Context: an optimization exercise on an open-source flow, tuned for small area, a short achievable clock period and few clock cycles per item. The choices shown serve that exercise and are no tape-out recipe. At most, simulation tests tie the RTL to the original design; equivalence was not proved. Some runs may be left out. An edit can pass the tests and still lose a function that they never use. Only the layout flow was run in run 4; the RTL was not checked for function there.

### Wire density map, run 1

(2 px per um) 33 x 33 tiles, from dark blue (low) to red (high), scaled to the fullest tile. Values are wire area over tile area, all layers added.
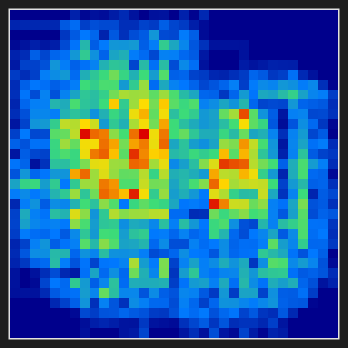
### Where the registers sit, run 1

(2 px per um) Other sequential cells in the stronger gray, the rest of the logic in the fainter gray.
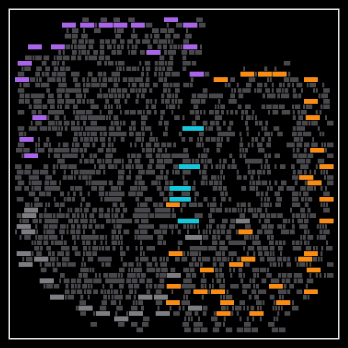
### Placement by cell class, run 1

(3 px per um)
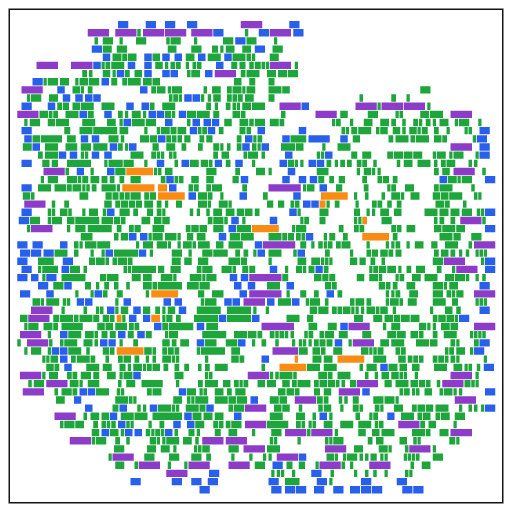
**design/flow/run.sh**
```bash
#!/bin/bash
# synth_recipe.tcl (not shown) runs the flow's synth.tcl, then flattens the netlist and writes it again
# the make line also repeats each setting of config.mk as NAME=value (left out here)
make -C /OpenROAD-flow-scripts/flow DESIGN_CONFIG=/design/flow/config.mk WORK_HOME=/design/flow/orfs CLKGATE_MAP_FILE= SYNTH_SCRIPT=/design/flow/synth_recipe.tcl finish
```
**design/flow/config.mk**
```make
export PLATFORM = sky130hd
export DESIGN_NAME = CORDIC_sin_cos
export DESIGN_NICKNAME = CORDIC_sin_cos
export VERILOG_FILES = /design/flow/design.v
export SDC_FILE = /design/flow/constraint.sdc
export NUM_CORES = 4
export LEC_CHECK = 0
export CAP_MARGIN = 20
export CORE_MARGIN = 2
export CORE_UTILIZATION = 40
export SLEW_MARGIN = 20
```
**design/flow/constraint.sdc**
```tcl
create_clock -name core_clock -period 6.5 [get_ports {clock}]
set_input_delay 1.3000 -clock core_clock [delete_from_list [all_inputs] [get_ports {clock}]]
set_output_delay 1.3000 -clock core_clock [all_outputs]
set_load 0.01 [all_outputs]
```
**design/flow/design.v**
```verilog
module CORDIC_LUT(N, value);
	input [4:0] N;
	output signed [31:0] value;
	wire signed [31:0] atan_LUT [0:30];
	assign atan_LUT[00] = 32'b00100000000000000000000000000000;  
	assign atan_LUT[01] = 32'b00010010111001000000010100011101;  
	assign atan_LUT[02] = 32'b00001001111110110011100001011011;  
	assign atan_LUT[03] = 32'b00000101000100010001000111010100;  
	assign atan_LUT[04] = 32'b00000010100010110000110101000011;
	assign atan_LUT[05] = 32'b00000001010001011101011111100001;
	assign atan_LUT[06] = 32'b00000000101000101111011000011110;
	assign atan_LUT[07] = 32'b00000000010100010111110001010101;
	assign atan_LUT[08] = 32'b00000000001010001011111001010011;
	assign atan_LUT[09] = 32'b00000000000101000101111100101110;
	assign atan_LUT[10] = 32'b00000000000010100010111110011000;
	assign atan_LUT[11] = 32'b00000000000001010001011111001100;
	assign atan_LUT[12] = 32'b00000000000000101000101111100110;
	assign atan_LUT[13] = 32'b00000000000000010100010111110011;
	assign atan_LUT[14] = 32'b00000000000000001010001011111001;
	assign atan_LUT[15] = 32'b00000000000000000101000101111101;
	assign atan_LUT[16] = 32'b00000000000000000010100010111110;
	assign atan_LUT[17] = 32'b00000000000000000001010001011111;
	assign atan_LUT[18] = 32'b00000000000000000000101000101111;
	assign atan_LUT[19] = 32'b00000000000000000000010100011000;
	assign atan_LUT[20] = 32'b00000000000000000000001010001100;
	assign atan_LUT[21] = 32'b00000000000000000000000101000110;
	assign atan_LUT[22] = 32'b00000000000000000000000010100011;
	assign atan_LUT[23] = 32'b00000000000000000000000001010001;
	assign atan_LUT[24] = 32'b00000000000000000000000000101000;
	assign atan_LUT[25] = 32'b00000000000000000000000000010100;
	assign atan_LUT[26] = 32'b00000000000000000000000000001010;
	assign atan_LUT[27] = 32'b00000000000000000000000000000101;
	assign atan_LUT[28] = 32'b00000000000000000000000000000010;
	assign atan_LUT[29] = 32'b00000000000000000000000000000001;
	assign atan_LUT[30] = 32'b00000000000000000000000000000000;
	assign value = atan_LUT[N];
endmodule
module CORDIC_sin_cos (clock, rst, strobe_in, angle, strobe_out, cos, sin);
	parameter XY_SZ = 16;
	localparam STG = XY_SZ;
	parameter signed [XY_SZ-1:0] Xin = 32000/1.647;
	parameter signed [XY_SZ-1:0] Yin = 0;
	input clock;
	input rst;
	input strobe_in;
	input signed [31:0] angle;
	output strobe_out;
	output signed [XY_SZ:0] cos;
	output signed [XY_SZ:0] sin;
	reg signed [XY_SZ:0] X;
	reg signed [XY_SZ:0] Y;
	reg signed [31:0] Z;
	wire signed [XY_SZ:0] X_;
	wire signed [XY_SZ:0] Y_;
	wire signed [31:0] Z_;
	reg [4:0] N;
	reg state, prev_state;
	reg prev_strobe_in;
	wire signed [31:0] cordic_atan_value;
	CORDIC_LUT CORDIC_atan_LUT(N, cordic_atan_value);
	always @(posedge clock) begin
		prev_strobe_in <= strobe_in;
		prev_state <= state;
		if(rst) begin
			prev_strobe_in <= 0;
			prev_state <= 0;
			state <= 0;
		end
		else if(!prev_strobe_in & strobe_in) begin
			N<=0;
			state <=1;			
		end
		else if(state) begin
			if(N < STG)
				N<=N+1;
			else
				state <= 0;
		end
	end
	wire [1:0] quadrant = angle[31:30];
	assign X_ = (N!=0)? X : ((quadrant == 2'b01)? -Yin : ((quadrant == 2'b10)? -Yin: Xin));
	assign Y_ = (N!=0)? Y : ((quadrant == 2'b01)? Xin : ((quadrant == 2'b10)? -Xin: Yin));
	assign Z_ = (N!=0)? Z : ((quadrant == 2'b01)? {2'b00,angle[29:0]} : ((quadrant == 2'b10)? {2'b11,angle[29:0]}: angle));
	always @(posedge clock) begin
		if(!prev_strobe_in & strobe_in) begin
			X <= 0;
			Y <= 0;
			Z <= 0;
		end
		else if(state) begin
			if (Z_[31]) begin
				X <= X_ + (Y_ >>> N);
				Y <= Y_ - (X_ >>> N);
				Z <= Z_ + cordic_atan_value;
			end
			else begin
				X <= X_ - (Y_ >>> N);
				Y <= Y_ + (X_ >>> N);
				Z <= Z_ - cordic_atan_value;
			end
		end
	end
	assign cos = X;
	assign sin = Y;
	assign strobe_out = prev_state & !state;
endmodule
```
==> reports/metrics.yaml, run 1 <==
floorplanning:
  die_w_um: 164
  rows: 58
  core_mm2: 0.0252
  die-area_mm2: 0.0269
synth:
  ys_seq_elements: 74
  synth_cell_types: 82
  syn-num-nets: 1554
  synth_top_flop_cell: "dfxtp_1"
  yosys_warnings: 3
  ys_async_sr_fraction_pct: 0
  synth_cells: 1440
  syn_area_mm2: 0.0102
routing:
  drt_iter0_drc: 951
  wl_um: 35900
  detail-route-antenna-nets: 0
  avgRoutedWirePerCell_um: 18.6
  via_per_inst: 5.80
  vias: 11196
sta:
  tightest_slew_ps: 848
  tns_ps: 0
  min_period_over_period_pct: 95.2
  slew_headroom_pct: 43.5
  finalSetupViolations: 0
  fmax_mhz: 162
clock_network:
  cts_buffers: 9
  cts_tree: "yes"
  h-tree-depth: 3
  clk_pin_slew_ps: 70
  cts_sinks: 74
placed_design:
  port_buffers: 69
  gp_congestion: 1.01
  place_area_mm2: 0.0123
  dpl.hpwl_um: 27500
setup_path:
  slowest_stage: "mux4_2"
  crit_required_ps: 6750
  crit_chain: "clkdlybuf4s50_1, inv_1, ha_1, inv_2, buf_4, mux2i_2, o21ai_1, mux4_2, a211oi_2, or2_2, ha_1, nor2_1, or4_4, xor2_1, ha_1, and3_1, a21oi_2, o21ai_2, o41ai_4, o21ai_2, a31o_2, nor3_2, o211a_1, nor3_2"
  start_kind: "primary input"
  path_class: "primary input to flop"
grt:
  grt_usage_pct: 26.6
  overflow: 0
  antenna_found_initial: 0
final_layout:
  diodes: 0
  fin_area_mm2: 0.0127
  areaGrowthSynthToFinish_pct: 24.0
  fill_cells: 2562
  drive_gt1_share_pct: 16.6
outcome:
  status: "no timing/DRC/antenna violations"
Testbench counts for the RTL of run 1, summed over its fixed seeds: cycles 36,872, items 2,048.
-- 'Wire density map' (at the start) --
nearly empty tiles = 13%
emptiest ninth of the die = top right
tiles over half the peak = 17%
fullest tile = 0.75
mean over tiles = 0.22
densest ninth of the die = middle

-- 'Where the registers sit' (at the start) --
orange -> `Z`  # placed flops 32
purple -> `X`  # placed flops 17
cyan -> `N`  # placed flops 5, where middle
not colored = 20
Seq. cell area: 0.00154 mm2
Finished Core Util: 50.4%
Seq/total area: 12.1%

-- 'Placement by cell class' (at the start) --
blue -> remaining buffers and delay cells  # cells 239
orange -> clock drivers and dummy loads  # cells 16
green -> remaining logic cells  # cells 1273
purple -> sequential cells  # cells 74

## run 1: flip-flops by register name (all words and copies together), names as in the netlist
| register | flops |
|---|---|
| X | 17 |
| N | 5 |
| Y | 17 |
| state | 1 |
| Z | 32 |
| prev_strobe_in | 1 |
| prev_state | 1 |
## run 1: final timing paths
path         startpoint     to  slack (ps)  cells after the start
min reg2reg       Z[28]  Z[28]         470                      2
max           angle[31]  Y[16]         310                     24
max reg2reg        N[0]  Y[16]         410                     23
min               Z[28]  Z[28]         470                      2
## run 1: cells in the mapped netlist (all sizes together) (5+ instances only)
cell type  count  share of area, %
a211oi        29               2.2
a21boi         8              0.59
a21o          25               1.8
a21oi         97               4.7
a221oi         6              0.51
a22oi          7              0.51
a31oi         26               1.6
and2          16               1.0
and4           5              0.43
buf           20              0.82
clkbuf        73               2.7
dfxtp         69                13
edfxtp         5               1.5
ha            76               9.3
inv           42               1.5
mux2          16               1.8
mux2i         76               7.4
mux4          15               3.3
nand2        229               8.4
nand2b        17               1.0
nand3         24               1.2
nor2         162               5.9
nor2b         15              0.92
nor3          36               1.8
nor4           6              0.37
o211ai         9              0.66
o21a          16               1.2
o21ai         85               4.2
o21bai         9              0.66
o221ai         7              0.60
o22ai          7              0.43
o31ai         14               1.0
or2           12              0.73
xnor2         57               4.9
xor2          40               3.4
## run 1: repair_timing
action | in CTS | in global routing
buffers inserted | 0 | 2
setup endpoints to repair | 0 | 10
gates resized for setup | 0 | 31
## run 1: worst reg2reg max path, cell delays in order (launching register included)
cell	delay, ps
edfxtp_1	470
inv_1	150
ha_1	340
nor4b_2	420
buf_12	300
mux2_2	410
mux4_2	490
o221a_2	290
a211oi_2	230
or2_2	170
ha_1	170
nor2_1	80
or4_4	500
xor2_1	160
ha_1	280
and3_1	190
a21oi_2	150
o21ai_2	110
o41ai_4	370
o21ai_2	120
a31o_2	280
nor3_2	100
o211a_1	170
nor3_2	40
## run 1: layer usage
| metal | GRT usage (%) | up-vias | routed length [um] |
|---|---|---|---|
| met3 | 3.28 | 76 | 2060 |
| met5 | 0 | - | 0 |
| met1 | 33.4 | 5223 | 15400 |
| li1 | - | 5504 | - |
| met2 | 46.9 | 393 | 17400 |
| met4 | 9.33 | 0 | 1100 |
## run 1: cell families after synthesis
kind of cell	synth area share (%)
xor gates and xnor gates	8.30
buffers and inverters	5.07
and+or+nand+nor	23.6
muxes	12.5
AOI/OAI and AO/OA	25.7
DFF	15.0
adders and majority gates	9.87
## run 1: layout make-up
class                      count  area (um2)  area share (%)
tap                          330         413            3.25
multi-input combinational   1230        8310            65.5
sequential                    74        1540            12.1
timing repair buffer         239        1980            15.6
clock inverter                 6        63.8           0.503
clock buffer                  10         229            1.80
inverter                      43         161            1.27
## run 1: cell usage in the layout, fill, tap and decap left out, drive strengths merged, types with 10 or more instances in the layout
master	count
nor2	162
buf	170
nand2	229
clkbuf	10
nor3	36
nand2b	17
nor2b	15
xnor2	57
mux2	16
xor2	40
mux2i	76
o21ai	85
o21a	16
a211oi	29
mux4	15
o31ai	14
ha	76
nand3	24
inv	45
or2	12
a21o	25
a21oi	97
dfxtp	69
a31oi	26
clkdlybuf4s50	69
and2	16
## run 1: through the flow
step | setup WS (ps) | hold WS (ps) | std cells
3_3_place_gp | -229 | 452 | 1914
2_1_floorplan | 22.3 | 441 | 1440
4_1_cts | 94.0 | 472 | 1930
5_1_grt | -18.8 | 488 | 1932
6_report | 309 | 469 | 1932
3_5_place_dp | -259 | 461 | 1914
==> run 2: changes to the inputs <==
==> design/flow/design.v (replaced) <==
module CORDIC_LUT(N, value);
	input [3:0] N;
	output [29:0] value;
	wire [29:0] atan_LUT [0:15];
	assign atan_LUT[00] = 30'h12E4051D;  
	assign atan_LUT[01] = 30'h09FB385B;  
	assign atan_LUT[02] = 30'h051111D4;  
	assign atan_LUT[03] = 30'h028B0D43;  
	assign atan_LUT[04] = 30'h0145D7E1;  
	assign atan_LUT[05] = 30'h00A2F61E;  
	assign atan_LUT[06] = 30'h00517C55;  
	assign atan_LUT[07] = 30'h0028BE53;  
	assign atan_LUT[08] = 30'h00145F2E;  
	assign atan_LUT[09] = 30'h000A2F98;  
	assign atan_LUT[10] = 30'h000517CC;  
	assign atan_LUT[11] = 30'h00028BE6;  
	assign atan_LUT[12] = 30'h000145F3;  
	assign atan_LUT[13] = 30'h0000A2F9;  
	assign atan_LUT[14] = 30'h0000517D;  
	assign atan_LUT[15] = 30'h000028BE;  
	assign value = atan_LUT[N];
endmodule
module CORDIC_sin_cos (clock, rst, strobe_in, angle, strobe_out, cos, sin);
	input clock;
	input rst;
	input strobe_in;
	input [31:0] angle;
	output strobe_out;
	output [16:0] cos;
	output [16:0] sin;
	reg signed [15:0] X, Y;
	reg signed [29:0] Z;
	reg [3:0] C;             
	reg busy, done, prev_strobe_in;
	wire start = strobe_in & ~prev_strobe_in;
	wire [29:0] atan;
	CORDIC_LUT lut(C, atan);
	wire signed [15:0] X1 = (angle[31] ^ angle[30]) ? -16'sd19429 : 16'sd19429;
	wire signed [15:0] Y1 = angle[31] ? -16'sd19429 : 16'sd19429;
	wire signed [29:0] Z1 = {~angle[29], angle[28:0]};
	wire signed [15:0] Xs = (X >>> 1) >>> C;
	wire signed [15:0] Ys = (Y >>> 1) >>> C;
	wire pos = ~Z[29];
	wire neg = Z[29];
	always @(posedge clock) begin
		prev_strobe_in <= strobe_in;
		if (rst) begin
			prev_strobe_in <= 1'b0;
			busy <= 1'b0;
			done <= 1'b0;
		end else begin
			done <= busy & (C == 4'd15);
			if (start)
				busy <= 1'b1;
			else if (C == 4'd15)
				busy <= 1'b0;
		end
	end
	always @(posedge clock) begin
		if (start) begin
			C <= 4'd0;
			X <= X1;
			Y <= Y1;
			Z <= Z1;
		end else begin
			C <= C + 4'd1;
			X <= X + (Ys ^ {16{pos}}) + pos;
			Y <= Y + (Xs ^ {16{neg}}) + neg;
			Z <= Z + (atan ^ {30{pos}}) + pos;
		end
	end
	assign cos = {X[15], X};
	assign sin = {Y[15], Y};
	assign strobe_out = done;
endmodule
--- a/design/flow/config.mk
+++ b/design/flow/config.mk
@@ -5,7 +5,9 @@
 export SDC_FILE = /design/flow/constraint.sdc
 export NUM_CORES = 4
 export LEC_CHECK = 0
+export ABC_CLOCK_PERIOD_IN_PS = 2500
 export CAP_MARGIN = 20
 export CORE_MARGIN = 2
 export CORE_UTILIZATION = 40
+export SETUP_SLACK_MARGIN = 3.5
 export SLEW_MARGIN = 20
### Cell density map, run 2

(3 px per um) 14 x 14 tiles, from dark blue (low) to red (high), 0 to 100% covered.
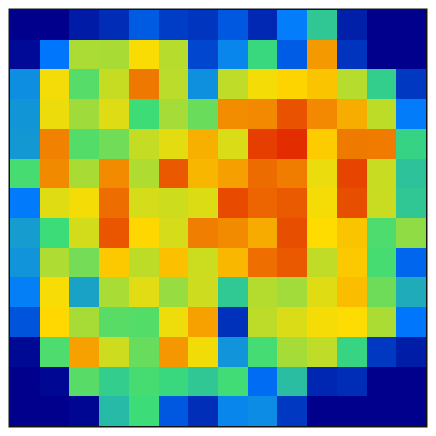
emptiest ninth of the die = bottom right
fullest tile = 95%
densest ninth of the die = middle
mean over tiles = 52%
tiles over 75% full = 25%
core area: 0.0179 mm2
Initial Util: 40.5%
Finished Core Util: 57.9%

==> reports/metrics.yaml, run 2 <==
synth:
  yosysMostFrequentCell: "a21oi_1"
  synth_top_area_share_pct: 19.0
  synth-edff-count: 0
  synth_top_flop_cell: "dfxtp_1"
  synth_cell_types: 69
  yosys_warnings: 2
  synth_cells: 930
  syn_avg_cell_area_um2: 7.80
  netlist_top_cells_count: "a21oi_1 (97), nand2_1 (88), o21ai_0 (80)"
  yosysTopAreaCell: "dfxtp_1"
  ys_seq_area_share_pct: 19.0
  ys_top_cells_by_area: "dfxtp_1 (19%), ha_1 (11%), xnor2_1 (9.5%), a21oi_1 (6.7%), o21ai_0 (5.5%)"
  syn-num-nets: 1029
  ys_async_sr_fraction_pct: 0
  syn_area_mm2: 0.00725
  ys_seq_elements: 69
setup_path:
  crit_chain: "buf_12, ha_4, buf_12, nor2_2, nor2_1, o21ai_0, nand2_1, xnor2_1, ha_1, a21o_1, a21o_1, a21oi_2, nor3b_4, a21oi_4, o211ai_1, nand3b_1, a21oi_2, o221ai_1, a41o_1"
  crit_required_ps: 6740
  slowest_stage: "dfxtp_4"
  slowest_delay_ps: 390
  path_buf_inv: 2
  path_class: "flop to flop"
  crit_fanout: 8
  cp-end-kind: "flop"
  crit_arrival_ps: 4040
  start_kind: "flop"
  critPathTopFamily: "compound AO/OA/AOI/OAI gates"
placed_design:
  port_buffers: 69
  place_inst: 1181
  gp_congestion: 0.903
  dpl.hpwl_um: 14900
  post-place-ws_ps: 2030
clock_network:
  ctsHoldBuffers: 0
  clk_latency_ps: 350
  cts_buffers: 9
  h-tree-depth: 3
  cts_sinks: 69
  clk_pin_slew_ps: 60
  cts_root_buf: "clkbuf_16"
  clk_path_buf_depth: 2
  cts_tree: "yes"
sta:
  fmax_mhz: 263
  hold_viol: 0
  tns_ps: 0
  min_period_over_period_pct: 58.5
  tightest_slew_ps: 467
  skew_ps: 10.6
  rsz0062_at_grt: "yes"
  finalSetupViolations: 0
  fin_crit_ps: 3800
  fin_ws_ps: 2700
  drv_slew: 0
  slew_headroom_pct: 68.8
final_layout:
  areaGrowthSynthToFinish_pct: 43.0
  nets: 1170
  fin_cells: 1305
  largest_register_ffs: 30
  layout_common_cells: "nand2_1 (84), buf_4 (83), clkdlybuf4s50_1 (69), xnor2_1 (68)"
  drive_gt1_share_pct: 30.7
  top_regs: "Z: 30 flops, X: 16 flops, Y: 16 flops"
  top_register: "Z"
  layout_commonest_cell: "nand2_1"
  diodes: 0
routing:
  detail-route-antenna-nets: 0
  drt_iter0_drc: 733
  avgRoutedWirePerCell_um: 18.0
  vias: 7452
  via_per_inst: 5.71
  drc: 0
  drtPass1Iterations: 5
grt:
  grt_pass1_vias: 7257
  antenna_found_initial: 0
  overflow: 0
  grt_pass1_wl_um: 36400
  grt_usage_pct: 22.9
  grt_max_degree: 47
worst_hold_path:
  min_path_type: "flop to flop"
floorplanning:
  rows: 49
  die-area_mm2: 0.0192
  io_pins: 70
flow_run:
  drv_cap: 0
outcome:
  status: "no timing/DRC/antenna violations"
Testbench counts for the RTL of run 2, summed over its fixed seeds: cycles 34,824, items 2,048.
### Top view of the die, run 2

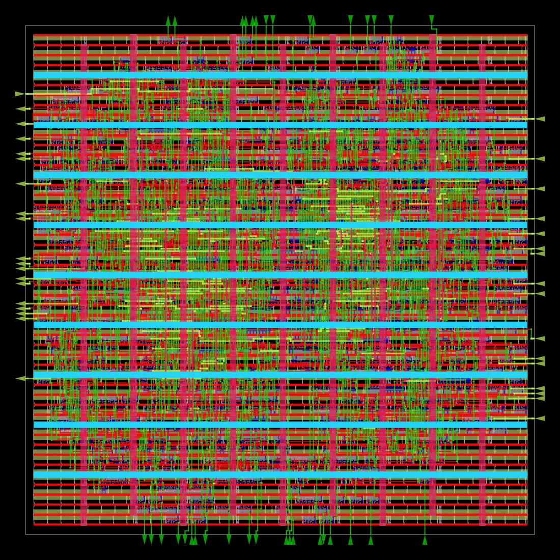
aggregate routed wire length: 23500 um
chip width: 139 um

-- run 2: changes by cell type after synthesis, sizes merged, moves of 10 or more --
cell / delta
a31oi: -14
nand2: -141
nor3: -26
ha: -15
xor2: -10
xnor2: +22
and2: -11
mux2i: -43
or2: -10
clkbuf: -33
a211oi: -17
inv: -14
nor2: -91
-- run 2: final cells by class --
cell class / instances / area, um2
flip-flops and latches: 69 / 1400
multi-input cells: 776 / 6460
fillers: 1559 / 7530
inverters: 29 / 131
clock inverters: 6 / 62.6
repair inverters: 1 / 8.76
repair buffers: 185 / 1790
clock buffers: 10 / 239
well taps: 229 / 287
-- run 2: per-layer routing --
metal  vias to the layer above  track usage, %  part of all wire, %
li1                       3615               -                    -
met1                      3524            28.1                   43
met2                       257            40.7                   49
met3                        56            4.42                  5.0
met4                         0            7.28                  2.8
met5                         -               0                    0
-- run 2: repair_timing --
item	CTS	global route
pin swaps	80	41
setup buffers	68	36
resized for setup	119	86
hold endpoints to repair	0	0
gates cloned	2	2
setup endpoints to repair	57	53
-- run 2: path summary, 6_finish.rpt --
path / from / endpoint / slack, ps / cells after the start
worst max-delay path: C[0] / Z[26] / 2700 / 19
worst min-delay path: busy / done / 480 / 1
worst max register to register: C[0] / Z[26] / 2700 / 19
worst min register to register: busy / done / 480 / 1
-- run 2: per-stage QoR --
stage | utilization [%] | hold WS [ps] | instance area (um2)
floorplan | - | 448 | 7610
global placement | 46.5 | 459 | 8320
detailed placement | 46.5 | 472 | 8320
CTS | 54.0 | 480 | 9660
global route | 57.9 | 496 | 10400
finish | 57.9 | 477 | 10400
-- run 2: worst reg2reg max path, delay by kind of cell, from the launching register on --
family          cells  cell delay (ps)
compound gates      9             1580
xor+xnor            1              160
fa+ha+maj           2              450
buf+inv             2              300
flops               1              390
simple gates        5              810
-- run 2: logic make-up (layout without fill, tap and decap cells) --
family | count (synthesis) | count (layout) | synth area share [%]
flops | 69 | 69 | 19.0
fa+ha+maj | 64 | 64 | 11.4
buf+inv | 85 | 231 | 4.69
compound gates | 297 | 297 | 24.8
xor+xnor | 109 | 109 | 13.2
simple gates | 247 | 247 | 15.7
mux | 59 | 59 | 11.2
==> run 3: changes to the inputs <==
==> design/flow/config.mk (replaced) <==
export PLATFORM = sky130hd
export DESIGN_NAME = CORDIC_sin_cos
export DESIGN_NICKNAME = CORDIC_sin_cos
export VERILOG_FILES = /design/flow/design.v
export SDC_FILE = /design/flow/constraint.sdc
export NUM_CORES = 4
export LEC_CHECK = 0
export CAP_MARGIN = 20
export CORE_MARGIN = 2
export CORE_UTILIZATION = 40
export SLEW_MARGIN = 20
==> reports/metrics.yaml, run 3 <==
final_layout:
  areaGrowthSynthToFinish_pct: 15.6
  nets: 1064
  fin_cells: 1199
  diodes: 0
  drive_gt1_share_pct: 6.91
  layout_commonest_cell: "a21oi_1"
  largest_register_ffs: 30
  top_register: "Z"
  layout_common_cells: "a21oi_1 (97), nand2_1 (88), o21ai_0 (80), xnor2_1 (79), nor2_1 (71)"
  top_regs: "Z: 30 flops, X: 16 flops, Y: 16 flops"
placed_design:
  dpl.hpwl_um: 14700
  port_buffers: 69
  gp_congestion: 0.934
  place_inst: 1183
clock_network:
  h-tree-depth: 3
  cts_root_buf: "clkbuf_16"
  clk_path_buf_depth: 2
  clk_pin_slew_ps: 60
  cts_tree: "yes"
  clk_latency_ps: 350
  cts_resized: 0
  postCtsSetupBuffers: 0
  cts_buffers: 9
  cts_sinks: 69
  ctsHoldBuffers: 0
floorplanning:
  core_mm2: 0.0179
  die_h_um: 139
  io_pins: 70
  start_util_pct: 40.5
  rows: 49
  die_w_um: 139
  die-area_mm2: 0.0192
flow_run:
  drv_cap: 0
setup_path:
  start_kind: "flop"
  crit_required_ps: 6790
  reg2regPathDepth: 17
  crit_arrival_ps: 5120
  path_class: "flop to flop"
  crit_fanout: 21
  cp-end-kind: "flop"
sta:
  finalSetupViolations: 0
  tightest_slew_ps: 1060
  tns_ps: 0
  fin_crit_ps: 4830
  drv_slew: 0
  min_period_over_period_pct: 74.2
  fmax_mhz: 207
  skew_ps: 8.06
  slew_headroom_pct: 29.2
  hold_viol: 0
  rsz0062_at_grt: "no"
grt:
  grt_max_degree: 47
  grt_pass1_wl_um: 32900
  overflow: 0
  grt_pass1_vias: 6664
  antenna_found_initial: 0
synth:
  syn_avg_cell_area_um2: 7.80
  synth_cells: 930
  ys_top_cells_by_area: "dfxtp_1 (19%), ha_1 (11%), xnor2_1 (9.5%), a21oi_1 (6.7%), o21ai_0 (5.5%)"
  ys_seq_elements: 69
  synth-edff-count: 0
  synth_top_flop_cell: "dfxtp_1"
  ys_seq_area_share_pct: 19.0
  netlist_top_cells_count: "a21oi_1 (97), nand2_1 (88), o21ai_0 (80)"
  synth_cell_types: 69
  yosys_warnings: 2
  synth_top_area_share_pct: 19.0
  syn_area_mm2: 0.00725
  ys_async_sr_fraction_pct: 0
  yosysTopAreaCell: "dfxtp_1"
  syn-num-nets: 1029
  yosysMostFrequentCell: "a21oi_1"
routing:
  drc: 0
  drt_iter0_drc: 477
  via_per_inst: 5.64
  detail-route-antenna-nets: 0
  drtPass1Iterations: 5
outcome:
  status: "no timing/DRC/antenna violations"
worst_hold_path:
  min_path_type: "flop to flop"
  worstHoldPathCells: 2
## run 3: cell counts after synthesis
No cell type changed its count.
## run 3: kinds of logic after synthesis
| logic type | count (synthesis) | synth area share, % |
|---|---|---|
| AOI/OAI and AO/OA | 297 | 24.8 |
| and+or+nand+nor | 247 | 15.7 |
| DFF | 69 | 19.0 |
| muxes | 59 | 11.2 |
| buffers and inverters | 85 | 4.69 |
| xor gates and xnor gates | 109 | 13.2 |
| adders and majority gates | 64 | 11.4 |
## run 3: final cells by class
class | count | area [um2]
clock buffers | 12 | 246
clock inverters | 4 | 47.5
fillers | 1848 | 9510
inverters | 29 | 109
multi-input cells | 776 | 5540
flip-flops and latches | 69 | 1380
well taps | 229 | 287
repair buffers | 80 | 773
## run 3: critical path, stage by stage, from the launching register on
cell and delay (ps):
dfxtp_2 670, ha_1 630, nand2_1 160, o32a_1 200, o311a_1 350, nor2_1 110, a21oi_1 70, fa_1 410
nor2b_1 130, o21ai_1 90, a21boi_0 390, o21bai_1 190, a211oi_1 320, o21ai_0 120, nand2b_1 120, a21oi_1 90
or4b_2 610, nand3_1 90
## run 3: routing by layer
| layer | GRT usage, % | up-vias | part of all wire [%] |
|---|---|---|---|
| li1 | - | 3417 | - |
| met1 | 25.9 | 3177 | 45 |
| met2 | 36.8 | 150 | 50 |
| met3 | 3.42 | 19 | 3.8 |
| met4 | 5.69 | 0 | 1.5 |
| met5 | 0 | - | 0 |
## run 3: final timing paths
| path | end | slack [ps] | from |
|---|---|---|---|
| max | Z[16] | 1670 | C[0] |
| min | busy | 480 | busy |
| max reg2reg | Z[16] | 1670 | C[0] |
| min reg2reg | busy | 480 | busy |
## run 3: metrics by stage
step	setup slack [ps]	hold WS, ps	instance area [um2]	util, %
2_1_floorplan	1920	448	7250	-
6_report	1670	481	8390	46.9
3_3_place_gp	1870	465	8090	45.2
4_1_cts	1710	487	8390	46.9
3_5_place_dp	1770	472	8090	45.2
5_1_grt	1330	518	8390	46.9
### Wire density map, run 3

(3 px per um) 28 x 28 tiles, from dark blue (low) to red (high), scaled to the fullest tile. Values are wire area over tile area, all layers added.
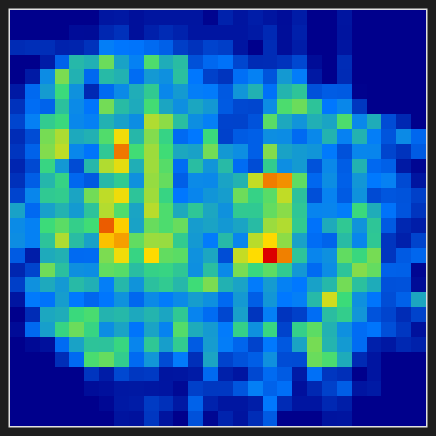
densest ninth of the die = middle
nearly empty tiles = 15%
mean over tiles = 0.16
emptiest ninth of the die = top right
fullest tile = 0.63
via count: 6763
aggregate routed wire length: 19900 um
Total GRT Usage: 20.7%
routed length per placed instance: 16.6 um

### Placement by cell class, run 3

(3 px per um)
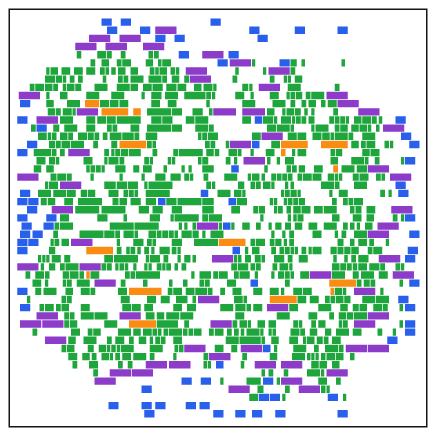
purple -> sequential cells  # cells 69
blue -> remaining buffers and delay cells  # cells 80
orange -> clock drivers and dummy loads  # cells 16
green -> remaining logic cells  # cells 805

==> run 4: changes to the inputs <==
--- a/design/flow/design.v
+++ b/design/flow/design.v
@@ -29,19 +29,37 @@
 	output [16:0] cos;
 	output [16:0] sin;
 	reg signed [15:0] X, Y;
-	reg signed [29:0] Z;
-	reg [3:0] C;             
+	reg [29:0] Z;            
+	reg [7:1] PC;            
+	reg [3:0] C;                 
 	reg busy, done, prev_strobe_in;
 	wire start = strobe_in & ~prev_strobe_in;
 	wire [29:0] atan;
 	CORDIC_LUT lut(C, atan);
 	wire signed [15:0] X1 = (angle[31] ^ angle[30]) ? -16'sd19429 : 16'sd19429;
 	wire signed [15:0] Y1 = angle[31] ? -16'sd19429 : 16'sd19429;
-	wire signed [29:0] Z1 = {~angle[29], angle[28:0]};
+	wire [29:0] Z1 = {{1{~angle[29]}}, angle[28:0]};
+	wire [29:0] pend;
+	assign pend = {1'b0, PC[7], 1'b0, 1'b0, 1'b0, PC[6], 1'b0, 1'b0, 1'b0, PC[5], 1'b0, 1'b0, 1'b0, PC[4], 1'b0, 1'b0, 1'b0, PC[3], 1'b0, 1'b0, 1'b0, PC[2], 1'b0, 1'b0, 1'b0, PC[1], 1'b0, 1'b0, 1'b0, 1'b0};
+	wire [29:0] zfull = Z + pend;
+	wire neg = zfull[29];
+	wire pos = ~neg;
+	wire [29:0] K = atan ^ {30{pos}};
+	wire [29:0] Zn;
+	wire [8:0] co;
+	assign co[0] = pos;
+	RCA4 za0(Z[3:0], K[3:0], pos, Zn[3:0], co[1]);
+	RCA4 za1(Z[7:4], K[7:4], PC[1], Zn[7:4], co[2]);
+	RCA4 za2(Z[11:8], K[11:8], PC[2], Zn[11:8], co[3]);
+	RCA4 za3(Z[15:12], K[15:12], PC[3], Zn[15:12], co[4]);
+	RCA4 za4(Z[19:16], K[19:16], PC[4], Zn[19:16], co[5]);
+	RCA4 za5(Z[23:20], K[23:20], PC[5], Zn[23:20], co[6]);
+	RCA4 za6(Z[27:24], K[27:24], PC[6], Zn[27:24], co[7]);
+	RCA2 za7(Z[29:28], K[29:28], PC[7], Zn[29:28], co[8]);
 	wire signed [15:0] Xs = (X >>> 1) >>> C;
 	wire signed [15:0] Ys = (Y >>> 1) >>> C;
-	wire pos = ~Z[29];
-	wire neg = Z[29];
+	wire signed [15:0] Xn = X + (Ys ^ {16{pos}}) + pos;
+	wire signed [15:0] Yn = Y + (Xs ^ {16{neg}}) + neg;
 	always @(posedge clock) begin
 		prev_strobe_in <= strobe_in;
 		if (rst) begin
@@ -62,14 +80,44 @@
 			X <= X1;
 			Y <= Y1;
 			Z <= Z1;
+			PC <= 7'd0;
 		end else begin
 			C <= C + 4'd1;
-			X <= X + (Ys ^ {16{pos}}) + pos;
-			Y <= Y + (Xs ^ {16{neg}}) + neg;
-			Z <= Z + (atan ^ {30{pos}}) + pos;
+			X <= Xn;
+			Y <= Yn;
+			Z <= Zn;
+			PC <= co[7:1];
 		end
 	end
 	assign cos = {X[15], X};
 	assign sin = {Y[15], Y};
 	assign strobe_out = done;
 endmodule
+module RCA2(a, b, ci, s, co);
+	input [1:0] a, b;
+	input ci;
+	output [1:0] s;
+	output co;
+	wire [2:0] c;
+	assign c[0] = ci;
+	genvar i;
+	generate for (i = 0; i < 2; i = i + 1) begin : bit_
+		assign s[i] = a[i] ^ b[i] ^ c[i];
+		assign c[i+1] = (a[i] & b[i]) | (a[i] & c[i]) | (b[i] & c[i]);
+	end endgenerate
+	assign co = c[2];
+endmodule
+module RCA4(a, b, ci, s, co);
+	input [3:0] a, b;
+	input ci;
+	output [3:0] s;
+	output co;
+	wire [4:0] c;
+	assign c[0] = ci;
+	genvar i;
+	generate for (i = 0; i < 4; i = i + 1) begin : bit_
+		assign s[i] = a[i] ^ b[i] ^ c[i];
+		assign c[i+1] = (a[i] & b[i]) | (a[i] & c[i]) | (b[i] & c[i]);
+	end endgenerate
+	assign co = c[4];
+endmodule
--- a/design/flow/config.mk
+++ b/design/flow/config.mk
@@ -8,4 +8,5 @@
 export CAP_MARGIN = 20
 export CORE_MARGIN = 2
 export CORE_UTILIZATION = 40
+export SETUP_SLACK_MARGIN = 3.5
 export SLEW_MARGIN = 20
==> reports/metrics.yaml, run 4 <==
outcome:
  status: "no timing/DRC/antenna violations"
setup_path:
  slowest_stage: "fa_2"
  slowest_delay_ps: 510
  crit_fanout: 7
  crit_chain: "ha_2, a41oi_2, nor3_4, o31a_4, or2_4, buf_4, buf_12, xnor2_2, fa_2, fa_2, inv_2, fa_2, inv_1, fa_2, nand2_1, nand2_1"
  worst_path_most_repeated_cell: "fa_2"
  start_kind: "flop"
  cp-end-kind: "flop"
  path_class: "flop to flop"
  crit_required_ps: 6800
  path_buf_inv: 4
  critPathTopFamily: "adder cells"
  crit_arrival_ps: 4150
clock_network:
  cts_root_buf: "clkbuf_16"
  cts_buffers: 9
  clk_path_buf_depth: 2
  ctsHoldBuffers: 0
  clk_latency_ps: 350
  clk_pin_slew_ps: 60
  h-tree-depth: 3
  cts_tree: "yes"
  cts_sinks: 76
grt:
  grt_pass1_vias: 6202
  overflow: 0
  grt_max_degree: 64
  grt_pass1_wl_um: 31800
  grt_usage_pct: 21.7
  antenna_found_initial: 0
synth:
  ys_seq_elements: 76
  synth_top_flop_cell: "dfxtp_1"
  synth_cell_types: 78
  yosysTopAreaCell: "dfxtp_1"
  ys_seq_area_share_pct: 21.6
  synth_cells: 832
  syn-num-nets: 935
  ys_top_cells_by_area: "dfxtp_1 (22%), xnor2_1 (8.7%), fa_1 (8.5%), mux4_2 (7.0%), ha_1 (6.7%)"
  syn_area_mm2: 0.00705
  synth_top_area_share_pct: 21.6
  netlist_top_cells_count: "nand2_1 (112), dfxtp_1 (76), xnor2_1 (70)"
  yosysMostFrequentCell: "nand2_1"
  syn_avg_cell_area_um2: 8.47
  synth-edff-count: 0
  ys_async_sr_fraction_pct: 0
  yosys_warnings: 2
sta:
  finalSetupViolations: 0
  fin_crit_ps: 3850
  drv_slew: 0
  slew_headroom_pct: 40.3
  rsz0062_at_grt: "yes"
  tightest_slew_ps: 892
  min_period_over_period_pct: 59.3
  hold_viol: 0
  skew_ps: 3.88
  fin_ws_ps: 2650
  fmax_mhz: 259
  tns_ps: 0
placed_design:
  dpl.hpwl_um: 13200
  port_buffers: 69
  gp_congestion: 0.854
  place_area_mm2: 0.00797
  post-place-ws_ps: 1820
final_layout:
  drive_gt1_share_pct: 30.4
  top_regs: "Z: 30 flops, X: 16 flops, Y: 16 flops"
  largest_register_ffs: 30
  top_register: "Z"
  nets: 1032
  diodes: 0
  layout_commonest_cell: "nand2_1"
  layout_common_cells: "nand2_1 (109), clkdlybuf4s50_1 (69), dfxtp_1 (68), nor2_1 (64), buf_4 (56)"
  areaGrowthSynthToFinish_pct: 36.0
routing:
  drtPass1Iterations: 6
  drt_iter0_drc: 589
  drc: 0
  detail-route-antenna-nets: 0
  avgRoutedWirePerCell_um: 17.3
  wl_um: 20000
  vias: 6431
  via_per_inst: 5.55
floorplanning:
  die_h_um: 137
  die_w_um: 137
  die-area_mm2: 0.0187
worst_hold_path:
  min_path_type: "flop to flop"
flow_run:
  drv_cap: 0
run 4: area by class of cell:
cell class              instances  area, um2
flip-flops and latches         76       1540
multi-input cells             658       5910
clock inverters                 4       50.0
clock buffers                  12        236
well taps                     225        282
inverters                      38        146
fillers                      1535       7650
repair buffers                146       1420
run 4: metrics by stage:
| stage | hold WS [ps] | util (%) | cells |
|---|---|---|---|
| detailed placement | 469 | 46.2 | 1074 |
| floorplan | 448 | - | 832 |
| global placement | 461 | 46.2 | 1074 |
| CTS | 477 | 53.6 | 1146 |
| global route | 500 | 55.6 | 1159 |
| finish | 477 | 55.6 | 1159 |
run 4: cells by family (layout without fill, tap and decap cells):
logic type      count (synthesis)  count (layout)  share of synthesized area (%)
flops                          76              76                           21.6
fa+ha+maj                      68              68                           15.3
mux                            41              41                           9.84
buf+inv                        98             200                           5.86
xor+xnor                       81              81                           10.3
compound gates                200             200                           19.6
simple gates                  268             268                           17.6
run 4: what timing repair did:
| action | CTS | global route |
|---|---|---|
| endpoints found under the setup margin | 66 | 57 |
| gates resized for setup | 110 | 45 |
| buffers inserted | 55 | 13 |
| pin swaps | 75 | 52 |
| gates cloned | 1 | 0 |
run 4: metal layers:
layer | wire, um | vias to the layer above | track usage [%]
met3 | 995 | 34 | 3.74
met5 | 0 | - | 0
met4 | 381 | 0 | 7.12
met1 | 8450 | 3097 | 27.1
li1 | - | 3111 | -
met2 | 10200 | 189 | 38.0
run 4: final timing paths:
check	startpoint	to	slack, ps	depth (start not counted)
setup reg to reg	Z[12]	Z[7]	2650	16
setup / recovery	Z[12]	Z[7]	2650	16
hold reg to reg	busy	done	480	1
hold / removal	busy	done	480	1
### Cell density map, run 4

(3 px per um) 14 x 14 tiles, from dark blue (low) to red (high), 0 to 100% covered.
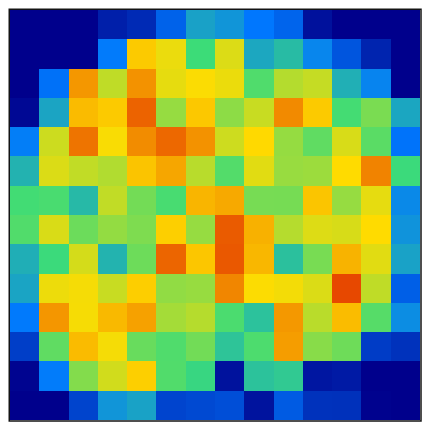
mean over tiles = 50%
tiles over 75% full = 21%
densest ninth of the die = middle
nearly empty tiles = 10%
fullest tile = 92%
Finished Core Util: 55.6%
core area: 0.0172 mm2
Initial Util: 40.9%

### Top view of the die, run 4

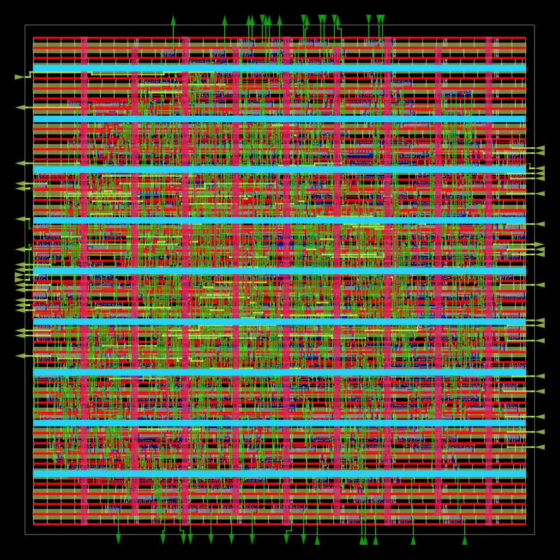
IO Pins: 70
design area: 0.00958 mm2
Finished Layout Cells: 1159
row count: 48

==> run 5: a larger rewrite; changed files in full <==
==> design/flow/design.v <==
module CORDIC_LUT(N, value);
	input [3:0] N;
	output [29:0] value;
	wire [29:0] atan_LUT [0:15];
	assign atan_LUT[00] = 30'h12E4051D;  
	assign atan_LUT[01] = 30'h09FB385B;  
	assign atan_LUT[02] = 30'h051111D4;  
	assign atan_LUT[03] = 30'h028B0D43;  
	assign atan_LUT[04] = 30'h0145D7E1;  
	assign atan_LUT[05] = 30'h00A2F61E;  
	assign atan_LUT[06] = 30'h00517C55;  
	assign atan_LUT[07] = 30'h0028BE53;  
	assign atan_LUT[08] = 30'h00145F2E;  
	assign atan_LUT[09] = 30'h000A2F98;  
	assign atan_LUT[10] = 30'h000517CC;  
	assign atan_LUT[11] = 30'h00028BE6;  
	assign atan_LUT[12] = 30'h000145F3;  
	assign atan_LUT[13] = 30'h0000A2F9;  
	assign atan_LUT[14] = 30'h0000517D;  
	assign atan_LUT[15] = 30'h000028BE;  
	assign value = atan_LUT[N];
endmodule
module CORDIC_sin_cos (clock, rst, strobe_in, angle, strobe_out, cos, sin);
	input clock;
	input rst;
	input strobe_in;
	input [31:0] angle;
	output strobe_out;
	output [16:0] cos;
	output [16:0] sin;
	reg signed [15:0] X, Y;
	reg [29:0] Z;            
	reg [10:1] PC;            
	reg [3:0] C;                 
	reg busy, done, prev_strobe_in;
	wire start = strobe_in & ~prev_strobe_in;
	wire [29:0] atan;
	CORDIC_LUT lut(C, atan);
	wire signed [15:0] X1 = (angle[31] ^ angle[30]) ? -16'sd19429 : 16'sd19429;
	wire signed [15:0] Y1 = angle[31] ? -16'sd19429 : 16'sd19429;
	wire [29:0] Z1 = {{1{~angle[29]}}, angle[28:0]};
	wire g1 = PC[1] & (&Z[5:3]);
	wire r1 = (&Z[5:4]) & (PC[1] | Z[3]);
	wire g2 = PC[2] & (&Z[8:6]);
	wire r2 = (&Z[8:7]) & (PC[2] | Z[6]);
	wire g3 = PC[3] & (&Z[11:9]);
	wire r3 = (&Z[11:10]) & (PC[3] | Z[9]);
	wire g4 = PC[4] & (&Z[14:12]);
	wire r4 = (&Z[14:13]) & (PC[4] | Z[12]);
	wire g5 = PC[5] & (&Z[17:15]);
	wire r5 = (&Z[17:16]) & (PC[5] | Z[15]);
	wire g6 = PC[6] & (&Z[20:18]);
	wire r6 = (&Z[20:19]) & (PC[6] | Z[18]);
	wire g7 = PC[7] & (&Z[23:21]);
	wire r7 = (&Z[23:22]) & (PC[7] | Z[21]);
	wire g8 = PC[8] & (&Z[26:24]);
	wire r8 = (&Z[26:25]) & (PC[8] | Z[24]);
	wire g9 = PC[9] & (&Z[28:27]);
	wire r9 = (&Z[28:28]) & (PC[9] | Z[27]);
	wire la_g0 = g2 | (r2 & g1);
	wire la_r0 = r2 & r1;
	wire la_g1 = g4 | (r4 & g3);
	wire la_r1 = r4 & r3;
	wire la_g2 = la_g1 | (la_r1 & la_g0);
	wire la_r2 = la_r1 & la_r0;
	wire la_g3 = g6 | (r6 & g5);
	wire la_r3 = r6 & r5;
	wire la_g4 = g9 | (r9 & g8);
	wire la_r4 = r9 & r8;
	wire la_g5 = la_g4 | (la_r4 & g7);
	wire la_r5 = la_r4 & r7;
	wire la_g6 = la_g5 | (la_r5 & la_g3);
	wire la_r6 = la_r5 & la_r3;
	wire la_g7 = la_g6 | (la_r6 & la_g2);
	wire la_r7 = la_r6 & la_r2;
	wire neg = Z[29] ^ PC[10] ^ la_g7;
	wire pos = ~neg;
	wire [29:0] K = atan ^ {30{pos}};
	wire [29:0] Zn;
	wire [11:0] co;
	RCA3 za0(Z[2:0], K[2:0], pos, Zn[2:0], co[1]);
	RCA3 za1(Z[5:3], K[5:3], PC[1], Zn[5:3], co[2]);
	RCA3 za2(Z[8:6], K[8:6], PC[2], Zn[8:6], co[3]);
	RCA3 za3(Z[11:9], K[11:9], PC[3], Zn[11:9], co[4]);
	RCA3 za4(Z[14:12], K[14:12], PC[4], Zn[14:12], co[5]);
	RCA3 za5(Z[17:15], K[17:15], PC[5], Zn[17:15], co[6]);
	RCA3 za6(Z[20:18], K[20:18], PC[6], Zn[20:18], co[7]);
	RCA3 za7(Z[23:21], K[23:21], PC[7], Zn[23:21], co[8]);
	RCA3 za8(Z[26:24], K[26:24], PC[8], Zn[26:24], co[9]);
	RCA2 za9(Z[28:27], K[28:27], PC[9], Zn[28:27], co[10]);
	RCA1 za10(Z[29:29], K[29:29], PC[10], Zn[29:29], co[11]);
	wire signed [15:0] Xs = (X >>> 1) >>> C;
	wire signed [15:0] Ys = (Y >>> 1) >>> C;
	wire [15:0] Xn, Yn;
	ADD16 ax(X, Ys ^ {16{pos}}, pos, Xn);
	ADD16 ay(Y, Xs ^ {16{neg}}, neg, Yn);
	always @(posedge clock) begin
		prev_strobe_in <= strobe_in;
		if (rst) begin
			prev_strobe_in <= 1'b0;
			busy <= 1'b0;
			done <= 1'b0;
		end else begin
			done <= busy & (C == 4'd15);
			if (start)
				busy <= 1'b1;
			else if (C == 4'd15)
				busy <= 1'b0;
		end
	end
	always @(posedge clock) begin
		if (start) begin
			C <= 4'd0;
			X <= X1;
			Y <= Y1;
			Z <= Z1;
			PC <= 10'd0;
		end else begin
			C <= C + 4'd1;
			X <= Xn;
			Y <= Yn;
			Z <= Zn;
			PC <= co[10:1];
		end
	end
	assign cos = {X[15], X};
	assign sin = {Y[15], Y};
	assign strobe_out = done;
endmodule
module RCA1(a, b, ci, s, co);
	input [0:0] a, b;
	input ci;
	output [0:0] s;
	output co;
	wire [1:0] c;
	assign c[0] = ci;
	genvar i;
	generate for (i = 0; i < 1; i = i + 1) begin : bit_
		assign s[i] = a[i] ^ b[i] ^ c[i];
		assign c[i+1] = (a[i] & b[i]) | (a[i] & c[i]) | (b[i] & c[i]);
	end endgenerate
	assign co = c[1];
endmodule
module RCA2(a, b, ci, s, co);
	input [1:0] a, b;
	input ci;
	output [1:0] s;
	output co;
	wire [2:0] c;
	assign c[0] = ci;
	genvar i;
	generate for (i = 0; i < 2; i = i + 1) begin : bit_
		assign s[i] = a[i] ^ b[i] ^ c[i];
		assign c[i+1] = (a[i] & b[i]) | (a[i] & c[i]) | (b[i] & c[i]);
	end endgenerate
	assign co = c[2];
endmodule
module RCA3(a, b, ci, s, co);
	input [2:0] a, b;
	input ci;
	output [2:0] s;
	output co;
	wire [3:0] c;
	assign c[0] = ci;
	genvar i;
	generate for (i = 0; i < 3; i = i + 1) begin : bit_
		assign s[i] = a[i] ^ b[i] ^ c[i];
		assign c[i+1] = (a[i] & b[i]) | (a[i] & c[i]) | (b[i] & c[i]);
	end endgenerate
	assign co = c[3];
endmodule
module ADD16(input [15:0] a, b, input ci, output [15:0] s);
wire [16:0] g0 = {a & b, ci};
wire [16:0] p0 = {a ^ b, 1'b0};
wire gg0 = g0[1] | (p0[1] & g0[0]);
wire pp0 = p0[1] & p0[0];
wire gg1 = g0[3] | (p0[3] & g0[2]);
wire pp1 = p0[3] & p0[2];
wire gg2 = g0[5] | (p0[5] & g0[4]);
wire pp2 = p0[5] & p0[4];
wire gg3 = g0[7] | (p0[7] & g0[6]);
wire pp3 = p0[7] & p0[6];
wire gg4 = g0[9] | (p0[9] & g0[8]);
wire pp4 = p0[9] & p0[8];
wire gg5 = g0[11] | (p0[11] & g0[10]);
wire pp5 = p0[11] & p0[10];
wire gg6 = g0[13] | (p0[13] & g0[12]);
wire pp6 = p0[13] & p0[12];
wire gg7 = g0[15] | (p0[15] & g0[14]);
wire pp7 = p0[15] & p0[14];
wire gg8 = gg1 | (pp1 & gg0);
wire pp8 = pp1 & pp0;
wire gg9 = gg3 | (pp3 & gg2);
wire pp9 = pp3 & pp2;
wire gg10 = gg5 | (pp5 & gg4);
wire pp10 = pp5 & pp4;
wire gg11 = gg7 | (pp7 & gg6);
wire pp11 = pp7 & pp6;
wire gg12 = gg9 | (pp9 & gg8);
wire pp12 = pp9 & pp8;
wire gg13 = gg11 | (pp11 & gg10);
wire pp13 = pp11 & pp10;
wire gg14 = gg13 | (pp13 & gg12);
wire pp14 = pp13 & pp12;
wire gg15 = gg10 | (pp10 & gg12);
wire pp15 = pp10 & pp12;
wire gg16 = gg2 | (pp2 & gg8);
wire pp16 = pp2 & pp8;
wire gg17 = gg4 | (pp4 & gg12);
wire pp17 = pp4 & pp12;
wire gg18 = gg6 | (pp6 & gg15);
wire pp18 = pp6 & pp15;
wire gg19 = g0[2] | (p0[2] & gg0);
wire pp19 = p0[2] & pp0;
wire gg20 = g0[4] | (p0[4] & gg8);
wire pp20 = p0[4] & pp8;
wire gg21 = g0[6] | (p0[6] & gg16);
wire pp21 = p0[6] & pp16;
wire gg22 = g0[8] | (p0[8] & gg12);
wire pp22 = p0[8] & pp12;
wire gg23 = g0[10] | (p0[10] & gg17);
wire pp23 = p0[10] & pp17;
wire gg24 = g0[12] | (p0[12] & gg15);
wire pp24 = p0[12] & pp15;
wire gg25 = g0[14] | (p0[14] & gg18);
wire pp25 = p0[14] & pp18;
wire gg26 = g0[16] | (p0[16] & gg14);
wire pp26 = p0[16] & pp14;
wire [15:0] cc = {gg14, gg25, gg18, gg24, gg15, gg23, gg17, gg22, gg12, gg21, gg16, gg20, gg8, gg19, gg0, g0[0]};
assign s = a ^ b ^ cc;
endmodule
==> design/flow/config.mk <==
export PLATFORM = sky130hd
export DESIGN_NAME = CORDIC_sin_cos
export DESIGN_NICKNAME = CORDIC_sin_cos
export VERILOG_FILES = /design/flow/design.v
export SDC_FILE = /design/flow/constraint.sdc
export NUM_CORES = 4
export LEC_CHECK = 0
export CAP_MARGIN = 20
export CORE_MARGIN = 2
export CORE_UTILIZATION = 40
export SLEW_MARGIN = 20
### Placement by cell class, run 5

(4 px per um)
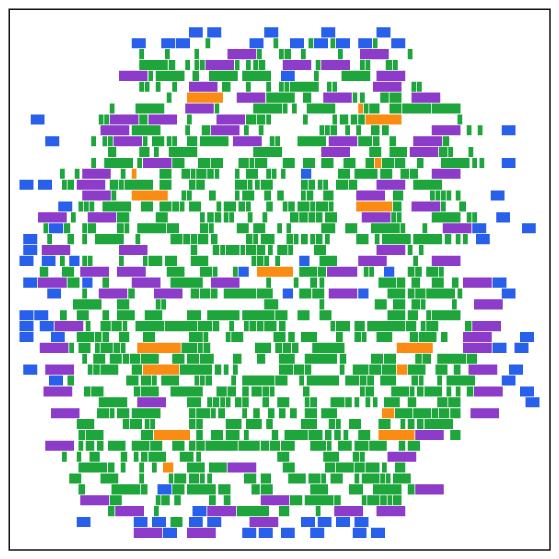
orange -> clock drivers and dummy loads  # cells 16
green -> remaining logic cells  # cells 686
purple -> sequential cells  # cells 79
blue -> remaining buffers and delay cells  # cells 77

### Cell density map, run 5

(3 px per um) 13 x 13 tiles, from dark blue (low) to red (high), 0 to 100% covered.
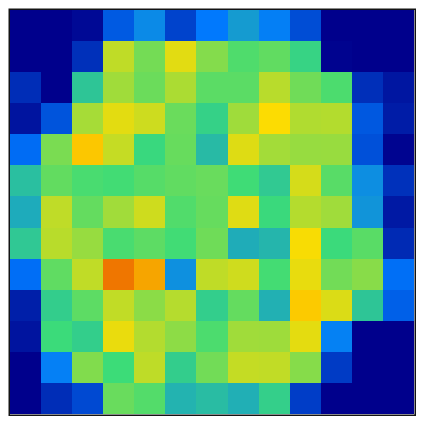
core area: 0.0166 mm2
Finished Core Util: 47.8%

==> reports/metrics.yaml, run 5 <==
sta:
  fin_ws_ps: 1660
  fin_crit_ps: 4840
  tightest_slew_ps: 999
  rsz0062_at_grt: "no"
  fmax_mhz: 207
  min_period_over_period_pct: 74.5
  slew_headroom_pct: 33.2
  finalSetupViolations: 0
  tns_ps: 0
  hold_viol: 0
  skew_ps: 6.37
  drv_slew: 0
routing:
  drc: 0
  via_per_inst: 5.25
  drt_iter0_drc: 581
  vias: 5656
  avgRoutedWirePerCell_um: 16.0
  drtPass1Iterations: 5
  wl_um: 17200
clock_network:
  clk_path_buf_depth: 2
  cts_tree: "yes"
  clk_pin_slew_ps: 60
  cts_resized: 0
  postCtsSetupBuffers: 0
  ctsHoldBuffers: 0
  cts_sinks: 79
  cts_root_buf: "clkbuf_16"
  cts_buffers: 9
final_layout:
  nets: 962
  diodes: 0
  multi_input_area_mm2: 0.00483
  seqCellArea_mm2: 0.00158
  drive_gt1_share_pct: 7.58
  top_regs: "Z: 30 flops, X: 16 flops, Y: 16 flops"
  top_register: "Z"
  layout_commonest_cell: "nand2_1"
  areaGrowthSynthToFinish_pct: 16.2
synth:
  yosysTopAreaCell: "dfxtp_1"
  synth_top_area_share_pct: 23.1
  netlist_top_cells_count: "nand2_1 (109), dfxtp_1 (79), nor2_1 (75)"
  synth_cells: 815
  ys_async_sr_fraction_pct: 0
  syn_area_mm2: 0.00684
  synth_cell_types: 56
  synth-edff-count: 0
  ys_top_cells_by_area: "dfxtp_1 (23%), fa_1 (12%), xnor2_1 (8.7%), nand2_1 (6.0%), ha_1 (5.9%)"
  yosysMostFrequentCell: "nand2_1"
  syn_avg_cell_area_um2: 8.40
  syn-num-nets: 924
  yosys_warnings: 2
placed_design:
  post-place-ws_ps: 1680
  gp_congestion: 0.868
floorplanning:
  rows: 47
  die_w_um: 135
  die-area_mm2: 0.0182
  start_util_pct: 41.1
  die_h_um: 135
  io_pins: 70
grt:
  grt_pass1_wl_um: 28800
  antenna_found_initial: 0
  grt_pass1_vias: 5395
  overflow: 0
  grt_usage_pct: 20.1
flow_run:
  drv_cap: 0
outcome:
  status: "no timing/DRC/antenna violations"
setup_path:
  path_class: "flop to flop"
  cp-end-kind: "flop"
  crit_arrival_ps: 5120
Testbench counts for the RTL of run 5, summed over its fixed seeds: cycles 34,824, items 2,048.
[run 5: cells by family (layout without fill, tap and decap cells)]
| kind of cell | Yosys count | in the layout | share of synthesized area, % |
|---|---|---|---|
| AO/OA/AOI/OAI | 183 | 183 | 16.5 |
| adder cells (fa/ha/maj) | 74 | 74 | 18.1 |
| XOR/XNOR | 80 | 80 | 10.3 |
| multiplexers | 49 | 49 | 10.1 |
| buffers and inverters | 107 | 150 | 6.31 |
| flip-flops | 79 | 79 | 23.1 |
| AND/OR/NAND/NOR | 243 | 243 | 15.4 |
[run 5: final timing paths]
| kind | startpoint | endpoint | slack, ps | cells past startpoint |
|---|---|---|---|---|
| max | PC[2] | X[7] | 1660 | 17 |
| min | busy | done | 450 | 2 |
| max reg2reg | PC[2] | X[7] | 1660 | 17 |
| min reg2reg | busy | done | 450 | 2 |
[run 5: layout make-up]
class	instances	area share, %
clock buffers	11	2.93
flip-flops and latches	79	19.9
repair buffers	77	9.44
multi-input cells	629	60.8
clock inverters	5	0.740
inverters	57	2.69
well taps	220	3.46
[run 5: critical path: stages (launching register included)]
cell and delay [ps]:
dfxtp_1 330, o211ai_1 180, a221oi_1 70, a211oi_1 460, o221ai_1 310, or3_1 770
buf_4 370, xnor2_1 210, ha_1 300, a21o_1 180, a21o_1 160, a21oi_1 140
o21a_1 160, o21ai_0 150, a21o_1 210, a21oi_1 190, fa_1 440, a21oi_1 120
[run 5: routing by layer]
| metal | wire length [um] | track usage [%] | vias up |
|---|---|---|---|
| met5 | 0 | 0 | - |
| met4 | 306 | 6.78 | 0 |
| met3 | 895 | 2.74 | 26 |
| met2 | 7210 | 28.6 | 149 |
| met1 | 8830 | 31.0 | 2643 |
| li1 | - | - | 2838 |
[run 5: stage by stage]
step | cell area, um2 | cells | hold WS, ps
CTS | 7950 | 1078 | 451
finish | 7950 | 1078 | 446
detailed placement | 7660 | 1062 | 442
global placement | 7660 | 1062 | 443
global route | 7950 | 1078 | 478
floorplan | 6840 | 815 | 422
==> run 6: changes to the inputs <==
--- a/design/flow/config.mk
+++ b/design/flow/config.mk
@@ -5,7 +5,9 @@
 export SDC_FILE = /design/flow/constraint.sdc
 export NUM_CORES = 4
 export LEC_CHECK = 0
+export ABC_AREA = 1
 export CAP_MARGIN = 20
 export CORE_MARGIN = 2
 export CORE_UTILIZATION = 40
+export SETUP_SLACK_MARGIN = 3.0
 export SLEW_MARGIN = 20
### Top view of the die, run 6

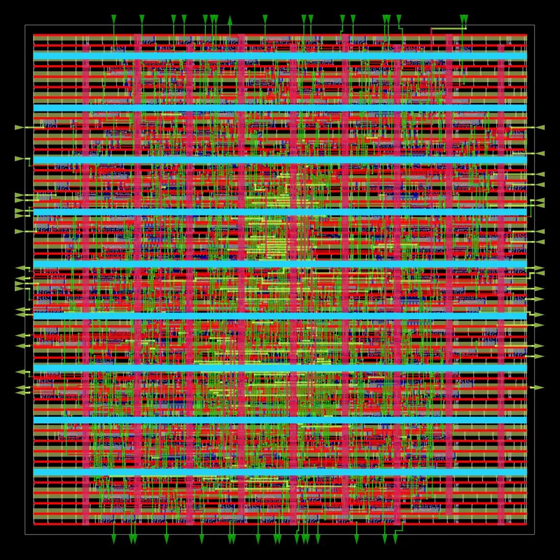
chip width: 133 um
Finished Core Util: 53.4%
aggregate routed wire length: 19000 um
design area: 0.00880 mm2
row count: 47

==> reports/metrics.yaml, run 6 <==
placed_design:
  dpl.hpwl_um: 12900
  gp_congestion: 0.924
  post-place-ws_ps: 2160
  place_inst: 1199
  port_buffers: 69
grt:
  grt_usage_pct: 21.4
  antenna_found_initial: 0
  grt_max_degree: 71
  grt_pass1_vias: 5865
  grt_pass1_wl_um: 30200
synth:
  syn_avg_cell_area_um2: 7.08
  ys_seq_area_share_pct: 23.7
  ys_async_sr_fraction_pct: 0
  syn_area_mm2: 0.00668
  netlist_top_cells_count: "nand2_1 (249), inv_1 (111), dfxtp_1 (79)"
  yosys_warnings: 2
  syn-num-nets: 1052
  synth_top_area_share_pct: 23.7
  synth-edff-count: 0
  ys_top_cells_by_area: "dfxtp_1 (24%), nand2_1 (14%), fa_1 (13%), inv_1 (6.2%), ha_1 (6.0%)"
  ys_seq_elements: 79
  synth_cell_types: 46
clock_network:
  h-tree-depth: 3
  cts_sinks: 79
  cts_tree: "yes"
  cts_root_buf: "clkbuf_16"
  clk_path_buf_depth: 2
  cts_buffers: 9
  clk_latency_ps: 350
outcome:
  status: "no timing/DRC/antenna violations"
floorplanning:
  start_util_pct: 40.6
  die-area_mm2: 0.0177
  io_pins: 70
  core_mm2: 0.0165
final_layout:
  top_register: "Z"
  largest_register_ffs: 30
  layout_common_cells: "nand2_1 (231), inv_1 (109), clkdlybuf4s50_1 (69), nor2_1 (63), a21oi_1 (51)"
  diodes: 0
  top_regs: "Z: 30 flops, X: 16 flops, Y: 16 flops"
setup_path:
  path_class: "flop to flop"
  crit_fanout: 15
  crit_arrival_ps: 3690
  crit_required_ps: 6720
  cp-end-kind: "flop"
  start_kind: "flop"
routing:
  detail-route-antenna-nets: 0
  vias: 6318
  drc: 0
  via_per_inst: 5.02
sta:
  hold_viol: 0
  finalSetupViolations: 0
  slew_headroom_pct: 52.0
  fin_ws_ps: 3030
  fmax_mhz: 288
worst_hold_path:
  min_path_type: "flop to flop"
### Placement by cell class, run 6

(4 px per um)
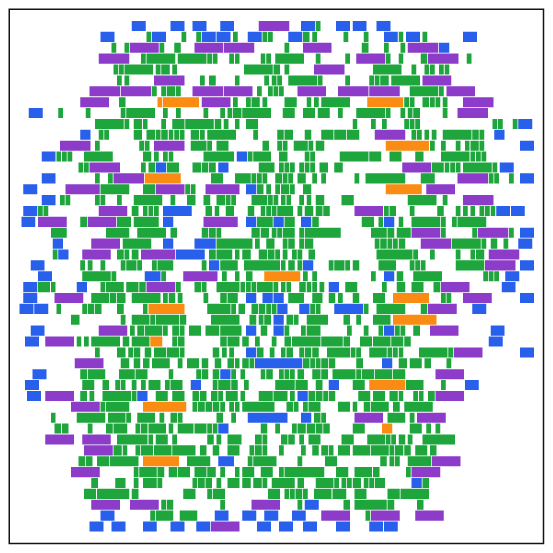
purple -> sequential cells  # cells 79
blue -> remaining buffers and delay cells  # cells 116
green -> remaining logic cells  # cells 829
orange -> clock drivers and dummy loads  # cells 15

run 6: cell types whose count changed after synthesis, sizes merged, moves of 12 or more:
cell | before | now
nand2 | 109 | 253
inv | 54 | 125
o21ai | 41 | 90
xnor2 | 69 | 24
xor2 | 11 | 38
nand3 | 9 | 33
a21oi | 74 | 54
clkbuf | 32 | 12
a21o | 16 | 0
and2 | 17 | 1
mux2 | 16 | 0
mux4 | 14 | 0
mux2i | 19 | 7
run 6: worst paths after layout:
| kind | from | to | slack [ps] | cells past startpoint |
|---|---|---|---|---|
| worst max-delay path | C[0] | X[14] | 3030 | 21 |
| worst min-delay path | busy | done | 480 | 2 |
| worst max register to register | C[0] | X[14] | 3030 | 21 |
| worst min register to register | busy | done | 480 | 2 |
run 6: stage by stage:
| step | util (%) | hold slack, ps | cell area [um2] |
|---|---|---|---|
| global route | 53.4 | 514 | 8800 |
| floorplan | - | 430 | 6680 |
| detailed placement | 45.4 | 476 | 7480 |
| global placement | 45.4 | 467 | 7480 |
| finish | 53.4 | 481 | 8800 |
| CTS | 48.8 | 487 | 8040 |
run 6: layer usage:
layer / up-vias / share of wire, % / track usage [%]
met5: - / 0 / 0
met1: 2883 / 49 / 32.1
met4: 0 / 2.7 / 7.80
met2: 208 / 43 / 31.3
met3: 44 / 5.4 / 2.85
li1: 3183 / - / -
run 6: cell families (layout without fill, tap and decap cells):
| family | count (synthesis) | after routing | synth area share [%] |
|---|---|---|---|
| multiplexers | 7 | 7 | 1.05 |
| AO/OA/AOI/OAI | 164 | 164 | 13.3 |
| AND/OR/NAND/NOR | 394 | 396 | 24.5 |
| adder cells (fa/ha/maj) | 74 | 74 | 18.6 |
| XOR/XNOR | 62 | 62 | 8.69 |
| flip-flops | 79 | 79 | 23.7 |
| buffers and inverters | 163 | 257 | 10.2 |
run 6: area by class of cell:
type                    count  area [um2]
flip-flops and latches     79        1630
multi-input cells         703        4900
well taps                 220         275
repair buffers            116        1140
fillers                  1580        7670
clock inverters             5         106
inverters                 126         513
clock buffers              10         229
run 6: critical path, stage by stage, from the launching register on:
cell and delay [ps]:
dfxtp_4 400, buf_12 180, inv_16 70, nand2_4 60, o21ai_4 70, mux2i_2 210, o21ai_2 120, a221oi_2 290
xor2_1 170, inv_1 90, ha_4 280, nand2_1 50, inv_1 70, nand3_2 90, nand2_2 80, nand2_1 60
nand2_2 120, a21oi_4 70, o21a_1 220, fa_2 380, xor2_1 160, a21oi_1 80
run 6: what timing repair did:
item / in CTS / in global routing
endpoints found under the setup margin: 56 / 31
buffers inserted: 3 / 38
pin swaps: 2 / 47
hold buffers: 0 / 0
cloned: 4 / 0
hold endpoints to repair: 0 / 0
resized for setup: 39 / 157
### Where the registers sit, run 6

(3 px per um) Other sequential cells in the stronger gray, the rest of the logic in the fainter gray.
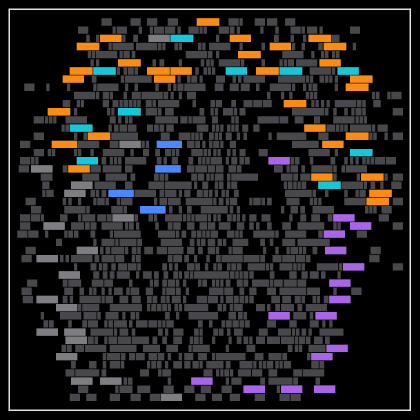

==> run 7: changes to the inputs <==
--- a/design/flow/design.v
+++ b/design/flow/design.v
@@ -33,47 +33,14 @@
 	reg [10:1] PC;            
 	reg [3:0] C;                 
 	reg busy, done, prev_strobe_in;
+	reg NEG;                     
 	wire start = strobe_in & ~prev_strobe_in;
 	wire [29:0] atan;
 	CORDIC_LUT lut(C, atan);
 	wire signed [15:0] X1 = (angle[31] ^ angle[30]) ? -16'sd19429 : 16'sd19429;
 	wire signed [15:0] Y1 = angle[31] ? -16'sd19429 : 16'sd19429;
 	wire [29:0] Z1 = {{1{~angle[29]}}, angle[28:0]};
-	wire g1 = PC[1] & (&Z[5:3]);
-	wire r1 = (&Z[5:4]) & (PC[1] | Z[3]);
-	wire g2 = PC[2] & (&Z[8:6]);
-	wire r2 = (&Z[8:7]) & (PC[2] | Z[6]);
-	wire g3 = PC[3] & (&Z[11:9]);
-	wire r3 = (&Z[11:10]) & (PC[3] | Z[9]);
-	wire g4 = PC[4] & (&Z[14:12]);
-	wire r4 = (&Z[14:13]) & (PC[4] | Z[12]);
-	wire g5 = PC[5] & (&Z[17:15]);
-	wire r5 = (&Z[17:16]) & (PC[5] | Z[15]);
-	wire g6 = PC[6] & (&Z[20:18]);
-	wire r6 = (&Z[20:19]) & (PC[6] | Z[18]);
-	wire g7 = PC[7] & (&Z[23:21]);
-	wire r7 = (&Z[23:22]) & (PC[7] | Z[21]);
-	wire g8 = PC[8] & (&Z[26:24]);
-	wire r8 = (&Z[26:25]) & (PC[8] | Z[24]);
-	wire g9 = PC[9] & (&Z[28:27]);
-	wire r9 = (&Z[28:28]) & (PC[9] | Z[27]);
-	wire la_g0 = g2 | (r2 & g1);
-	wire la_r0 = r2 & r1;
-	wire la_g1 = g4 | (r4 & g3);
-	wire la_r1 = r4 & r3;
-	wire la_g2 = la_g1 | (la_r1 & la_g0);
-	wire la_r2 = la_r1 & la_r0;
-	wire la_g3 = g6 | (r6 & g5);
-	wire la_r3 = r6 & r5;
-	wire la_g4 = g9 | (r9 & g8);
-	wire la_r4 = r9 & r8;
-	wire la_g5 = la_g4 | (la_r4 & g7);
-	wire la_r5 = la_r4 & r7;
-	wire la_g6 = la_g5 | (la_r5 & la_g3);
-	wire la_r6 = la_r5 & la_r3;
-	wire la_g7 = la_g6 | (la_r6 & la_g2);
-	wire la_r7 = la_r6 & la_r2;
-	wire neg = Z[29] ^ PC[10] ^ la_g7;
+	wire neg = NEG;
 	wire pos = ~neg;
 	wire [29:0] K = atan ^ {30{pos}};
 	wire [29:0] Zn;
@@ -89,6 +56,41 @@
 	RCA3 za8(Z[26:24], K[26:24], PC[8], Zn[26:24], co[9]);
 	RCA2 za9(Z[28:27], K[28:27], PC[9], Zn[28:27], co[10]);
 	RCA1 za10(Z[29:29], K[29:29], PC[10], Zn[29:29], co[11]);
+	wire n_g1 = co[1] & (&Zn[5:3]);
+	wire n_r1 = (&Zn[5:4]) & (co[1] | Zn[3]);
+	wire n_g2 = co[2] & (&Zn[8:6]);
+	wire n_r2 = (&Zn[8:7]) & (co[2] | Zn[6]);
+	wire n_g3 = co[3] & (&Zn[11:9]);
+	wire n_r3 = (&Zn[11:10]) & (co[3] | Zn[9]);
+	wire n_g4 = co[4] & (&Zn[14:12]);
+	wire n_r4 = (&Zn[14:13]) & (co[4] | Zn[12]);
+	wire n_g5 = co[5] & (&Zn[17:15]);
+	wire n_r5 = (&Zn[17:16]) & (co[5] | Zn[15]);
+	wire n_g6 = co[6] & (&Zn[20:18]);
+	wire n_r6 = (&Zn[20:19]) & (co[6] | Zn[18]);
+	wire n_g7 = co[7] & (&Zn[23:21]);
+	wire n_r7 = (&Zn[23:22]) & (co[7] | Zn[21]);
+	wire n_g8 = co[8] & (&Zn[26:24]);
+	wire n_r8 = (&Zn[26:25]) & (co[8] | Zn[24]);
+	wire n_g9 = co[9] & (&Zn[28:27]);
+	wire n_r9 = (&Zn[28:28]) & (co[9] | Zn[27]);
+	wire n_la_g0 = n_g2 | (n_r2 & n_g1);
+	wire n_la_r0 = n_r2 & n_r1;
+	wire n_la_g1 = n_g4 | (n_r4 & n_g3);
+	wire n_la_r1 = n_r4 & n_r3;
+	wire n_la_g2 = n_la_g1 | (n_la_r1 & n_la_g0);
+	wire n_la_r2 = n_la_r1 & n_la_r0;
+	wire n_la_g3 = n_g6 | (n_r6 & n_g5);
+	wire n_la_r3 = n_r6 & n_r5;
+	wire n_la_g4 = n_g9 | (n_r9 & n_g8);
+	wire n_la_r4 = n_r9 & n_r8;
+	wire n_la_g5 = n_la_g4 | (n_la_r4 & n_g7);
+	wire n_la_r5 = n_la_r4 & n_r7;
+	wire n_la_g6 = n_la_g5 | (n_la_r5 & n_la_g3);
+	wire n_la_r6 = n_la_r5 & n_la_r3;
+	wire n_la_g7 = n_la_g6 | (n_la_r6 & n_la_g2);
+	wire n_la_r7 = n_la_r6 & n_la_r2;
+	wire neg_n = Zn[29] ^ co[10] ^ n_la_g7;
 	wire signed [15:0] Xs = (X >>> 1) >>> C;
 	wire signed [15:0] Ys = (Y >>> 1) >>> C;
 	wire [15:0] Xn, Yn;
@@ -115,12 +117,14 @@
 			Y <= Y1;
 			Z <= Z1;
 			PC <= 10'd0;
+			NEG <= ~angle[29];
 		end else begin
 			C <= C + 4'd1;
 			X <= Xn;
 			Y <= Yn;
 			Z <= Zn;
 			PC <= co[10:1];
+			NEG <= neg_n;
 		end
 	end
 	assign cos = {X[15], X};
==> design/flow/flow/run.sh (new file) <==
#!/bin/bash
# Layout flow: the standard flow (standard.sh) with two changes.
#  - ADDER_MAP_FILE is empty, so synthesis maps no full/half-adder cells and ABC
#    maps the adders to plain gates, which are faster than the library's fa/ha cells.
#  - buffer_ports puts a buf_1 on each port instead of the delay buffer it picks
#    by default.
# The synthesis is otherwise the standard one, so the registers are the same.
set -euo pipefail
export ADDER_MAP_FILE=
export BUFFER_PORTS_ARGS="-buffer_cell sky130_fd_sc_hd__buf_1"
bash standard.sh > standard.log 2>&1
==> design/flow/standard.sh (new file) <==
#!/bin/bash
# synth_recipe.tcl (not shown) runs the flow's synth.tcl, then flattens the netlist and writes it again
# the make line also repeats each setting of config.mk as NAME=value (left out here)
make -C /OpenROAD-flow-scripts/flow DESIGN_CONFIG=/design/flow/config.mk WORK_HOME=/design/flow/orfs CLKGATE_MAP_FILE= SYNTH_SCRIPT=/design/flow/synth_recipe.tcl "${@:-finish}"
removed: design/flow/run.sh
### Where the registers sit, run 7

(3 px per um) Other sequential cells in the stronger gray, the rest of the logic in the fainter gray.
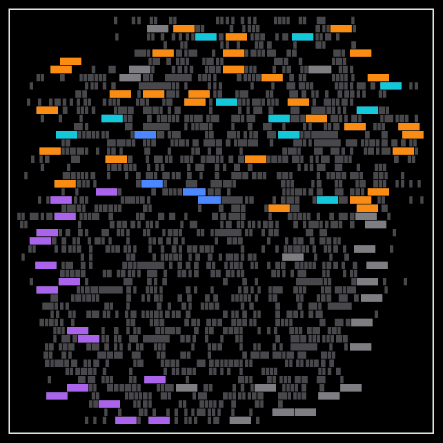
Seq. cell area: 0.00161 mm2
Finished Core Util: 43.5%
Seq/total area: 19.9%

### Wire density map, run 7

(3 px per um) 28 x 28 tiles, from dark blue (low) to red (high), scaled to the fullest tile. Values are wire area over tile area, all layers added.
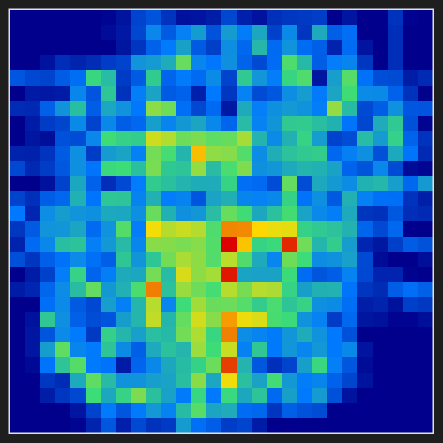
mean over tiles = 0.17
emptiest ninth of the die = bottom right
nearly empty tiles = 14%
aggregate routed wire length: 20800 um
routed length per placed instance: 13.2 um
Total GRT Usage: 21.4%
via count: 7895

==> reports/metrics.yaml, run 7 <==
routing:
  via_per_inst: 5.01
  drt_iter0_drc: 491
  drtPass1Iterations: 5
  detail-route-antenna-nets: 0
  drc: 0
final_layout:
  layout_commonest_cell: "nand2_1"
  top_regs: "Z: 30 flops, X: 16 flops, Y: 16 flops"
  fill_cells: 2040
  diodes: 0
  layout_common_cells: "nand2_1 (514), nand3_1 (209), inv_1 (103), dfxtp_1 (77), buf_1 (69)"
  top_register: "Z"
  drive_gt1_share_pct: 8.13
  fin_cells: 1575
  areaGrowthSynthToFinish_pct: 7.60
  fin_area_mm2: 0.00806
  largest_register_ffs: 30
  nets: 1371
placed_design:
  post-place-ws_ps: 3170
  dpl.hpwl_um: 15700
  port_buffers: 69
  place_area_mm2: 0.00775
  gp_congestion: 0.890
setup_path:
  crit_fanout: 49
  slowest_stage: "buf_4"
  path_buf_inv: 3
  critPathTopFamily: "simple AND/OR/NAND/NOR gates"
  start_kind: "flop"
  cp-end-kind: "flop"
  path_class: "flop to flop"
  crit_arrival_ps: 3530
  worst_path_most_repeated_cell: "nand2_1"
  crit_chain: "buf_4, inv_2, buf_4, xor2_1, or2_1, nand2_2, nand2_1, nand2_1, nand2_1, nand2_1, nor2_1, nor2_1, nand3_1, nor2_1, nand2_1, nand3_1, nand2_1, nand2_1, nand2_1"
  slowest_delay_ps: 490
  crit_required_ps: 6750
synth:
  netlist_top_cells_count: "nand2_1 (514), nand3_1 (209), inv_1 (103)"
  synth_cell_types: 43
  syn_area_mm2: 0.00749
  synth_cells: 1302
  yosysTopAreaCell: "nand2_1"
  synth-edff-count: 0
  ys_async_sr_fraction_pct: 0
  syn-num-nets: 1337
  ys_seq_elements: 80
  synth_top_area_share_pct: 25.7
  syn_avg_cell_area_um2: 5.76
  yosys_warnings: 2
  ys_top_cells_by_area: "nand2_1 (26%), dfxtp_1 (21%), nand3_1 (14%), xor2_1 (6.1%), inv_1 (5.2%)"
  yosysMostFrequentCell: "nand2_1"
  ys_seq_area_share_pct: 21.4
  synth_top_flop_cell: "dfxtp_1"
flow_run:
  drv_cap: 0
sta:
  fin_crit_ps: 3270
  tns_ps: 0
  finalSetupViolations: 0
  drv_slew: 0
  fmax_mhz: 306
  tightest_slew_ps: 748
  slew_headroom_pct: 50.2
  min_period_over_period_pct: 50.3
  skew_ps: 11.9
  hold_viol: 0
  hold_ws_ps: 494
outcome:
  status: "no timing/DRC/antenna violations"
floorplanning:
  die_h_um: 141
  die-area_mm2: 0.0198
  core_mm2: 0.0185
  die_w_um: 141
  rows: 50
  io_pins: 70
  start_util_pct: 40.5
clock_network:
  cts_sinks: 80
  clk_latency_ps: 360
  h-tree-depth: 3
  clk_pin_slew_ps: 70
  cts_root_buf: "clkbuf_16"
  clk_path_buf_depth: 2
  ctsHoldBuffers: 0
  cts_buffers: 9
grt:
  overflow: 0
  grt_max_degree: 74
  grt_pass1_vias: 7079
  antenna_found_initial: 0
worst_hold_path:
  min_path_type: "flop to flop"
Testbench counts for the RTL of run 7, summed over its fixed seeds: cycles 34,824, items 2,048.
## run 7: cell count changes after synthesis, sizes merged, moves of 9 or more
| cell | before | now |
|---|---|---|
| buf | 25 | 42 |
| xor2 | 38 | 52 |
| nand3 | 33 | 216 |
| or2 | 1 | 26 |
| o21ai | 90 | 56 |
| xnor2 | 24 | 9 |
| fa | 42 | 0 |
| a21oi | 54 | 21 |
| inv | 125 | 116 |
| ha | 32 | 0 |
| nand2 | 253 | 544 |
## run 7: cell type report
type	instances	area, um2	share of cell area [%]
Timing Repair Buffer	76	312	3.86
Sequential cell	80	1610	19.9
Clock inverter	6	73.8	0.916
Inverter	116	448	5.56
Multi-Input combinational cell	1053	5090	63.2
Clock buffer	10	239	2.96
Tap cell	234	293	3.63
## run 7: cells by family after synthesis
group	Yosys count	share of synthesized area, %
flip-flops	80	21.4
buffers and inverters	169	10.8
AO/OA/AOI/OAI	104	8.01
AND/OR/NAND/NOR	886	52.1
XOR/XNOR	63	7.73
## run 7: layer usage
| layer | wire length (um) | share of wire, % | global-route usage [%] | vias to the layer above |
|---|---|---|---|---|
| met5 | 0 | 0 | 0 | - |
| met4 | 504 | 2.4 | 7.84 | 0 |
| met3 | 917 | 4.4 | 2.72 | 29 |
| met2 | 8800 | 42 | 32.8 | 167 |
| met1 | 10600 | 51 | 30.7 | 3476 |
| li1 | - | - | - | 4223 |
## run 7: worst paths after layout
path | end | slack [ps] | from | cells after the start
setup / recovery | NEG | 3230 | NEG | 19
hold / removal | done | 490 | busy | 2
setup reg to reg | NEG | 3230 | NEG | 19
hold reg to reg | done | 490 | busy | 2
## run 7: repair_timing
item,in CTS,in global routing
endpoints found under the setup margin,0,13
hold endpoints to repair,0,0
gates resized for setup,0,2
buffers inserted,0,0
## run 7: tightest hold or removal path: stages, from the launching register on
cell and delay (ps):
dfxtp_1 300, nand2_1 80, nor3_1 60
==> run 8: changes to the inputs <==
--- a/design/flow/config.mk
+++ b/design/flow/config.mk
@@ -9,5 +9,5 @@
 export CAP_MARGIN = 20
 export CORE_MARGIN = 2
 export CORE_UTILIZATION = 40
-export SETUP_SLACK_MARGIN = 3.0
+export SETUP_SLACK_MARGIN = 3.75
 export SLEW_MARGIN = 20
### Top view of the die, run 8

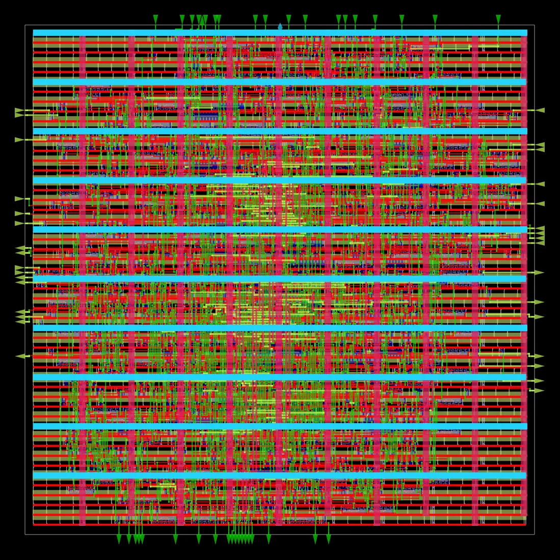
aggregate routed wire length: 24000 um
chip width: 141 um
Die Ht: 141 um
row count: 50
design area: 0.00916 mm2

==> reports/metrics.yaml, run 8 <==
synth:
  yosys_warnings: 2
  syn-num-nets: 1337
  synth_top_flop_cell: "dfxtp_1"
  ys_seq_elements: 80
  synth_top_area_share_pct: 25.7
  yosysMostFrequentCell: "nand2_1"
  ys_async_sr_fraction_pct: 0
sta:
  skew_ps: 11.9
  rsz0062_at_grt: "yes"
  min_period_over_period_pct: 40.5
  slew_headroom_pct: 49.0
  finalSetupViolations: 0
  fmax_mhz: 379
  fin_ws_ps: 3860
  fin_crit_ps: 2640
  tightest_slew_ps: 766
  hold_viol: 0
grt:
  grt_pass1_wl_um: 34800
  antenna_found_initial: 0
  overflow: 0
  grt_max_degree: 74
  grt_usage_pct: 21.6
routing:
  avgRoutedWirePerCell_um: 14.8
  vias: 8403
  via_per_inst: 5.17
  detail-route-antenna-nets: 0
clock_network:
  h-tree-depth: 3
  cts_tree: "yes"
  clk_pin_slew_ps: 70
  cts_buffers: 9
  clk_path_buf_depth: 2
  cts_root_buf: "clkbuf_16"
  cts_sinks: 80
floorplanning:
  core_mm2: 0.0185
worst_hold_path:
  min_path_type: "flop to flop"
  worstHoldPathCells: 2
final_layout:
  largest_register_ffs: 30
  layout_common_cells: "nand2_1 (469), nand3_1 (181), inv_1 (97), dfxtp_1 (75), nand2_2 (73)"
  areaGrowthSynthToFinish_pct: 22.3
  top_register: "Z"
  nets: 1420
  layout_commonest_cell: "nand2_1"
placed_design:
  post-place-ws_ps: 3170
  gp_congestion: 0.890
  dpl.hpwl_um: 15700
  port_buffers: 69
outcome:
  status: "no timing/DRC/antenna violations"
flow_run:
  drv_cap: 0
setup_path:
  crit_required_ps: 6750
  cp-end-kind: "flop"
### Where the registers sit, run 8

(3 px per um) Other sequential cells in the stronger gray, the rest of the logic in the fainter gray.
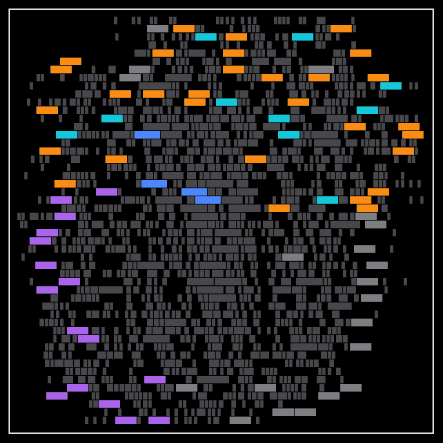
purple -> `X`  # placed flops 16
orange -> `Z`  # placed flops 30
cyan -> `PC`  # placed flops 10
blue -> `C`  # placed flops 4, where middle
Seq. cell area: 0.00162 mm2
Seq/total area: 17.7%
Finished Core Util: 49.5%

## run 8: changes by cell type in the layout (fill, tap and decap cells not counted), moves of 10 or more
cell / delta
clkbuf_16: +10
nand3_2: +27
buf_4: +28
nand2_1: -45
nand2_2: +44
nand3_1: -28
## run 8: per-stage QoR
stage	utilization (%)	instance area (um2)
global placement	41.8	7750
floorplan	-	7490
detailed placement	41.8	7750
finish	49.5	9160
CTS	44.1	8170
global route	49.5	9160
## run 8: what timing repair did
action | 4_1_cts | 5_1_grt
resized for setup | 22 | 125
setup buffers | 3 | 33
setup endpoints to repair | 31 | 19
gates cloned | 1 | 12
pin swaps | 2 | 23
## run 8: critical path, cell delays in order
cell     delay [ps]
buf_1            70
inv_1            70
nor2_4          110
buf_4           620
nand2_1         480
o31ai_1         200
## run 8: kinds of logic after synthesis
| logic type | Yosys count | share of synthesized area (%) |
|---|---|---|
| AND/OR/NAND/NOR | 886 | 52.1 |
| buffers and inverters | 169 | 10.8 |
| flip-flops | 80 | 21.4 |
| XOR/XNOR | 63 | 7.73 |
| AO/OA/AOI/OAI | 104 | 8.01 |
## run 8: per-layer routing
layer	vias to the layer above	wire, um	global-route usage (%)	share of wire, %
met5	-	0	0	0
met4	0	803	8.53	3.3
met3	70	1300	3.09	5.4
met2	266	10500	32.8	44
met1	3756	11400	30.9	48
li1	4311	-	-	-
## run 8: area by class of cell
class	count	area share, %
clock buffers	10	2.61
clock inverters	6	0.806
well taps	234	3.20
repair inverters	2	0.246
flip-flops and latches	80	17.7
inverters	116	5.59
multi-input cells	1054	59.7
repair buffers	122	10.2
## run 8: final timing paths
check	slack, ps	endpoint	start
worst max-delay path	3860	Y[4]	strobe_in
worst min-delay path	490	done	busy
worst max register to register	3870	NEG	C[1]
worst min register to register	490	done	busy
==> run 9: changes to the inputs <==
--- a/design/flow/config.mk
+++ b/design/flow/config.mk
@@ -9,5 +9,5 @@
 export CAP_MARGIN = 20
 export CORE_MARGIN = 2
 export CORE_UTILIZATION = 40
-export SETUP_SLACK_MARGIN = 3.75
+export SETUP_SLACK_MARGIN = 3.5
 export SLEW_MARGIN = 20
==> reports/metrics.yaml, run 9 <==
final_layout:
  layout_common_cells: "nand2_1 (514), nand3_1 (209), inv_1 (103), dfxtp_1 (76), buf_1 (69)"
  drive_gt1_share_pct: 8.75
  fin_cells: 1582
  fill_cells: 2025
  areaGrowthSynthToFinish_pct: 9.75
  diodes: 0
  top_register: "Z"
  nets: 1378
  top_regs: "Z: 30 flops, X: 16 flops, Y: 16 flops"
  multi_input_area_mm2: 0.00511
  seqCellArea_mm2: 0.00161
  finish.utilization_pct: 44.4
  largest_register_ffs: 30
  layout_commonest_cell: "nand2_1"
floorplanning:
  start_util_pct: 40.5
  die_h_um: 141
  core_mm2: 0.0185
  rows: 50
  die-area_mm2: 0.0198
  io_pins: 70
  die_w_um: 141
routing:
  vias: 7942
  drc: 0
  avgRoutedWirePerCell_um: 13.5
  detail-route-antenna-nets: 0
  drtPass1Iterations: 5
  drt_iter0_drc: 498
  via_per_inst: 5.02
  wl_um: 21300
clock_network:
  cts_tree: "yes"
  cts_root_buf: "clkbuf_16"
  h-tree-depth: 3
  clk_latency_ps: 360
  clk_path_buf_depth: 2
  cts_buffers: 9
  clk_pin_slew_ps: 70
  cts_sinks: 80
sta:
  rsz0062_at_grt: "yes"
  drv_slew: 0
  fin_crit_ps: 2740
  tns_ps: 0
  tightest_slew_ps: 744
  hold_ws_ps: 494
  fin_ws_ps: 3760
  skew_ps: 11.7
  slew_headroom_pct: 50.4
  fmax_mhz: 365
  min_period_over_period_pct: 42.2
  finalSetupViolations: 0
  hold_viol: 0
synth:
  synth_cell_types: 43
  syn-num-nets: 1337
  synth-edff-count: 0
  ys_seq_elements: 80
  yosys_warnings: 2
  yosysMostFrequentCell: "nand2_1"
  yosysTopAreaCell: "nand2_1"
  synth_top_area_share_pct: 25.7
  syn_avg_cell_area_um2: 5.76
  syn_area_mm2: 0.00749
  synth_top_flop_cell: "dfxtp_1"
  ys_async_sr_fraction_pct: 0
  ys_seq_area_share_pct: 21.4
  ys_top_cells_by_area: "nand2_1 (26%), dfxtp_1 (21%), nand3_1 (14%), xor2_1 (6.1%), inv_1 (5.2%)"
  netlist_top_cells_count: "nand2_1 (514), nand3_1 (209), inv_1 (103)"
  synth_cells: 1302
grt:
  grt_pass1_wl_um: 34600
  overflow: 0
  antenna_found_initial: 0
  grt_max_degree: 74
  grt_usage_pct: 21.4
  grt_pass1_vias: 7094
setup_path:
  start_kind: "flop"
  reg2reg_to: "NEG"
  path_class: "flop to flop"
  crit_arrival_ps: 3000
  cp-end-kind: "flop"
  reg2regPathDepth: 23
  crit_required_ps: 6750
  r2r-start: "C[1]"
  reg2reg_slack_ps: 3760
  crit_chain: "buf_12, inv_8, nand2_2, nand2_1, inv_1, nand2_1, nand3_1, xor2_1, inv_1, nand2_1, nand2_1, nand2_1, nand2_1, nor2_1, nor2_1, nor2_2, nand2_1, nand2_1, nand2_1, nand3_1, nand2_1, nand2_1, nand2_1"
  worst_path_most_repeated_cell: "nand2_1"
  slowest_stage: "dfxtp_2"
  path_buf_inv: 4
  critPathTopFamily: "simple AND/OR/NAND/NOR gates"
  slowest_delay_ps: 400
  crit_fanout: 33
worst_hold_path:
  worstHoldStart: "busy"
  worstHoldEndpoint: "done"
  worstHoldPathCells: 2
  min_path_type: "flop to flop"
flow_run:
  drv_cap: 0
placed_design:
  post-place-ws_ps: 3170
  dpl.hpwl_um: 15700
  port_buffers: 69
  place_inst: 1559
  gp_congestion: 0.890
outcome:
  status: "no timing/DRC/antenna violations"
## run 9: per-layer routing
layer / share of wire, % / vias to the layer above / GRT usage [%]
met1: 50 / 3492 / 30.7
met3: 4.8 / 25 / 2.89
met4: 2.0 / 0 / 8.11
li1: - / 4235 / -
met2: 43 / 190 / 32.7
met5: 0 / - / 0
## run 9: what timing repair did
action                     CTS  global route
pin swaps                    0             2
gates cloned                 0             2
setup endpoints to repair   20            15
hold buffers                 0             0
resized for setup            9            20
buffers inserted             0             5
## run 9: final cells by class
| cell class | count | share of cell area, % |
|---|---|---|
| inverter | 116 | 5.64 |
| timing repair buffer | 82 | 5.31 |
| tap | 234 | 3.56 |
| clock buffer | 10 | 2.91 |
| sequential | 80 | 19.6 |
| multi-input combinational | 1054 | 62.1 |
| clock inverter | 6 | 0.898 |
## run 9: worst max path at each step
| stage | from | end | slack (ps) | cells past startpoint |
|---|---|---|---|---|
| after detailed placement | C[2] | NEG | 3170 | 19 |
| after floorplan | strobe_in | Z[1] | 4050 | 7 |
| final | C[1] | NEG | 3760 | 23 |
| after CTS | C[1] | NEG | 3550 | 24 |
| after global routing | NEG | NEG | 3480 | 22 |
| after global placement | C[0] | NEG | 3210 | 20 |
## run 9: cell families (layout without fill, tap and decap cells)
family                 Yosys count  in the layout  share of synthesized area, %
AND/OR/NAND/NOR                886            887                          52.1
buffers and inverters          169            214                          10.8
AO/OA/AOI/OAI                  104            104                          8.01
flip-flops                      80             80                          21.4
XOR/XNOR                        63             63                          7.73
## run 9: worst register-to-register path: stages (launching register included)
cell,delay [ps]
dfxtp_2,400
buf_12,190
inv_8,110
nand2_2,130
nand2_1,90
inv_1,110
nand2_1,100
nand3_1,120
xor2_1,250
inv_1,70
nand2_1,90
nand2_1,60
nand2_1,60
nand2_1,60
nor2_1,130
nor2_1,70
nor2_2,160
nand2_1,80
nand2_1,70
nand2_1,60
nand3_1,80
nand2_1,50
nand2_1,50
nand2_1,50
## run 9: through the flow
stage	cell area [um2]
after floorplan	7490
after global placement	7750
after detailed placement	7750
after CTS	8090
after global routing	8220
final	8220
### Placement by cell class, run 9

(3 px per um)
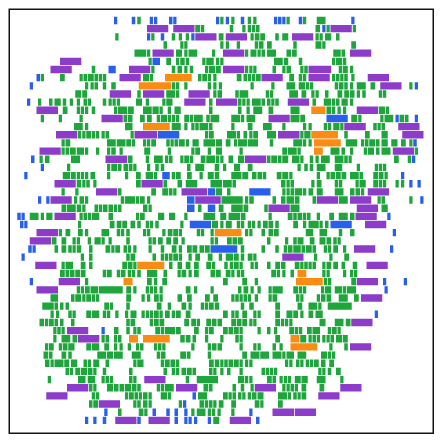
blue -> remaining buffers and delay cells  # cells 82
orange -> clock drivers and dummy loads  # cells 16
purple -> sequential cells  # cells 80
green -> remaining logic cells  # cells 1170

### Wire density map, run 9

(3 px per um) 28 x 28 tiles, from dark blue (low) to red (high), scaled to the fullest tile. Values are wire area over tile area, all layers added.
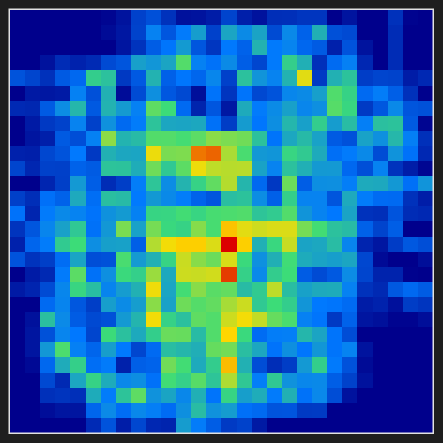
fullest tile = 0.65
emptiest ninth of the die = bottom right
densest ninth of the die = middle
mean over tiles = 0.17
nearly empty tiles = 14%
tiles over half the peak = 13%

--- run 10 (changed files replaced; the others as in run 9) ---
==> design/flow/design.v <==
module CORDIC_LUT(N, value);
	input [3:0] N;
	output [29:0] value;
	wire [29:0] atan_LUT [0:15];
	assign atan_LUT[00] = 30'h12E4051D;  
	assign atan_LUT[01] = 30'h09FB385B;  
	assign atan_LUT[02] = 30'h051111D4;  
	assign atan_LUT[03] = 30'h028B0D43;  
	assign atan_LUT[04] = 30'h0145D7E1;  
	assign atan_LUT[05] = 30'h00A2F61E;  
	assign atan_LUT[06] = 30'h00517C55;  
	assign atan_LUT[07] = 30'h0028BE53;  
	assign atan_LUT[08] = 30'h00145F2E;  
	assign atan_LUT[09] = 30'h000A2F98;  
	assign atan_LUT[10] = 30'h000517CC;  
	assign atan_LUT[11] = 30'h00028BE6;  
	assign atan_LUT[12] = 30'h000145F3;  
	assign atan_LUT[13] = 30'h0000A2F9;  
	assign atan_LUT[14] = 30'h0000517D;  
	assign atan_LUT[15] = 30'h000028BE;  
	assign value = atan_LUT[N];
endmodule
module CORDIC_sin_cos (clock, rst, strobe_in, angle, strobe_out, cos, sin);
	input clock;
	input rst;
	input strobe_in;
	input [31:0] angle;
	output strobe_out;
	output [16:0] cos;
	output [16:0] sin;
	reg signed [15:0] X, Y;
	reg [29:0] Z;            
	reg [8:1] PC;            
	reg [3:0] C;                 
	reg busy, done, prev_strobe_in;
	reg NEG;                     
	wire start = strobe_in & ~prev_strobe_in;
	wire [29:0] atan;
	CORDIC_LUT lut(C, atan);
	wire signed [15:0] X1 = (angle[31] ^ angle[30]) ? -16'sd19429 : 16'sd19429;
	wire signed [15:0] Y1 = angle[31] ? -16'sd19429 : 16'sd19429;
	wire [29:0] Z1 = {{1{~angle[29]}}, angle[28:0]};
	wire neg = NEG;
	wire pos = ~neg;
	wire [29:0] K = atan ^ {30{pos}};
	wire [29:0] Zn;
	wire [9:0] co;
	RCA4 za0(Z[3:0], K[3:0], pos, Zn[3:0], co[1]);
	RCA4 za1(Z[7:4], K[7:4], PC[1], Zn[7:4], co[2]);
	RCA4 za2(Z[11:8], K[11:8], PC[2], Zn[11:8], co[3]);
	RCA4 za3(Z[15:12], K[15:12], PC[3], Zn[15:12], co[4]);
	RCA4 za4(Z[19:16], K[19:16], PC[4], Zn[19:16], co[5]);
	RCA4 za5(Z[23:20], K[23:20], PC[5], Zn[23:20], co[6]);
	RCA4 za6(Z[27:24], K[27:24], PC[6], Zn[27:24], co[7]);
	RCA1 za7(Z[28:28], K[28:28], PC[7], Zn[28:28], co[8]);
	RCA1 za8(Z[29:29], K[29:29], PC[8], Zn[29:29], co[9]);
	wire n_g1 = co[1] & (&Zn[7:4]);
	wire n_r1 = (&Zn[7:5]) & (co[1] | Zn[4]);
	wire n_g2 = co[2] & (&Zn[11:8]);
	wire n_r2 = (&Zn[11:9]) & (co[2] | Zn[8]);
	wire n_g3 = co[3] & (&Zn[15:12]);
	wire n_r3 = (&Zn[15:13]) & (co[3] | Zn[12]);
	wire n_g4 = co[4] & (&Zn[19:16]);
	wire n_r4 = (&Zn[19:17]) & (co[4] | Zn[16]);
	wire n_g5 = co[5] & (&Zn[23:20]);
	wire n_r5 = (&Zn[23:21]) & (co[5] | Zn[20]);
	wire n_g6 = co[6] & (&Zn[27:24]);
	wire n_r6 = (&Zn[27:25]) & (co[6] | Zn[24]);
	wire n_g7 = co[7] & (&Zn[28:28]);
	wire n_r7 = 1'b1 & (co[7] | Zn[28]);
	wire n_la_g0 = n_g3 | (n_r3 & n_g2);
	wire n_la_r0 = n_r3 & n_r2;
	wire n_la_g1 = n_la_g0 | (n_la_r0 & n_g1);
	wire n_la_r1 = n_la_r0 & n_r1;
	wire n_la_g2 = n_g5 | (n_r5 & n_g4);
	wire n_la_r2 = n_r5 & n_r4;
	wire n_la_g3 = n_g7 | (n_r7 & n_g6);
	wire n_la_r3 = n_r7 & n_r6;
	wire n_la_g4 = n_la_g3 | (n_la_r3 & n_la_g2);
	wire n_la_r4 = n_la_r3 & n_la_r2;
	wire n_la_g5 = n_la_g4 | (n_la_r4 & n_la_g1);
	wire n_la_r5 = n_la_r4 & n_la_r1;
	wire neg_n = Zn[29] ^ co[8] ^ n_la_g5;
	wire signed [15:0] Xs = (X >>> 1) >>> C;
	wire signed [15:0] Ys = (Y >>> 1) >>> C;
	wire [15:0] Xn, Yn;
	ADD16 ax(X, Ys ^ {16{pos}}, pos, Xn);
	ADD16 ay(Y, Xs ^ {16{neg}}, neg, Yn);
	always @(posedge clock) begin
		prev_strobe_in <= strobe_in;
		if (rst) begin
			prev_strobe_in <= 1'b0;
			busy <= 1'b0;
			done <= 1'b0;
		end else begin
			done <= busy & (C == 4'd15);
			if (start)
				busy <= 1'b1;
			else if (C == 4'd15)
				busy <= 1'b0;
		end
	end
	always @(posedge clock) begin
		if (start) begin
			C <= 4'd0;
			X <= X1;
			Y <= Y1;
			Z <= Z1;
			PC <= 8'd0;
			NEG <= ~angle[29];
		end else begin
			C <= C + 4'd1;
			X <= Xn;
			Y <= Yn;
			Z <= Zn;
			PC <= co[8:1];
			NEG <= neg_n;
		end
	end
	assign cos = {X[15], X};
	assign sin = {Y[15], Y};
	assign strobe_out = done;
endmodule
module RCA1(a, b, ci, s, co);
	input [0:0] a, b;
	input ci;
	output [0:0] s;
	output co;
	wire [1:0] c;
	assign c[0] = ci;
	genvar i;
	generate for (i = 0; i < 1; i = i + 1) begin : bit_
		assign s[i] = a[i] ^ b[i] ^ c[i];
		assign c[i+1] = (a[i] & b[i]) | (a[i] & c[i]) | (b[i] & c[i]);
	end endgenerate
	assign co = c[1];
endmodule
module RCA4(a, b, ci, s, co);
	input [3:0] a, b;
	input ci;
	output [3:0] s;
	output co;
	wire [4:0] c;
	assign c[0] = ci;
	genvar i;
	generate for (i = 0; i < 4; i = i + 1) begin : bit_
		assign s[i] = a[i] ^ b[i] ^ c[i];
		assign c[i+1] = (a[i] & b[i]) | (a[i] & c[i]) | (b[i] & c[i]);
	end endgenerate
	assign co = c[4];
endmodule
module ADD16(input [15:0] a, b, input ci, output [15:0] s);
wire [16:0] g0 = {a & b, ci};
wire [16:0] p0 = {a ^ b, 1'b0};
wire gg0 = g0[1] | (p0[1] & g0[0]);
wire pp0 = p0[1] & p0[0];
wire gg1 = g0[3] | (p0[3] & g0[2]);
wire pp1 = p0[3] & p0[2];
wire gg2 = g0[5] | (p0[5] & g0[4]);
wire pp2 = p0[5] & p0[4];
wire gg3 = g0[7] | (p0[7] & g0[6]);
wire pp3 = p0[7] & p0[6];
wire gg4 = g0[9] | (p0[9] & g0[8]);
wire pp4 = p0[9] & p0[8];
wire gg5 = g0[11] | (p0[11] & g0[10]);
wire pp5 = p0[11] & p0[10];
wire gg6 = g0[13] | (p0[13] & g0[12]);
wire pp6 = p0[13] & p0[12];
wire gg7 = g0[15] | (p0[15] & g0[14]);
wire pp7 = p0[15] & p0[14];
wire gg8 = gg1 | (pp1 & gg0);
wire pp8 = pp1 & pp0;
wire gg9 = gg3 | (pp3 & gg2);
wire pp9 = pp3 & pp2;
wire gg10 = gg5 | (pp5 & gg4);
wire pp10 = pp5 & pp4;
wire gg11 = gg7 | (pp7 & gg6);
wire pp11 = pp7 & pp6;
wire gg12 = gg9 | (pp9 & gg8);
wire pp12 = pp9 & pp8;
wire gg13 = gg11 | (pp11 & gg10);
wire pp13 = pp11 & pp10;
wire gg14 = gg13 | (pp13 & gg12);
wire pp14 = pp13 & pp12;
wire gg15 = gg10 | (pp10 & gg12);
wire pp15 = pp10 & pp12;
wire gg16 = gg2 | (pp2 & gg8);
wire pp16 = pp2 & pp8;
wire gg17 = gg4 | (pp4 & gg12);
wire pp17 = pp4 & pp12;
wire gg18 = gg6 | (pp6 & gg15);
wire pp18 = pp6 & pp15;
wire gg19 = g0[2] | (p0[2] & gg0);
wire pp19 = p0[2] & pp0;
wire gg20 = g0[4] | (p0[4] & gg8);
wire pp20 = p0[4] & pp8;
wire gg21 = g0[6] | (p0[6] & gg16);
wire pp21 = p0[6] & pp16;
wire gg22 = g0[8] | (p0[8] & gg12);
wire pp22 = p0[8] & pp12;
wire gg23 = g0[10] | (p0[10] & gg17);
wire pp23 = p0[10] & pp17;
wire gg24 = g0[12] | (p0[12] & gg15);
wire pp24 = p0[12] & pp15;
wire gg25 = g0[14] | (p0[14] & gg18);
wire pp25 = p0[14] & pp18;
wire gg26 = g0[16] | (p0[16] & gg14);
wire pp26 = p0[16] & pp14;
wire [15:0] cc = {gg14, gg25, gg18, gg24, gg15, gg23, gg17, gg22, gg12, gg21, gg16, gg20, gg8, gg19, gg0, g0[0]};
assign s = a ^ b ^ cc;
endmodule
==> design/flow/config.mk <==
export PLATFORM = sky130hd
export DESIGN_NAME = CORDIC_sin_cos
export DESIGN_NICKNAME = CORDIC_sin_cos
export VERILOG_FILES = /design/flow/design.v
export SDC_FILE = /design/flow/constraint.sdc
export NUM_CORES = 4
export LEC_CHECK = 0
export ABC_AREA = 1
export CAP_MARGIN = 20
export CORE_MARGIN = 2
export CORE_UTILIZATION = 40
export SETUP_SLACK_MARGIN = 3.6
export SLEW_MARGIN = 20
### Where the registers sit, run 10

(3 px per um) Other sequential cells in the stronger gray, the rest of the logic in the fainter gray.
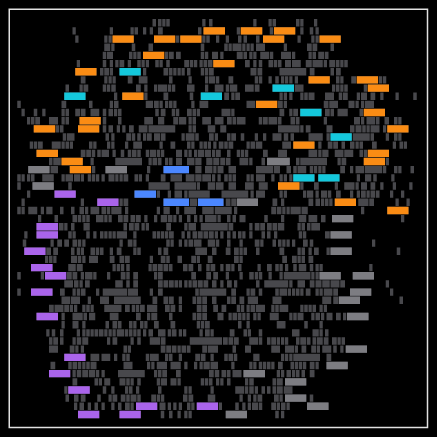
Seq/total area: 19.3%
Finished Core Util: 45.7%
Seq. cell area: 0.00157 mm2

### Placement by cell class, run 10

(3 px per um)
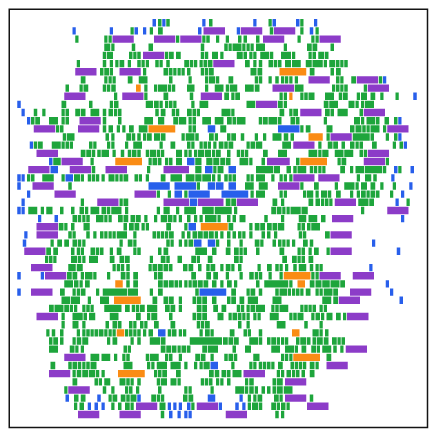
blue -> remaining buffers and delay cells  # cells 92
orange -> clock drivers and dummy loads  # cells 16
purple -> sequential cells  # cells 78
green -> remaining logic cells  # cells 1147

==> reports/metrics.yaml, run 10 <==
outcome:
  status: "no timing/DRC/antenna violations"
synth:
  synth_cell_types: 45
  synth_top_flop_cell: "dfxtp_1"
  ys_seq_area_share_pct: 21.5
  yosys_warnings: 2
  synth_cells: 1273
  syn_area_mm2: 0.00728
  syn-num-nets: 1308
  synth-edff-count: 0
  yosysTopAreaCell: "nand2_1"
  ys_seq_elements: 78
  ys_async_sr_fraction_pct: 0
  syn_avg_cell_area_um2: 5.72
  yosysMostFrequentCell: "nand2_1"
  netlist_top_cells_count: "nand2_1 (503), nand3_1 (193), inv_1 (106)"
  synth_top_area_share_pct: 25.9
  ys_top_cells_by_area: "nand2_1 (26%), dfxtp_1 (21%), nand3_1 (13%), xor2_1 (6.9%), inv_1 (5.5%)"
routing:
  drc: 0
  vias: 7664
  avgRoutedWirePerCell_um: 12.8
  via_per_inst: 4.91
  drt_iter0_drc: 424
  detail-route-antenna-nets: 0
  drtPass1Iterations: 5
  wl_um: 20000
sta:
  fin_crit_ps: 2690
  tns_ps: 0
  skew_ps: 6.10
  slew_headroom_pct: 49.2
  drv_slew: 0
  hold_ws_ps: 456
  fmax_mhz: 372
  finalSetupViolations: 0
  hold_viol: 0
  rsz0062_at_grt: "yes"
  min_period_over_period_pct: 41.4
grt:
  overflow: 0
  grt_pass1_wl_um: 32500
  grt_max_degree: 74
  grt_usage_pct: 20.3
  antenna_found_initial: 0
  grt_pass1_vias: 6723
floorplanning:
  die-area_mm2: 0.0193
  rows: 49
  core_mm2: 0.0179
  die_h_um: 139
  die_w_um: 139
  start_util_pct: 40.7
  io_pins: 70
clock_network:
  cts_sinks: 78
  ctsHoldBuffers: 0
  cts_tree: "yes"
  h-tree-depth: 3
  cts_root_buf: "clkbuf_16"
  cts_buffers: 9
  clk_latency_ps: 350
  clk_pin_slew_ps: 60
setup_path:
  crit_start: "C[3]"
  crit_required_ps: 6740
  path_class: "flop to flop"
  r2r-start: "C[3]"
  crit_fanout: 23
  reg2reg_to: "NEG"
  reg2regPathDepth: 20
  start_kind: "flop"
  cp-end-kind: "flop"
final_layout:
  diodes: 0
  layout_commonest_cell: "nand2_1"
  top_register: "Z"
  largest_register_ffs: 30
  fin_area_mm2: 0.00818
  areaGrowthSynthToFinish_pct: 12.3
  fill_cells: 1970
  layout_common_cells: "nand2_1 (498), nand3_1 (188), inv_1 (105), dfxtp_1 (74), nor2_1 (71)"
  drive_gt1_share_pct: 10.4
placed_design:
  dpl.hpwl_um: 14500
  gp_congestion: 0.882
  place_area_mm2: 0.00756
  port_buffers: 69
worst_hold_path:
  worstHoldEndpoint: "C[0]"
  worstHoldPathCells: 1
  worstHoldStart: "C[0]"
  min_path_type: "flop to flop"
flow_run:
  drv_cap: 0
Testbench counts for the RTL of run 10, summed over its fixed seeds: cycles 34,824, items 2,048.
[run 10: changes by cell type in the layout (fill, tap and decap cells not counted), sizes merged, moves of 6 or more]
cell and change:
a21boi -6, nor3 -6, nand3 -13, xor2 +6, nand2 -16, buf +9
[run 10: timing repair]
action / CTS / global route
resized for setup: 12 / 40
setup buffers: 4 / 10
gates cloned: 1 / 2
pin swaps: 2 / 6
endpoints found under the setup margin: 30 / 23
endpoints found under the hold margin: 0 / 0
[run 10: per-layer routing]
layer | global-route usage [%] | part of all wire, % | vias to the layer above
met5 | 0 | 0 | -
met1 | 30.2 | 52 | 3330
met4 | 6.43 | 1.6 | 0
met2 | 30.2 | 42 | 169
met3 | 2.59 | 4.2 | 22
li1 | - | - | 4143
[run 10: cell type report]
class	count	area, um2	share of cell area, %
Clock buffer	11	243	2.97
Clock inverter	5	35.0	0.429
Inverter	122	504	6.17
Multi-Input combinational cell	1025	5020	61.4
Sequential cell	78	1570	19.3
Tap cell	229	287	3.50
Timing Repair Buffer	92	517	6.32
[run 10: worst max-delay path, stage by stage (launching register included)]
cell and delay [ps]:
dfxtp_1 340, buf_12 170, nor2_4 240, buf_4 180, inv_1 60, a31oi_1 300
nand2_1 150, nand3b_1 130, nand2_1 60, nand2_1 90, a21oi_1 90, nor2_1 110
nand2_1 70, nand2_1 60, nand2_1 70, nand2_1 90, nand3_1 90, nand2_1 80
nand2_1 50, nand3_1 70, nand2_1 70
[run 10: how the worst max path moves through the flow]
stage | end | slack [ps] | depth (start not counted)
after floorplan | Y[4] | 4200 | 6
after global placement | Y[15] | 3050 | 18
after detailed placement | Y[15] | 2960 | 21
after CTS | NEG | 3600 | 18
after global routing | X[14] | 3560 | 25
final | NEG | 3810 | 20
[run 10: logic make-up (layout without fill, tap and decap cells)]
| kind of cell | Yosys count | after routing | synth area share (%) |
|---|---|---|---|
| simple gates | 851 | 852 | 50.8 |
| buf+inv | 171 | 230 | 11.0 |
| compound gates | 100 | 100 | 7.46 |
| flops | 78 | 78 | 21.5 |
| xor+xnor | 73 | 73 | 9.37 |
[run 10: metrics by stage]
stage,instances,worst slack (ps)
2_1_floorplan,1273,4200
3_3_place_gp,1529,3050
3_5_place_dp,1529,2960
4_1_cts,1550,3600
5_1_grt,1562,3560
6_report,1562,3810
### Top view of the die, run 10

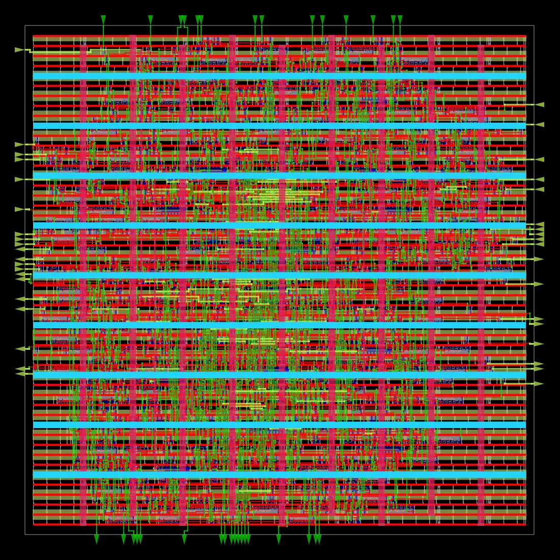

==> run 11: changes to the inputs <==
--- a/design/flow/config.mk
+++ b/design/flow/config.mk
@@ -9,5 +9,5 @@
 export CAP_MARGIN = 20
 export CORE_MARGIN = 2
 export CORE_UTILIZATION = 40
-export SETUP_SLACK_MARGIN = 3.6
+export SETUP_SLACK_MARGIN = 4.0
 export SLEW_MARGIN = 20
### Top view of the die, run 11

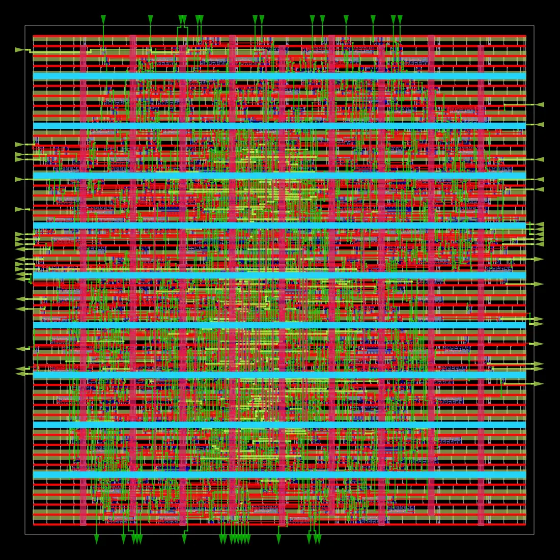
Finished Layout Cells: 1595
Die Ht: 139 um
aggregate routed wire length: 22900 um
row count: 49
Finished Core Util: 51.4%

==> reports/metrics.yaml, run 11 <==
outcome:
  status: "no timing/DRC/antenna violations"
synth:
  yosysTopAreaCell: "nand2_1"
  synth_top_area_share_pct: 25.9
  yosys_warnings: 2
  ys_top_cells_by_area: "nand2_1 (26%), dfxtp_1 (21%), nand3_1 (13%), xor2_1 (6.9%), inv_1 (5.5%)"
  synth_cells: 1273
  synth_cell_types: 45
  synth_top_flop_cell: "dfxtp_1"
  syn_area_mm2: 0.00728
  synth-edff-count: 0
  syn_avg_cell_area_um2: 5.72
  ys_seq_elements: 78
  yosysMostFrequentCell: "nand2_1"
  ys_async_sr_fraction_pct: 0
  netlist_top_cells_count: "nand2_1 (503), nand3_1 (193), inv_1 (106)"
  syn-num-nets: 1308
floorplanning:
  start_util_pct: 40.7
  die_w_um: 139
  die-area_mm2: 0.0193
  io_pins: 70
worst_hold_path:
  worstHoldEndpoint: "Z[0]"
  min_path_type: "flop to flop"
  worstHoldPathCells: 2
  worstHoldStart: "Z[0]"
setup_path:
  reg2regPathDepth: 22
  reg2reg_to: "NEG"
  crit_arrival_ps: 2820
  path_class: "flop to flop"
  crit_chain: "buf_8, buf_4, nand2_1, inv_1, nor2_1, a31oi_4, inv_1, nand2_1, nand3b_1, nand2_1, nand2_1, a21oi_1, nor2_1, nand2_1, nand2_1, nand2_1, nand2_2, nand3_2, nand2_1, nand2_1, nand3_1, nand2_1"
  start_kind: "flop"
  slowest_stage: "dfxtp_4"
  r2r-start: "C[1]"
  cp-end-kind: "flop"
  crit_fanout: 5
  crit_required_ps: 6740
  slowest_delay_ps: 360
  reg2reg_slack_ps: 3920
  worst_path_most_repeated_cell: "nand2_1"
sta:
  tns_ps: 0
  rsz0062_at_grt: "yes"
  hold_viol: 0
  skew_ps: 7.57
  finalSetupViolations: 0
  min_period_over_period_pct: 39.7
  slew_headroom_pct: 45.5
  tightest_slew_ps: 797
  fmax_mhz: 387
  drv_slew: 0
  fin_crit_ps: 2580
final_layout:
  layout_commonest_cell: "nand2_1"
  drive_gt1_share_pct: 22.5
  layout_common_cells: "nand2_1 (435), nand3_1 (150), inv_1 (101), nand2_2 (83), dfxtp_1 (72)"
  nets: 1396
  top_regs: "Z: 30 flops, X: 16 flops, Y: 16 flops"
  largest_register_ffs: 30
  diodes: 0
  top_register: "Z"
grt:
  grt_usage_pct: 21.7
  overflow: 0
  grt_pass1_wl_um: 34500
  grt_max_degree: 74
  antenna_found_initial: 0
  grt_pass1_vias: 7111
routing:
  drt_iter0_drc: 522
  vias: 8253
  avgRoutedWirePerCell_um: 14.4
  detail-route-antenna-nets: 0
  drc: 0
  via_per_inst: 5.17
  drtPass1Iterations: 5
clock_network:
  cts_root_buf: "clkbuf_16"
  ctsHoldBuffers: 0
  clk_latency_ps: 350
  cts_sinks: 78
  cts_buffers: 9
  clk_path_buf_depth: 2
  clk_pin_slew_ps: 60
  cts_tree: "yes"
  h-tree-depth: 3
placed_design:
  port_buffers: 69
  place_inst: 1529
  gp_congestion: 0.882
  dpl.hpwl_um: 14500
flow_run:
  drv_cap: 0
### Placement by cell class, run 11

(3 px per um)
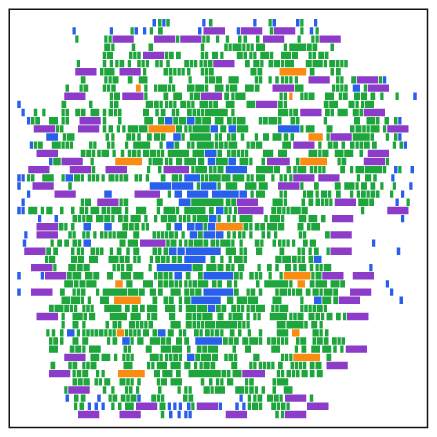
purple -> sequential cells  # cells 78
green -> remaining logic cells  # cells 1150
orange -> clock drivers and dummy loads  # cells 16
blue -> remaining buffers and delay cells  # cells 122
core area: 0.0179 mm2
Seq/total area: 17.1%
design area: 0.00921 mm2

-- run 11: final cells by class --
cell class,count,area (um2)
fillers,1825,8690
multi-input cells,1025,5590
clock buffers,11,243
well taps,229,287
inverters,122,528
repair buffers,122,907
flip-flops and latches,78,1580
clock inverters,5,35.0
repair inverters,3,45.0
-- run 11: what timing repair did --
action	in CTS	in global routing
hold endpoints to repair	0	0
gates cloned	8	3
pin swaps	17	40
gates resized for setup	80	155
setup endpoints to repair	65	28
buffers inserted	18	21
-- run 11: worst max path at each step --
stage | start | endpoint | slack [ps] | depth (start not counted)
floorplan | strobe_in | Y[4] | 4200 | 6
global placement | NEG | Y[15] | 3050 | 18
global route | C[1] | NEG | 3690 | 22
detailed placement | NEG | Y[15] | 2960 | 21
CTS | C[0] | NEG | 4000 | 21
finish | C[1] | NEG | 3920 | 22
-- run 11: cells by family after synthesis --
logic type | after synthesis | share of synthesized area, %
AND/OR/NAND/NOR | 851 | 50.8
buffers and inverters | 171 | 11.0
AO/OA/AOI/OAI | 100 | 7.46
flip-flops | 78 | 21.5
XOR/XNOR | 73 | 9.37
-- run 11: worst max-delay path, delay by kind of cell, from the launching register on --
kind / cells / cell delay [ps]
and+or+nand+nor: 16 / 1420
buffers and inverters: 4 / 470
DFF: 1 / 360
AOI/OAI and AO/OA: 2 / 240
-- run 11: per-layer routing --
layer  GRT usage [%]  wire (um)  vias to the layer above
met3            4.01       1460                       70
met2            32.7       9860                      302
met1            30.4      10800                     3654
met5               0          0                        -
li1                -          -                     4227
met4            9.41        794                        0
-- run 11: through the flow --
step / setup WS [ps] / hold WS, ps
global placement: 3050 / 458
finish: 3920 / 470
CTS: 4000 / 471
detailed placement: 2960 / 459
global route: 3690 / 506
floorplan: 4200 / 430
### Cell density map, run 11

(3 px per um) 14 x 14 tiles, from dark blue (low) to red (high), 0 to 100% covered.
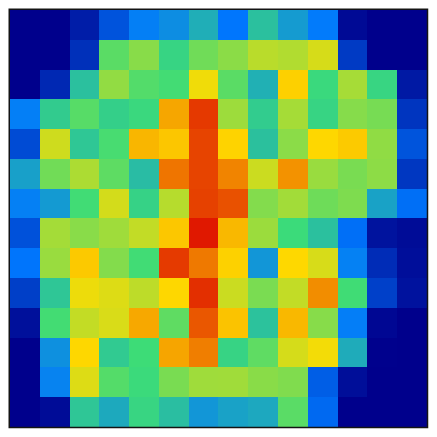

==> run 12: changes to the inputs <==
--- a/design/flow/config.mk
+++ b/design/flow/config.mk
@@ -9,5 +9,5 @@
 export CAP_MARGIN = 20
 export CORE_MARGIN = 2
 export CORE_UTILIZATION = 40
-export SETUP_SLACK_MARGIN = 4.0
+export SETUP_SLACK_MARGIN = 3.5
 export SLEW_MARGIN = 20
### Cell density map, run 12

(3 px per um) 14 x 14 tiles, from dark blue (low) to red (high), 0 to 100% covered.
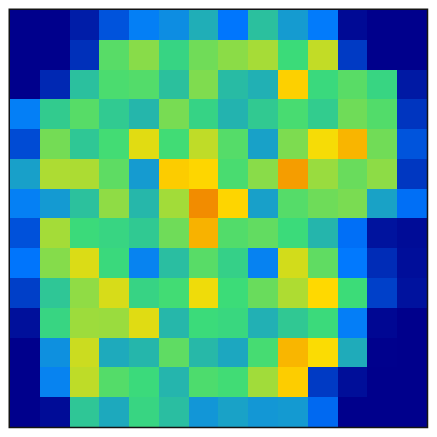
tiles over 75% full = 5.6%
fullest tile = 84%
nearly empty tiles = 11%
mean over tiles = 40%
densest ninth of the die = middle
Finished Core Util: 44.9%
Initial Util: 40.7%

==> reports/metrics.yaml, run 12 <==
outcome:
  status: "no timing/DRC/antenna violations"
clock_network:
  clk_latency_ps: 350
  cts_root_buf: "clkbuf_16"
  clk_path_buf_depth: 2
  cts_sinks: 78
  ctsHoldBuffers: 0
  cts_buffers: 9
  cts_tree: "yes"
sta:
  drv_slew: 0
  fin_crit_ps: 2740
  tightest_slew_ps: 750
  min_period_over_period_pct: 42.1
  fmax_mhz: 365
  finalSetupViolations: 0
  skew_ps: 6.55
  fin_ws_ps: 3760
  hold_ws_ps: 471
  hold_viol: 0
synth:
  ys_async_sr_fraction_pct: 0
  synth_top_flop_cell: "dfxtp_1"
  ys_seq_elements: 78
  synth-compound-area-share_pct: 7.46
  synth_cell_types: 45
  netlist_top_cells_count: "nand2_1 (503), nand3_1 (193), inv_1 (106)"
  yosysTopAreaCell: "nand2_1"
  syn_area_mm2: 0.00728
  synth_top_area_share_pct: 25.9
  ys_seq_area_share_pct: 21.5
  ys_top_cells_by_area: "nand2_1 (26%), dfxtp_1 (21%), nand3_1 (13%), xor2_1 (6.9%), inv_1 (5.5%)"
  synthMuxAreaShare_pct: 0
  synthSimpleGateAreaFrac_pct: 50.8
  synth-edff-count: 0
  synth_top_family_by_area: "simple AND/OR/NAND/NOR gates"
  synth-xor-area-share_pct: 9.37
  yosys_warnings: 2
  syn-num-nets: 1308
floorplanning:
  rows: 49
  die_w_um: 139
  io_pins: 70
  core_mm2: 0.0179
  die_h_um: 139
final_layout:
  largest_register_ffs: 30
  fin_cells: 1556
  drive_gt1_share_pct: 9.04
  top_register: "Z"
  seqCellArea_mm2: 0.00157
  fill_cells: 1981
  layout_commonest_cell: "nand2_1"
  areaGrowthSynthToFinish_pct: 10.4
  multi_input_area_mm2: 0.00496
  top_regs: "Z: 30 flops, X: 16 flops, Y: 16 flops"
  layout_common_cells: "nand2_1 (502), nand3_1 (192), inv_1 (106), dfxtp_1 (74), nor2_1 (72)"
  diodes: 0
grt:
  antenna_found_initial: 0
  grt_pass1_wl_um: 32500
  grt_usage_pct: 20.2
setup_path:
  critPathTopFamily: "simple AND/OR/NAND/NOR gates"
  cp-end-kind: "flop"
  crit_required_ps: 6740
  path_buf_inv: 2
  worst_path_most_repeated_cell: "nand2_1"
  slowest_delay_ps: 380
  slowest_stage: "dfxtp_4"
  path_class: "flop to flop"
  crit_start: "C[1]"
  start_kind: "flop"
  crit_arrival_ps: 2980
placed_design:
  place_area_mm2: 0.00756
  gp_congestion: 0.882
  port_buffers: 69
routing:
  detail-route-antenna-nets: 0
  avgRoutedWirePerCell_um: 12.7
  drt_iter0_drc: 510
  via_per_inst: 4.88
  drtPass1Iterations: 5
  drc: 0
flow_run:
  drv_cap: 0
### Where the registers sit, run 12

(3 px per um) Other sequential cells in the stronger gray, the rest of the logic in the fainter gray.
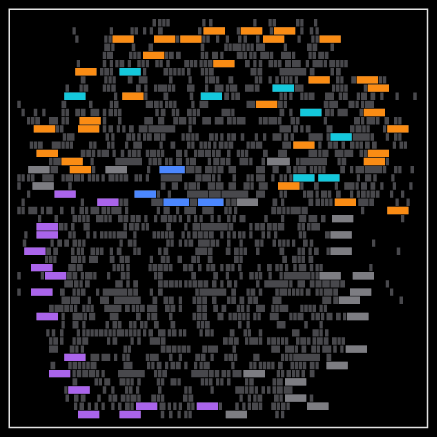
Seq/total area: 19.6%

## run 12: cell counts after synthesis
Identical to the previous run, type by type.
## run 12: area by class of cell
| type | count | area share, % |
|---|---|---|
| Clock inverter | 5 | 0.436 |
| Inverter | 122 | 6.01 |
| Sequential cell | 78 | 19.6 |
| Clock buffer | 11 | 3.02 |
| Multi-Input combinational cell | 1025 | 61.7 |
| Tap cell | 229 | 3.56 |
| Timing Repair Buffer | 86 | 5.65 |
## run 12: routing by layer
metal  global-route usage [%]  wire, um  up-vias
met1                     30.2     10500     3277
met5                        0         0        -
met4                     6.17       284        0
met2                     30.3      8140      167
met3                     2.59       807       18
li1                         -         -     4132
## run 12: kinds of logic after synthesis
group / count (synthesis)
xor+xnor: 73
compound gates: 100
simple gates: 851
flops: 78
buf+inv: 171
## run 12: tightest hold or removal path, stage by stage, from the launching register on
cell     delay (ps)
dfxtp_1         310
nand2_1          60
a31oi_1          60
## run 12: what timing repair did
item                       4_1_cts  5_1_grt
setup endpoints to repair       26       22
pin swaps                        2        3
resized for setup                7       22
setup buffers                    4        4
gates cloned                     1        2
## run 12: path summary, 6_finish.rpt
check / depth (start not counted) / end / slack [ps]
setup reg to reg: 18 / NEG / 3760
hold / removal: 2 / Z[0] / 470
setup / recovery: 18 / NEG / 3760
hold reg to reg: 2 / Z[0] / 470

what the ideal ports hide:
In the flow no input, the clock included, has a driving cell. The finished layouts below were timed again as built, in two steps. Step 1 sets driving cells, clkbuf_16 on the clock port and buf_2 on the other inputs (assumed; they add their load-dependent delay and slew). Step 2, shift: input delay + t, output delay - t, t = (earliest + latest rising clock arrival at the registers) / 2. This alone moves slack from input paths to output paths. a / b / c = no drivers / after step 1 / after step 2; a / b = the first two.
run | shift t [ns] | setup WS [ns] | worst hold slack (ns) | worst setup path at the end | pins driven straight from the clock port
run 1 | 0.403 | 0.309 / 0.337 / -0.066 | 0.469 / 0.469 / 0.469 | input to register | 1
run 2 | 0.391 | 2.699 / 2.699 / 2.699 | 0.477 / 0.477 / 0.477 | register to register | 1
run 3 | 0.398 | 1.674 / 1.674 / 1.674 | 0.481 / 0.481 / 0.481 | register to register | 1
run 4 | 0.395 | 2.645 / 2.645 / 2.645 | 0.477 / 0.477 / 0.477 | register to register | 1
run 5 | 0.385 | 1.660 / 1.660 / 1.660 | 0.446 / 0.446 / 0.446 | register to register | 1
run 6 | 0.390 | 3.026 / 3.026 / 3.026 | 0.481 / 0.481 / 0.481 | register to register | 1
run 7 | 0.397 | 3.228 / 3.228 / 3.228 | 0.494 / 0.494 / 0.494 | register to register | 1
run 8 | 0.400 | 3.865 / 3.872 / 3.490 | 0.493 / 0.493 / 0.493 | input to register | 1
run 9 | 0.397 | 3.759 / 3.759 / 3.496 | 0.494 / 0.494 / 0.494 | input to register | 1
run 10 | 0.395 | 3.809 / 3.809 / 3.640 | 0.456 / 0.456 / 0.456 | input to register | 1
run 11 | 0.397 | 3.919 / 3.919 / 3.742 | 0.470 / 0.470 / 0.470 | input to register | 1
run 12 | 0.396 | 3.763 / 3.763 / 3.652 | 0.471 / 0.471 / 0.471 | input to register | 1
Met with ideal ports but missed after step 2: setup timing in run 1.
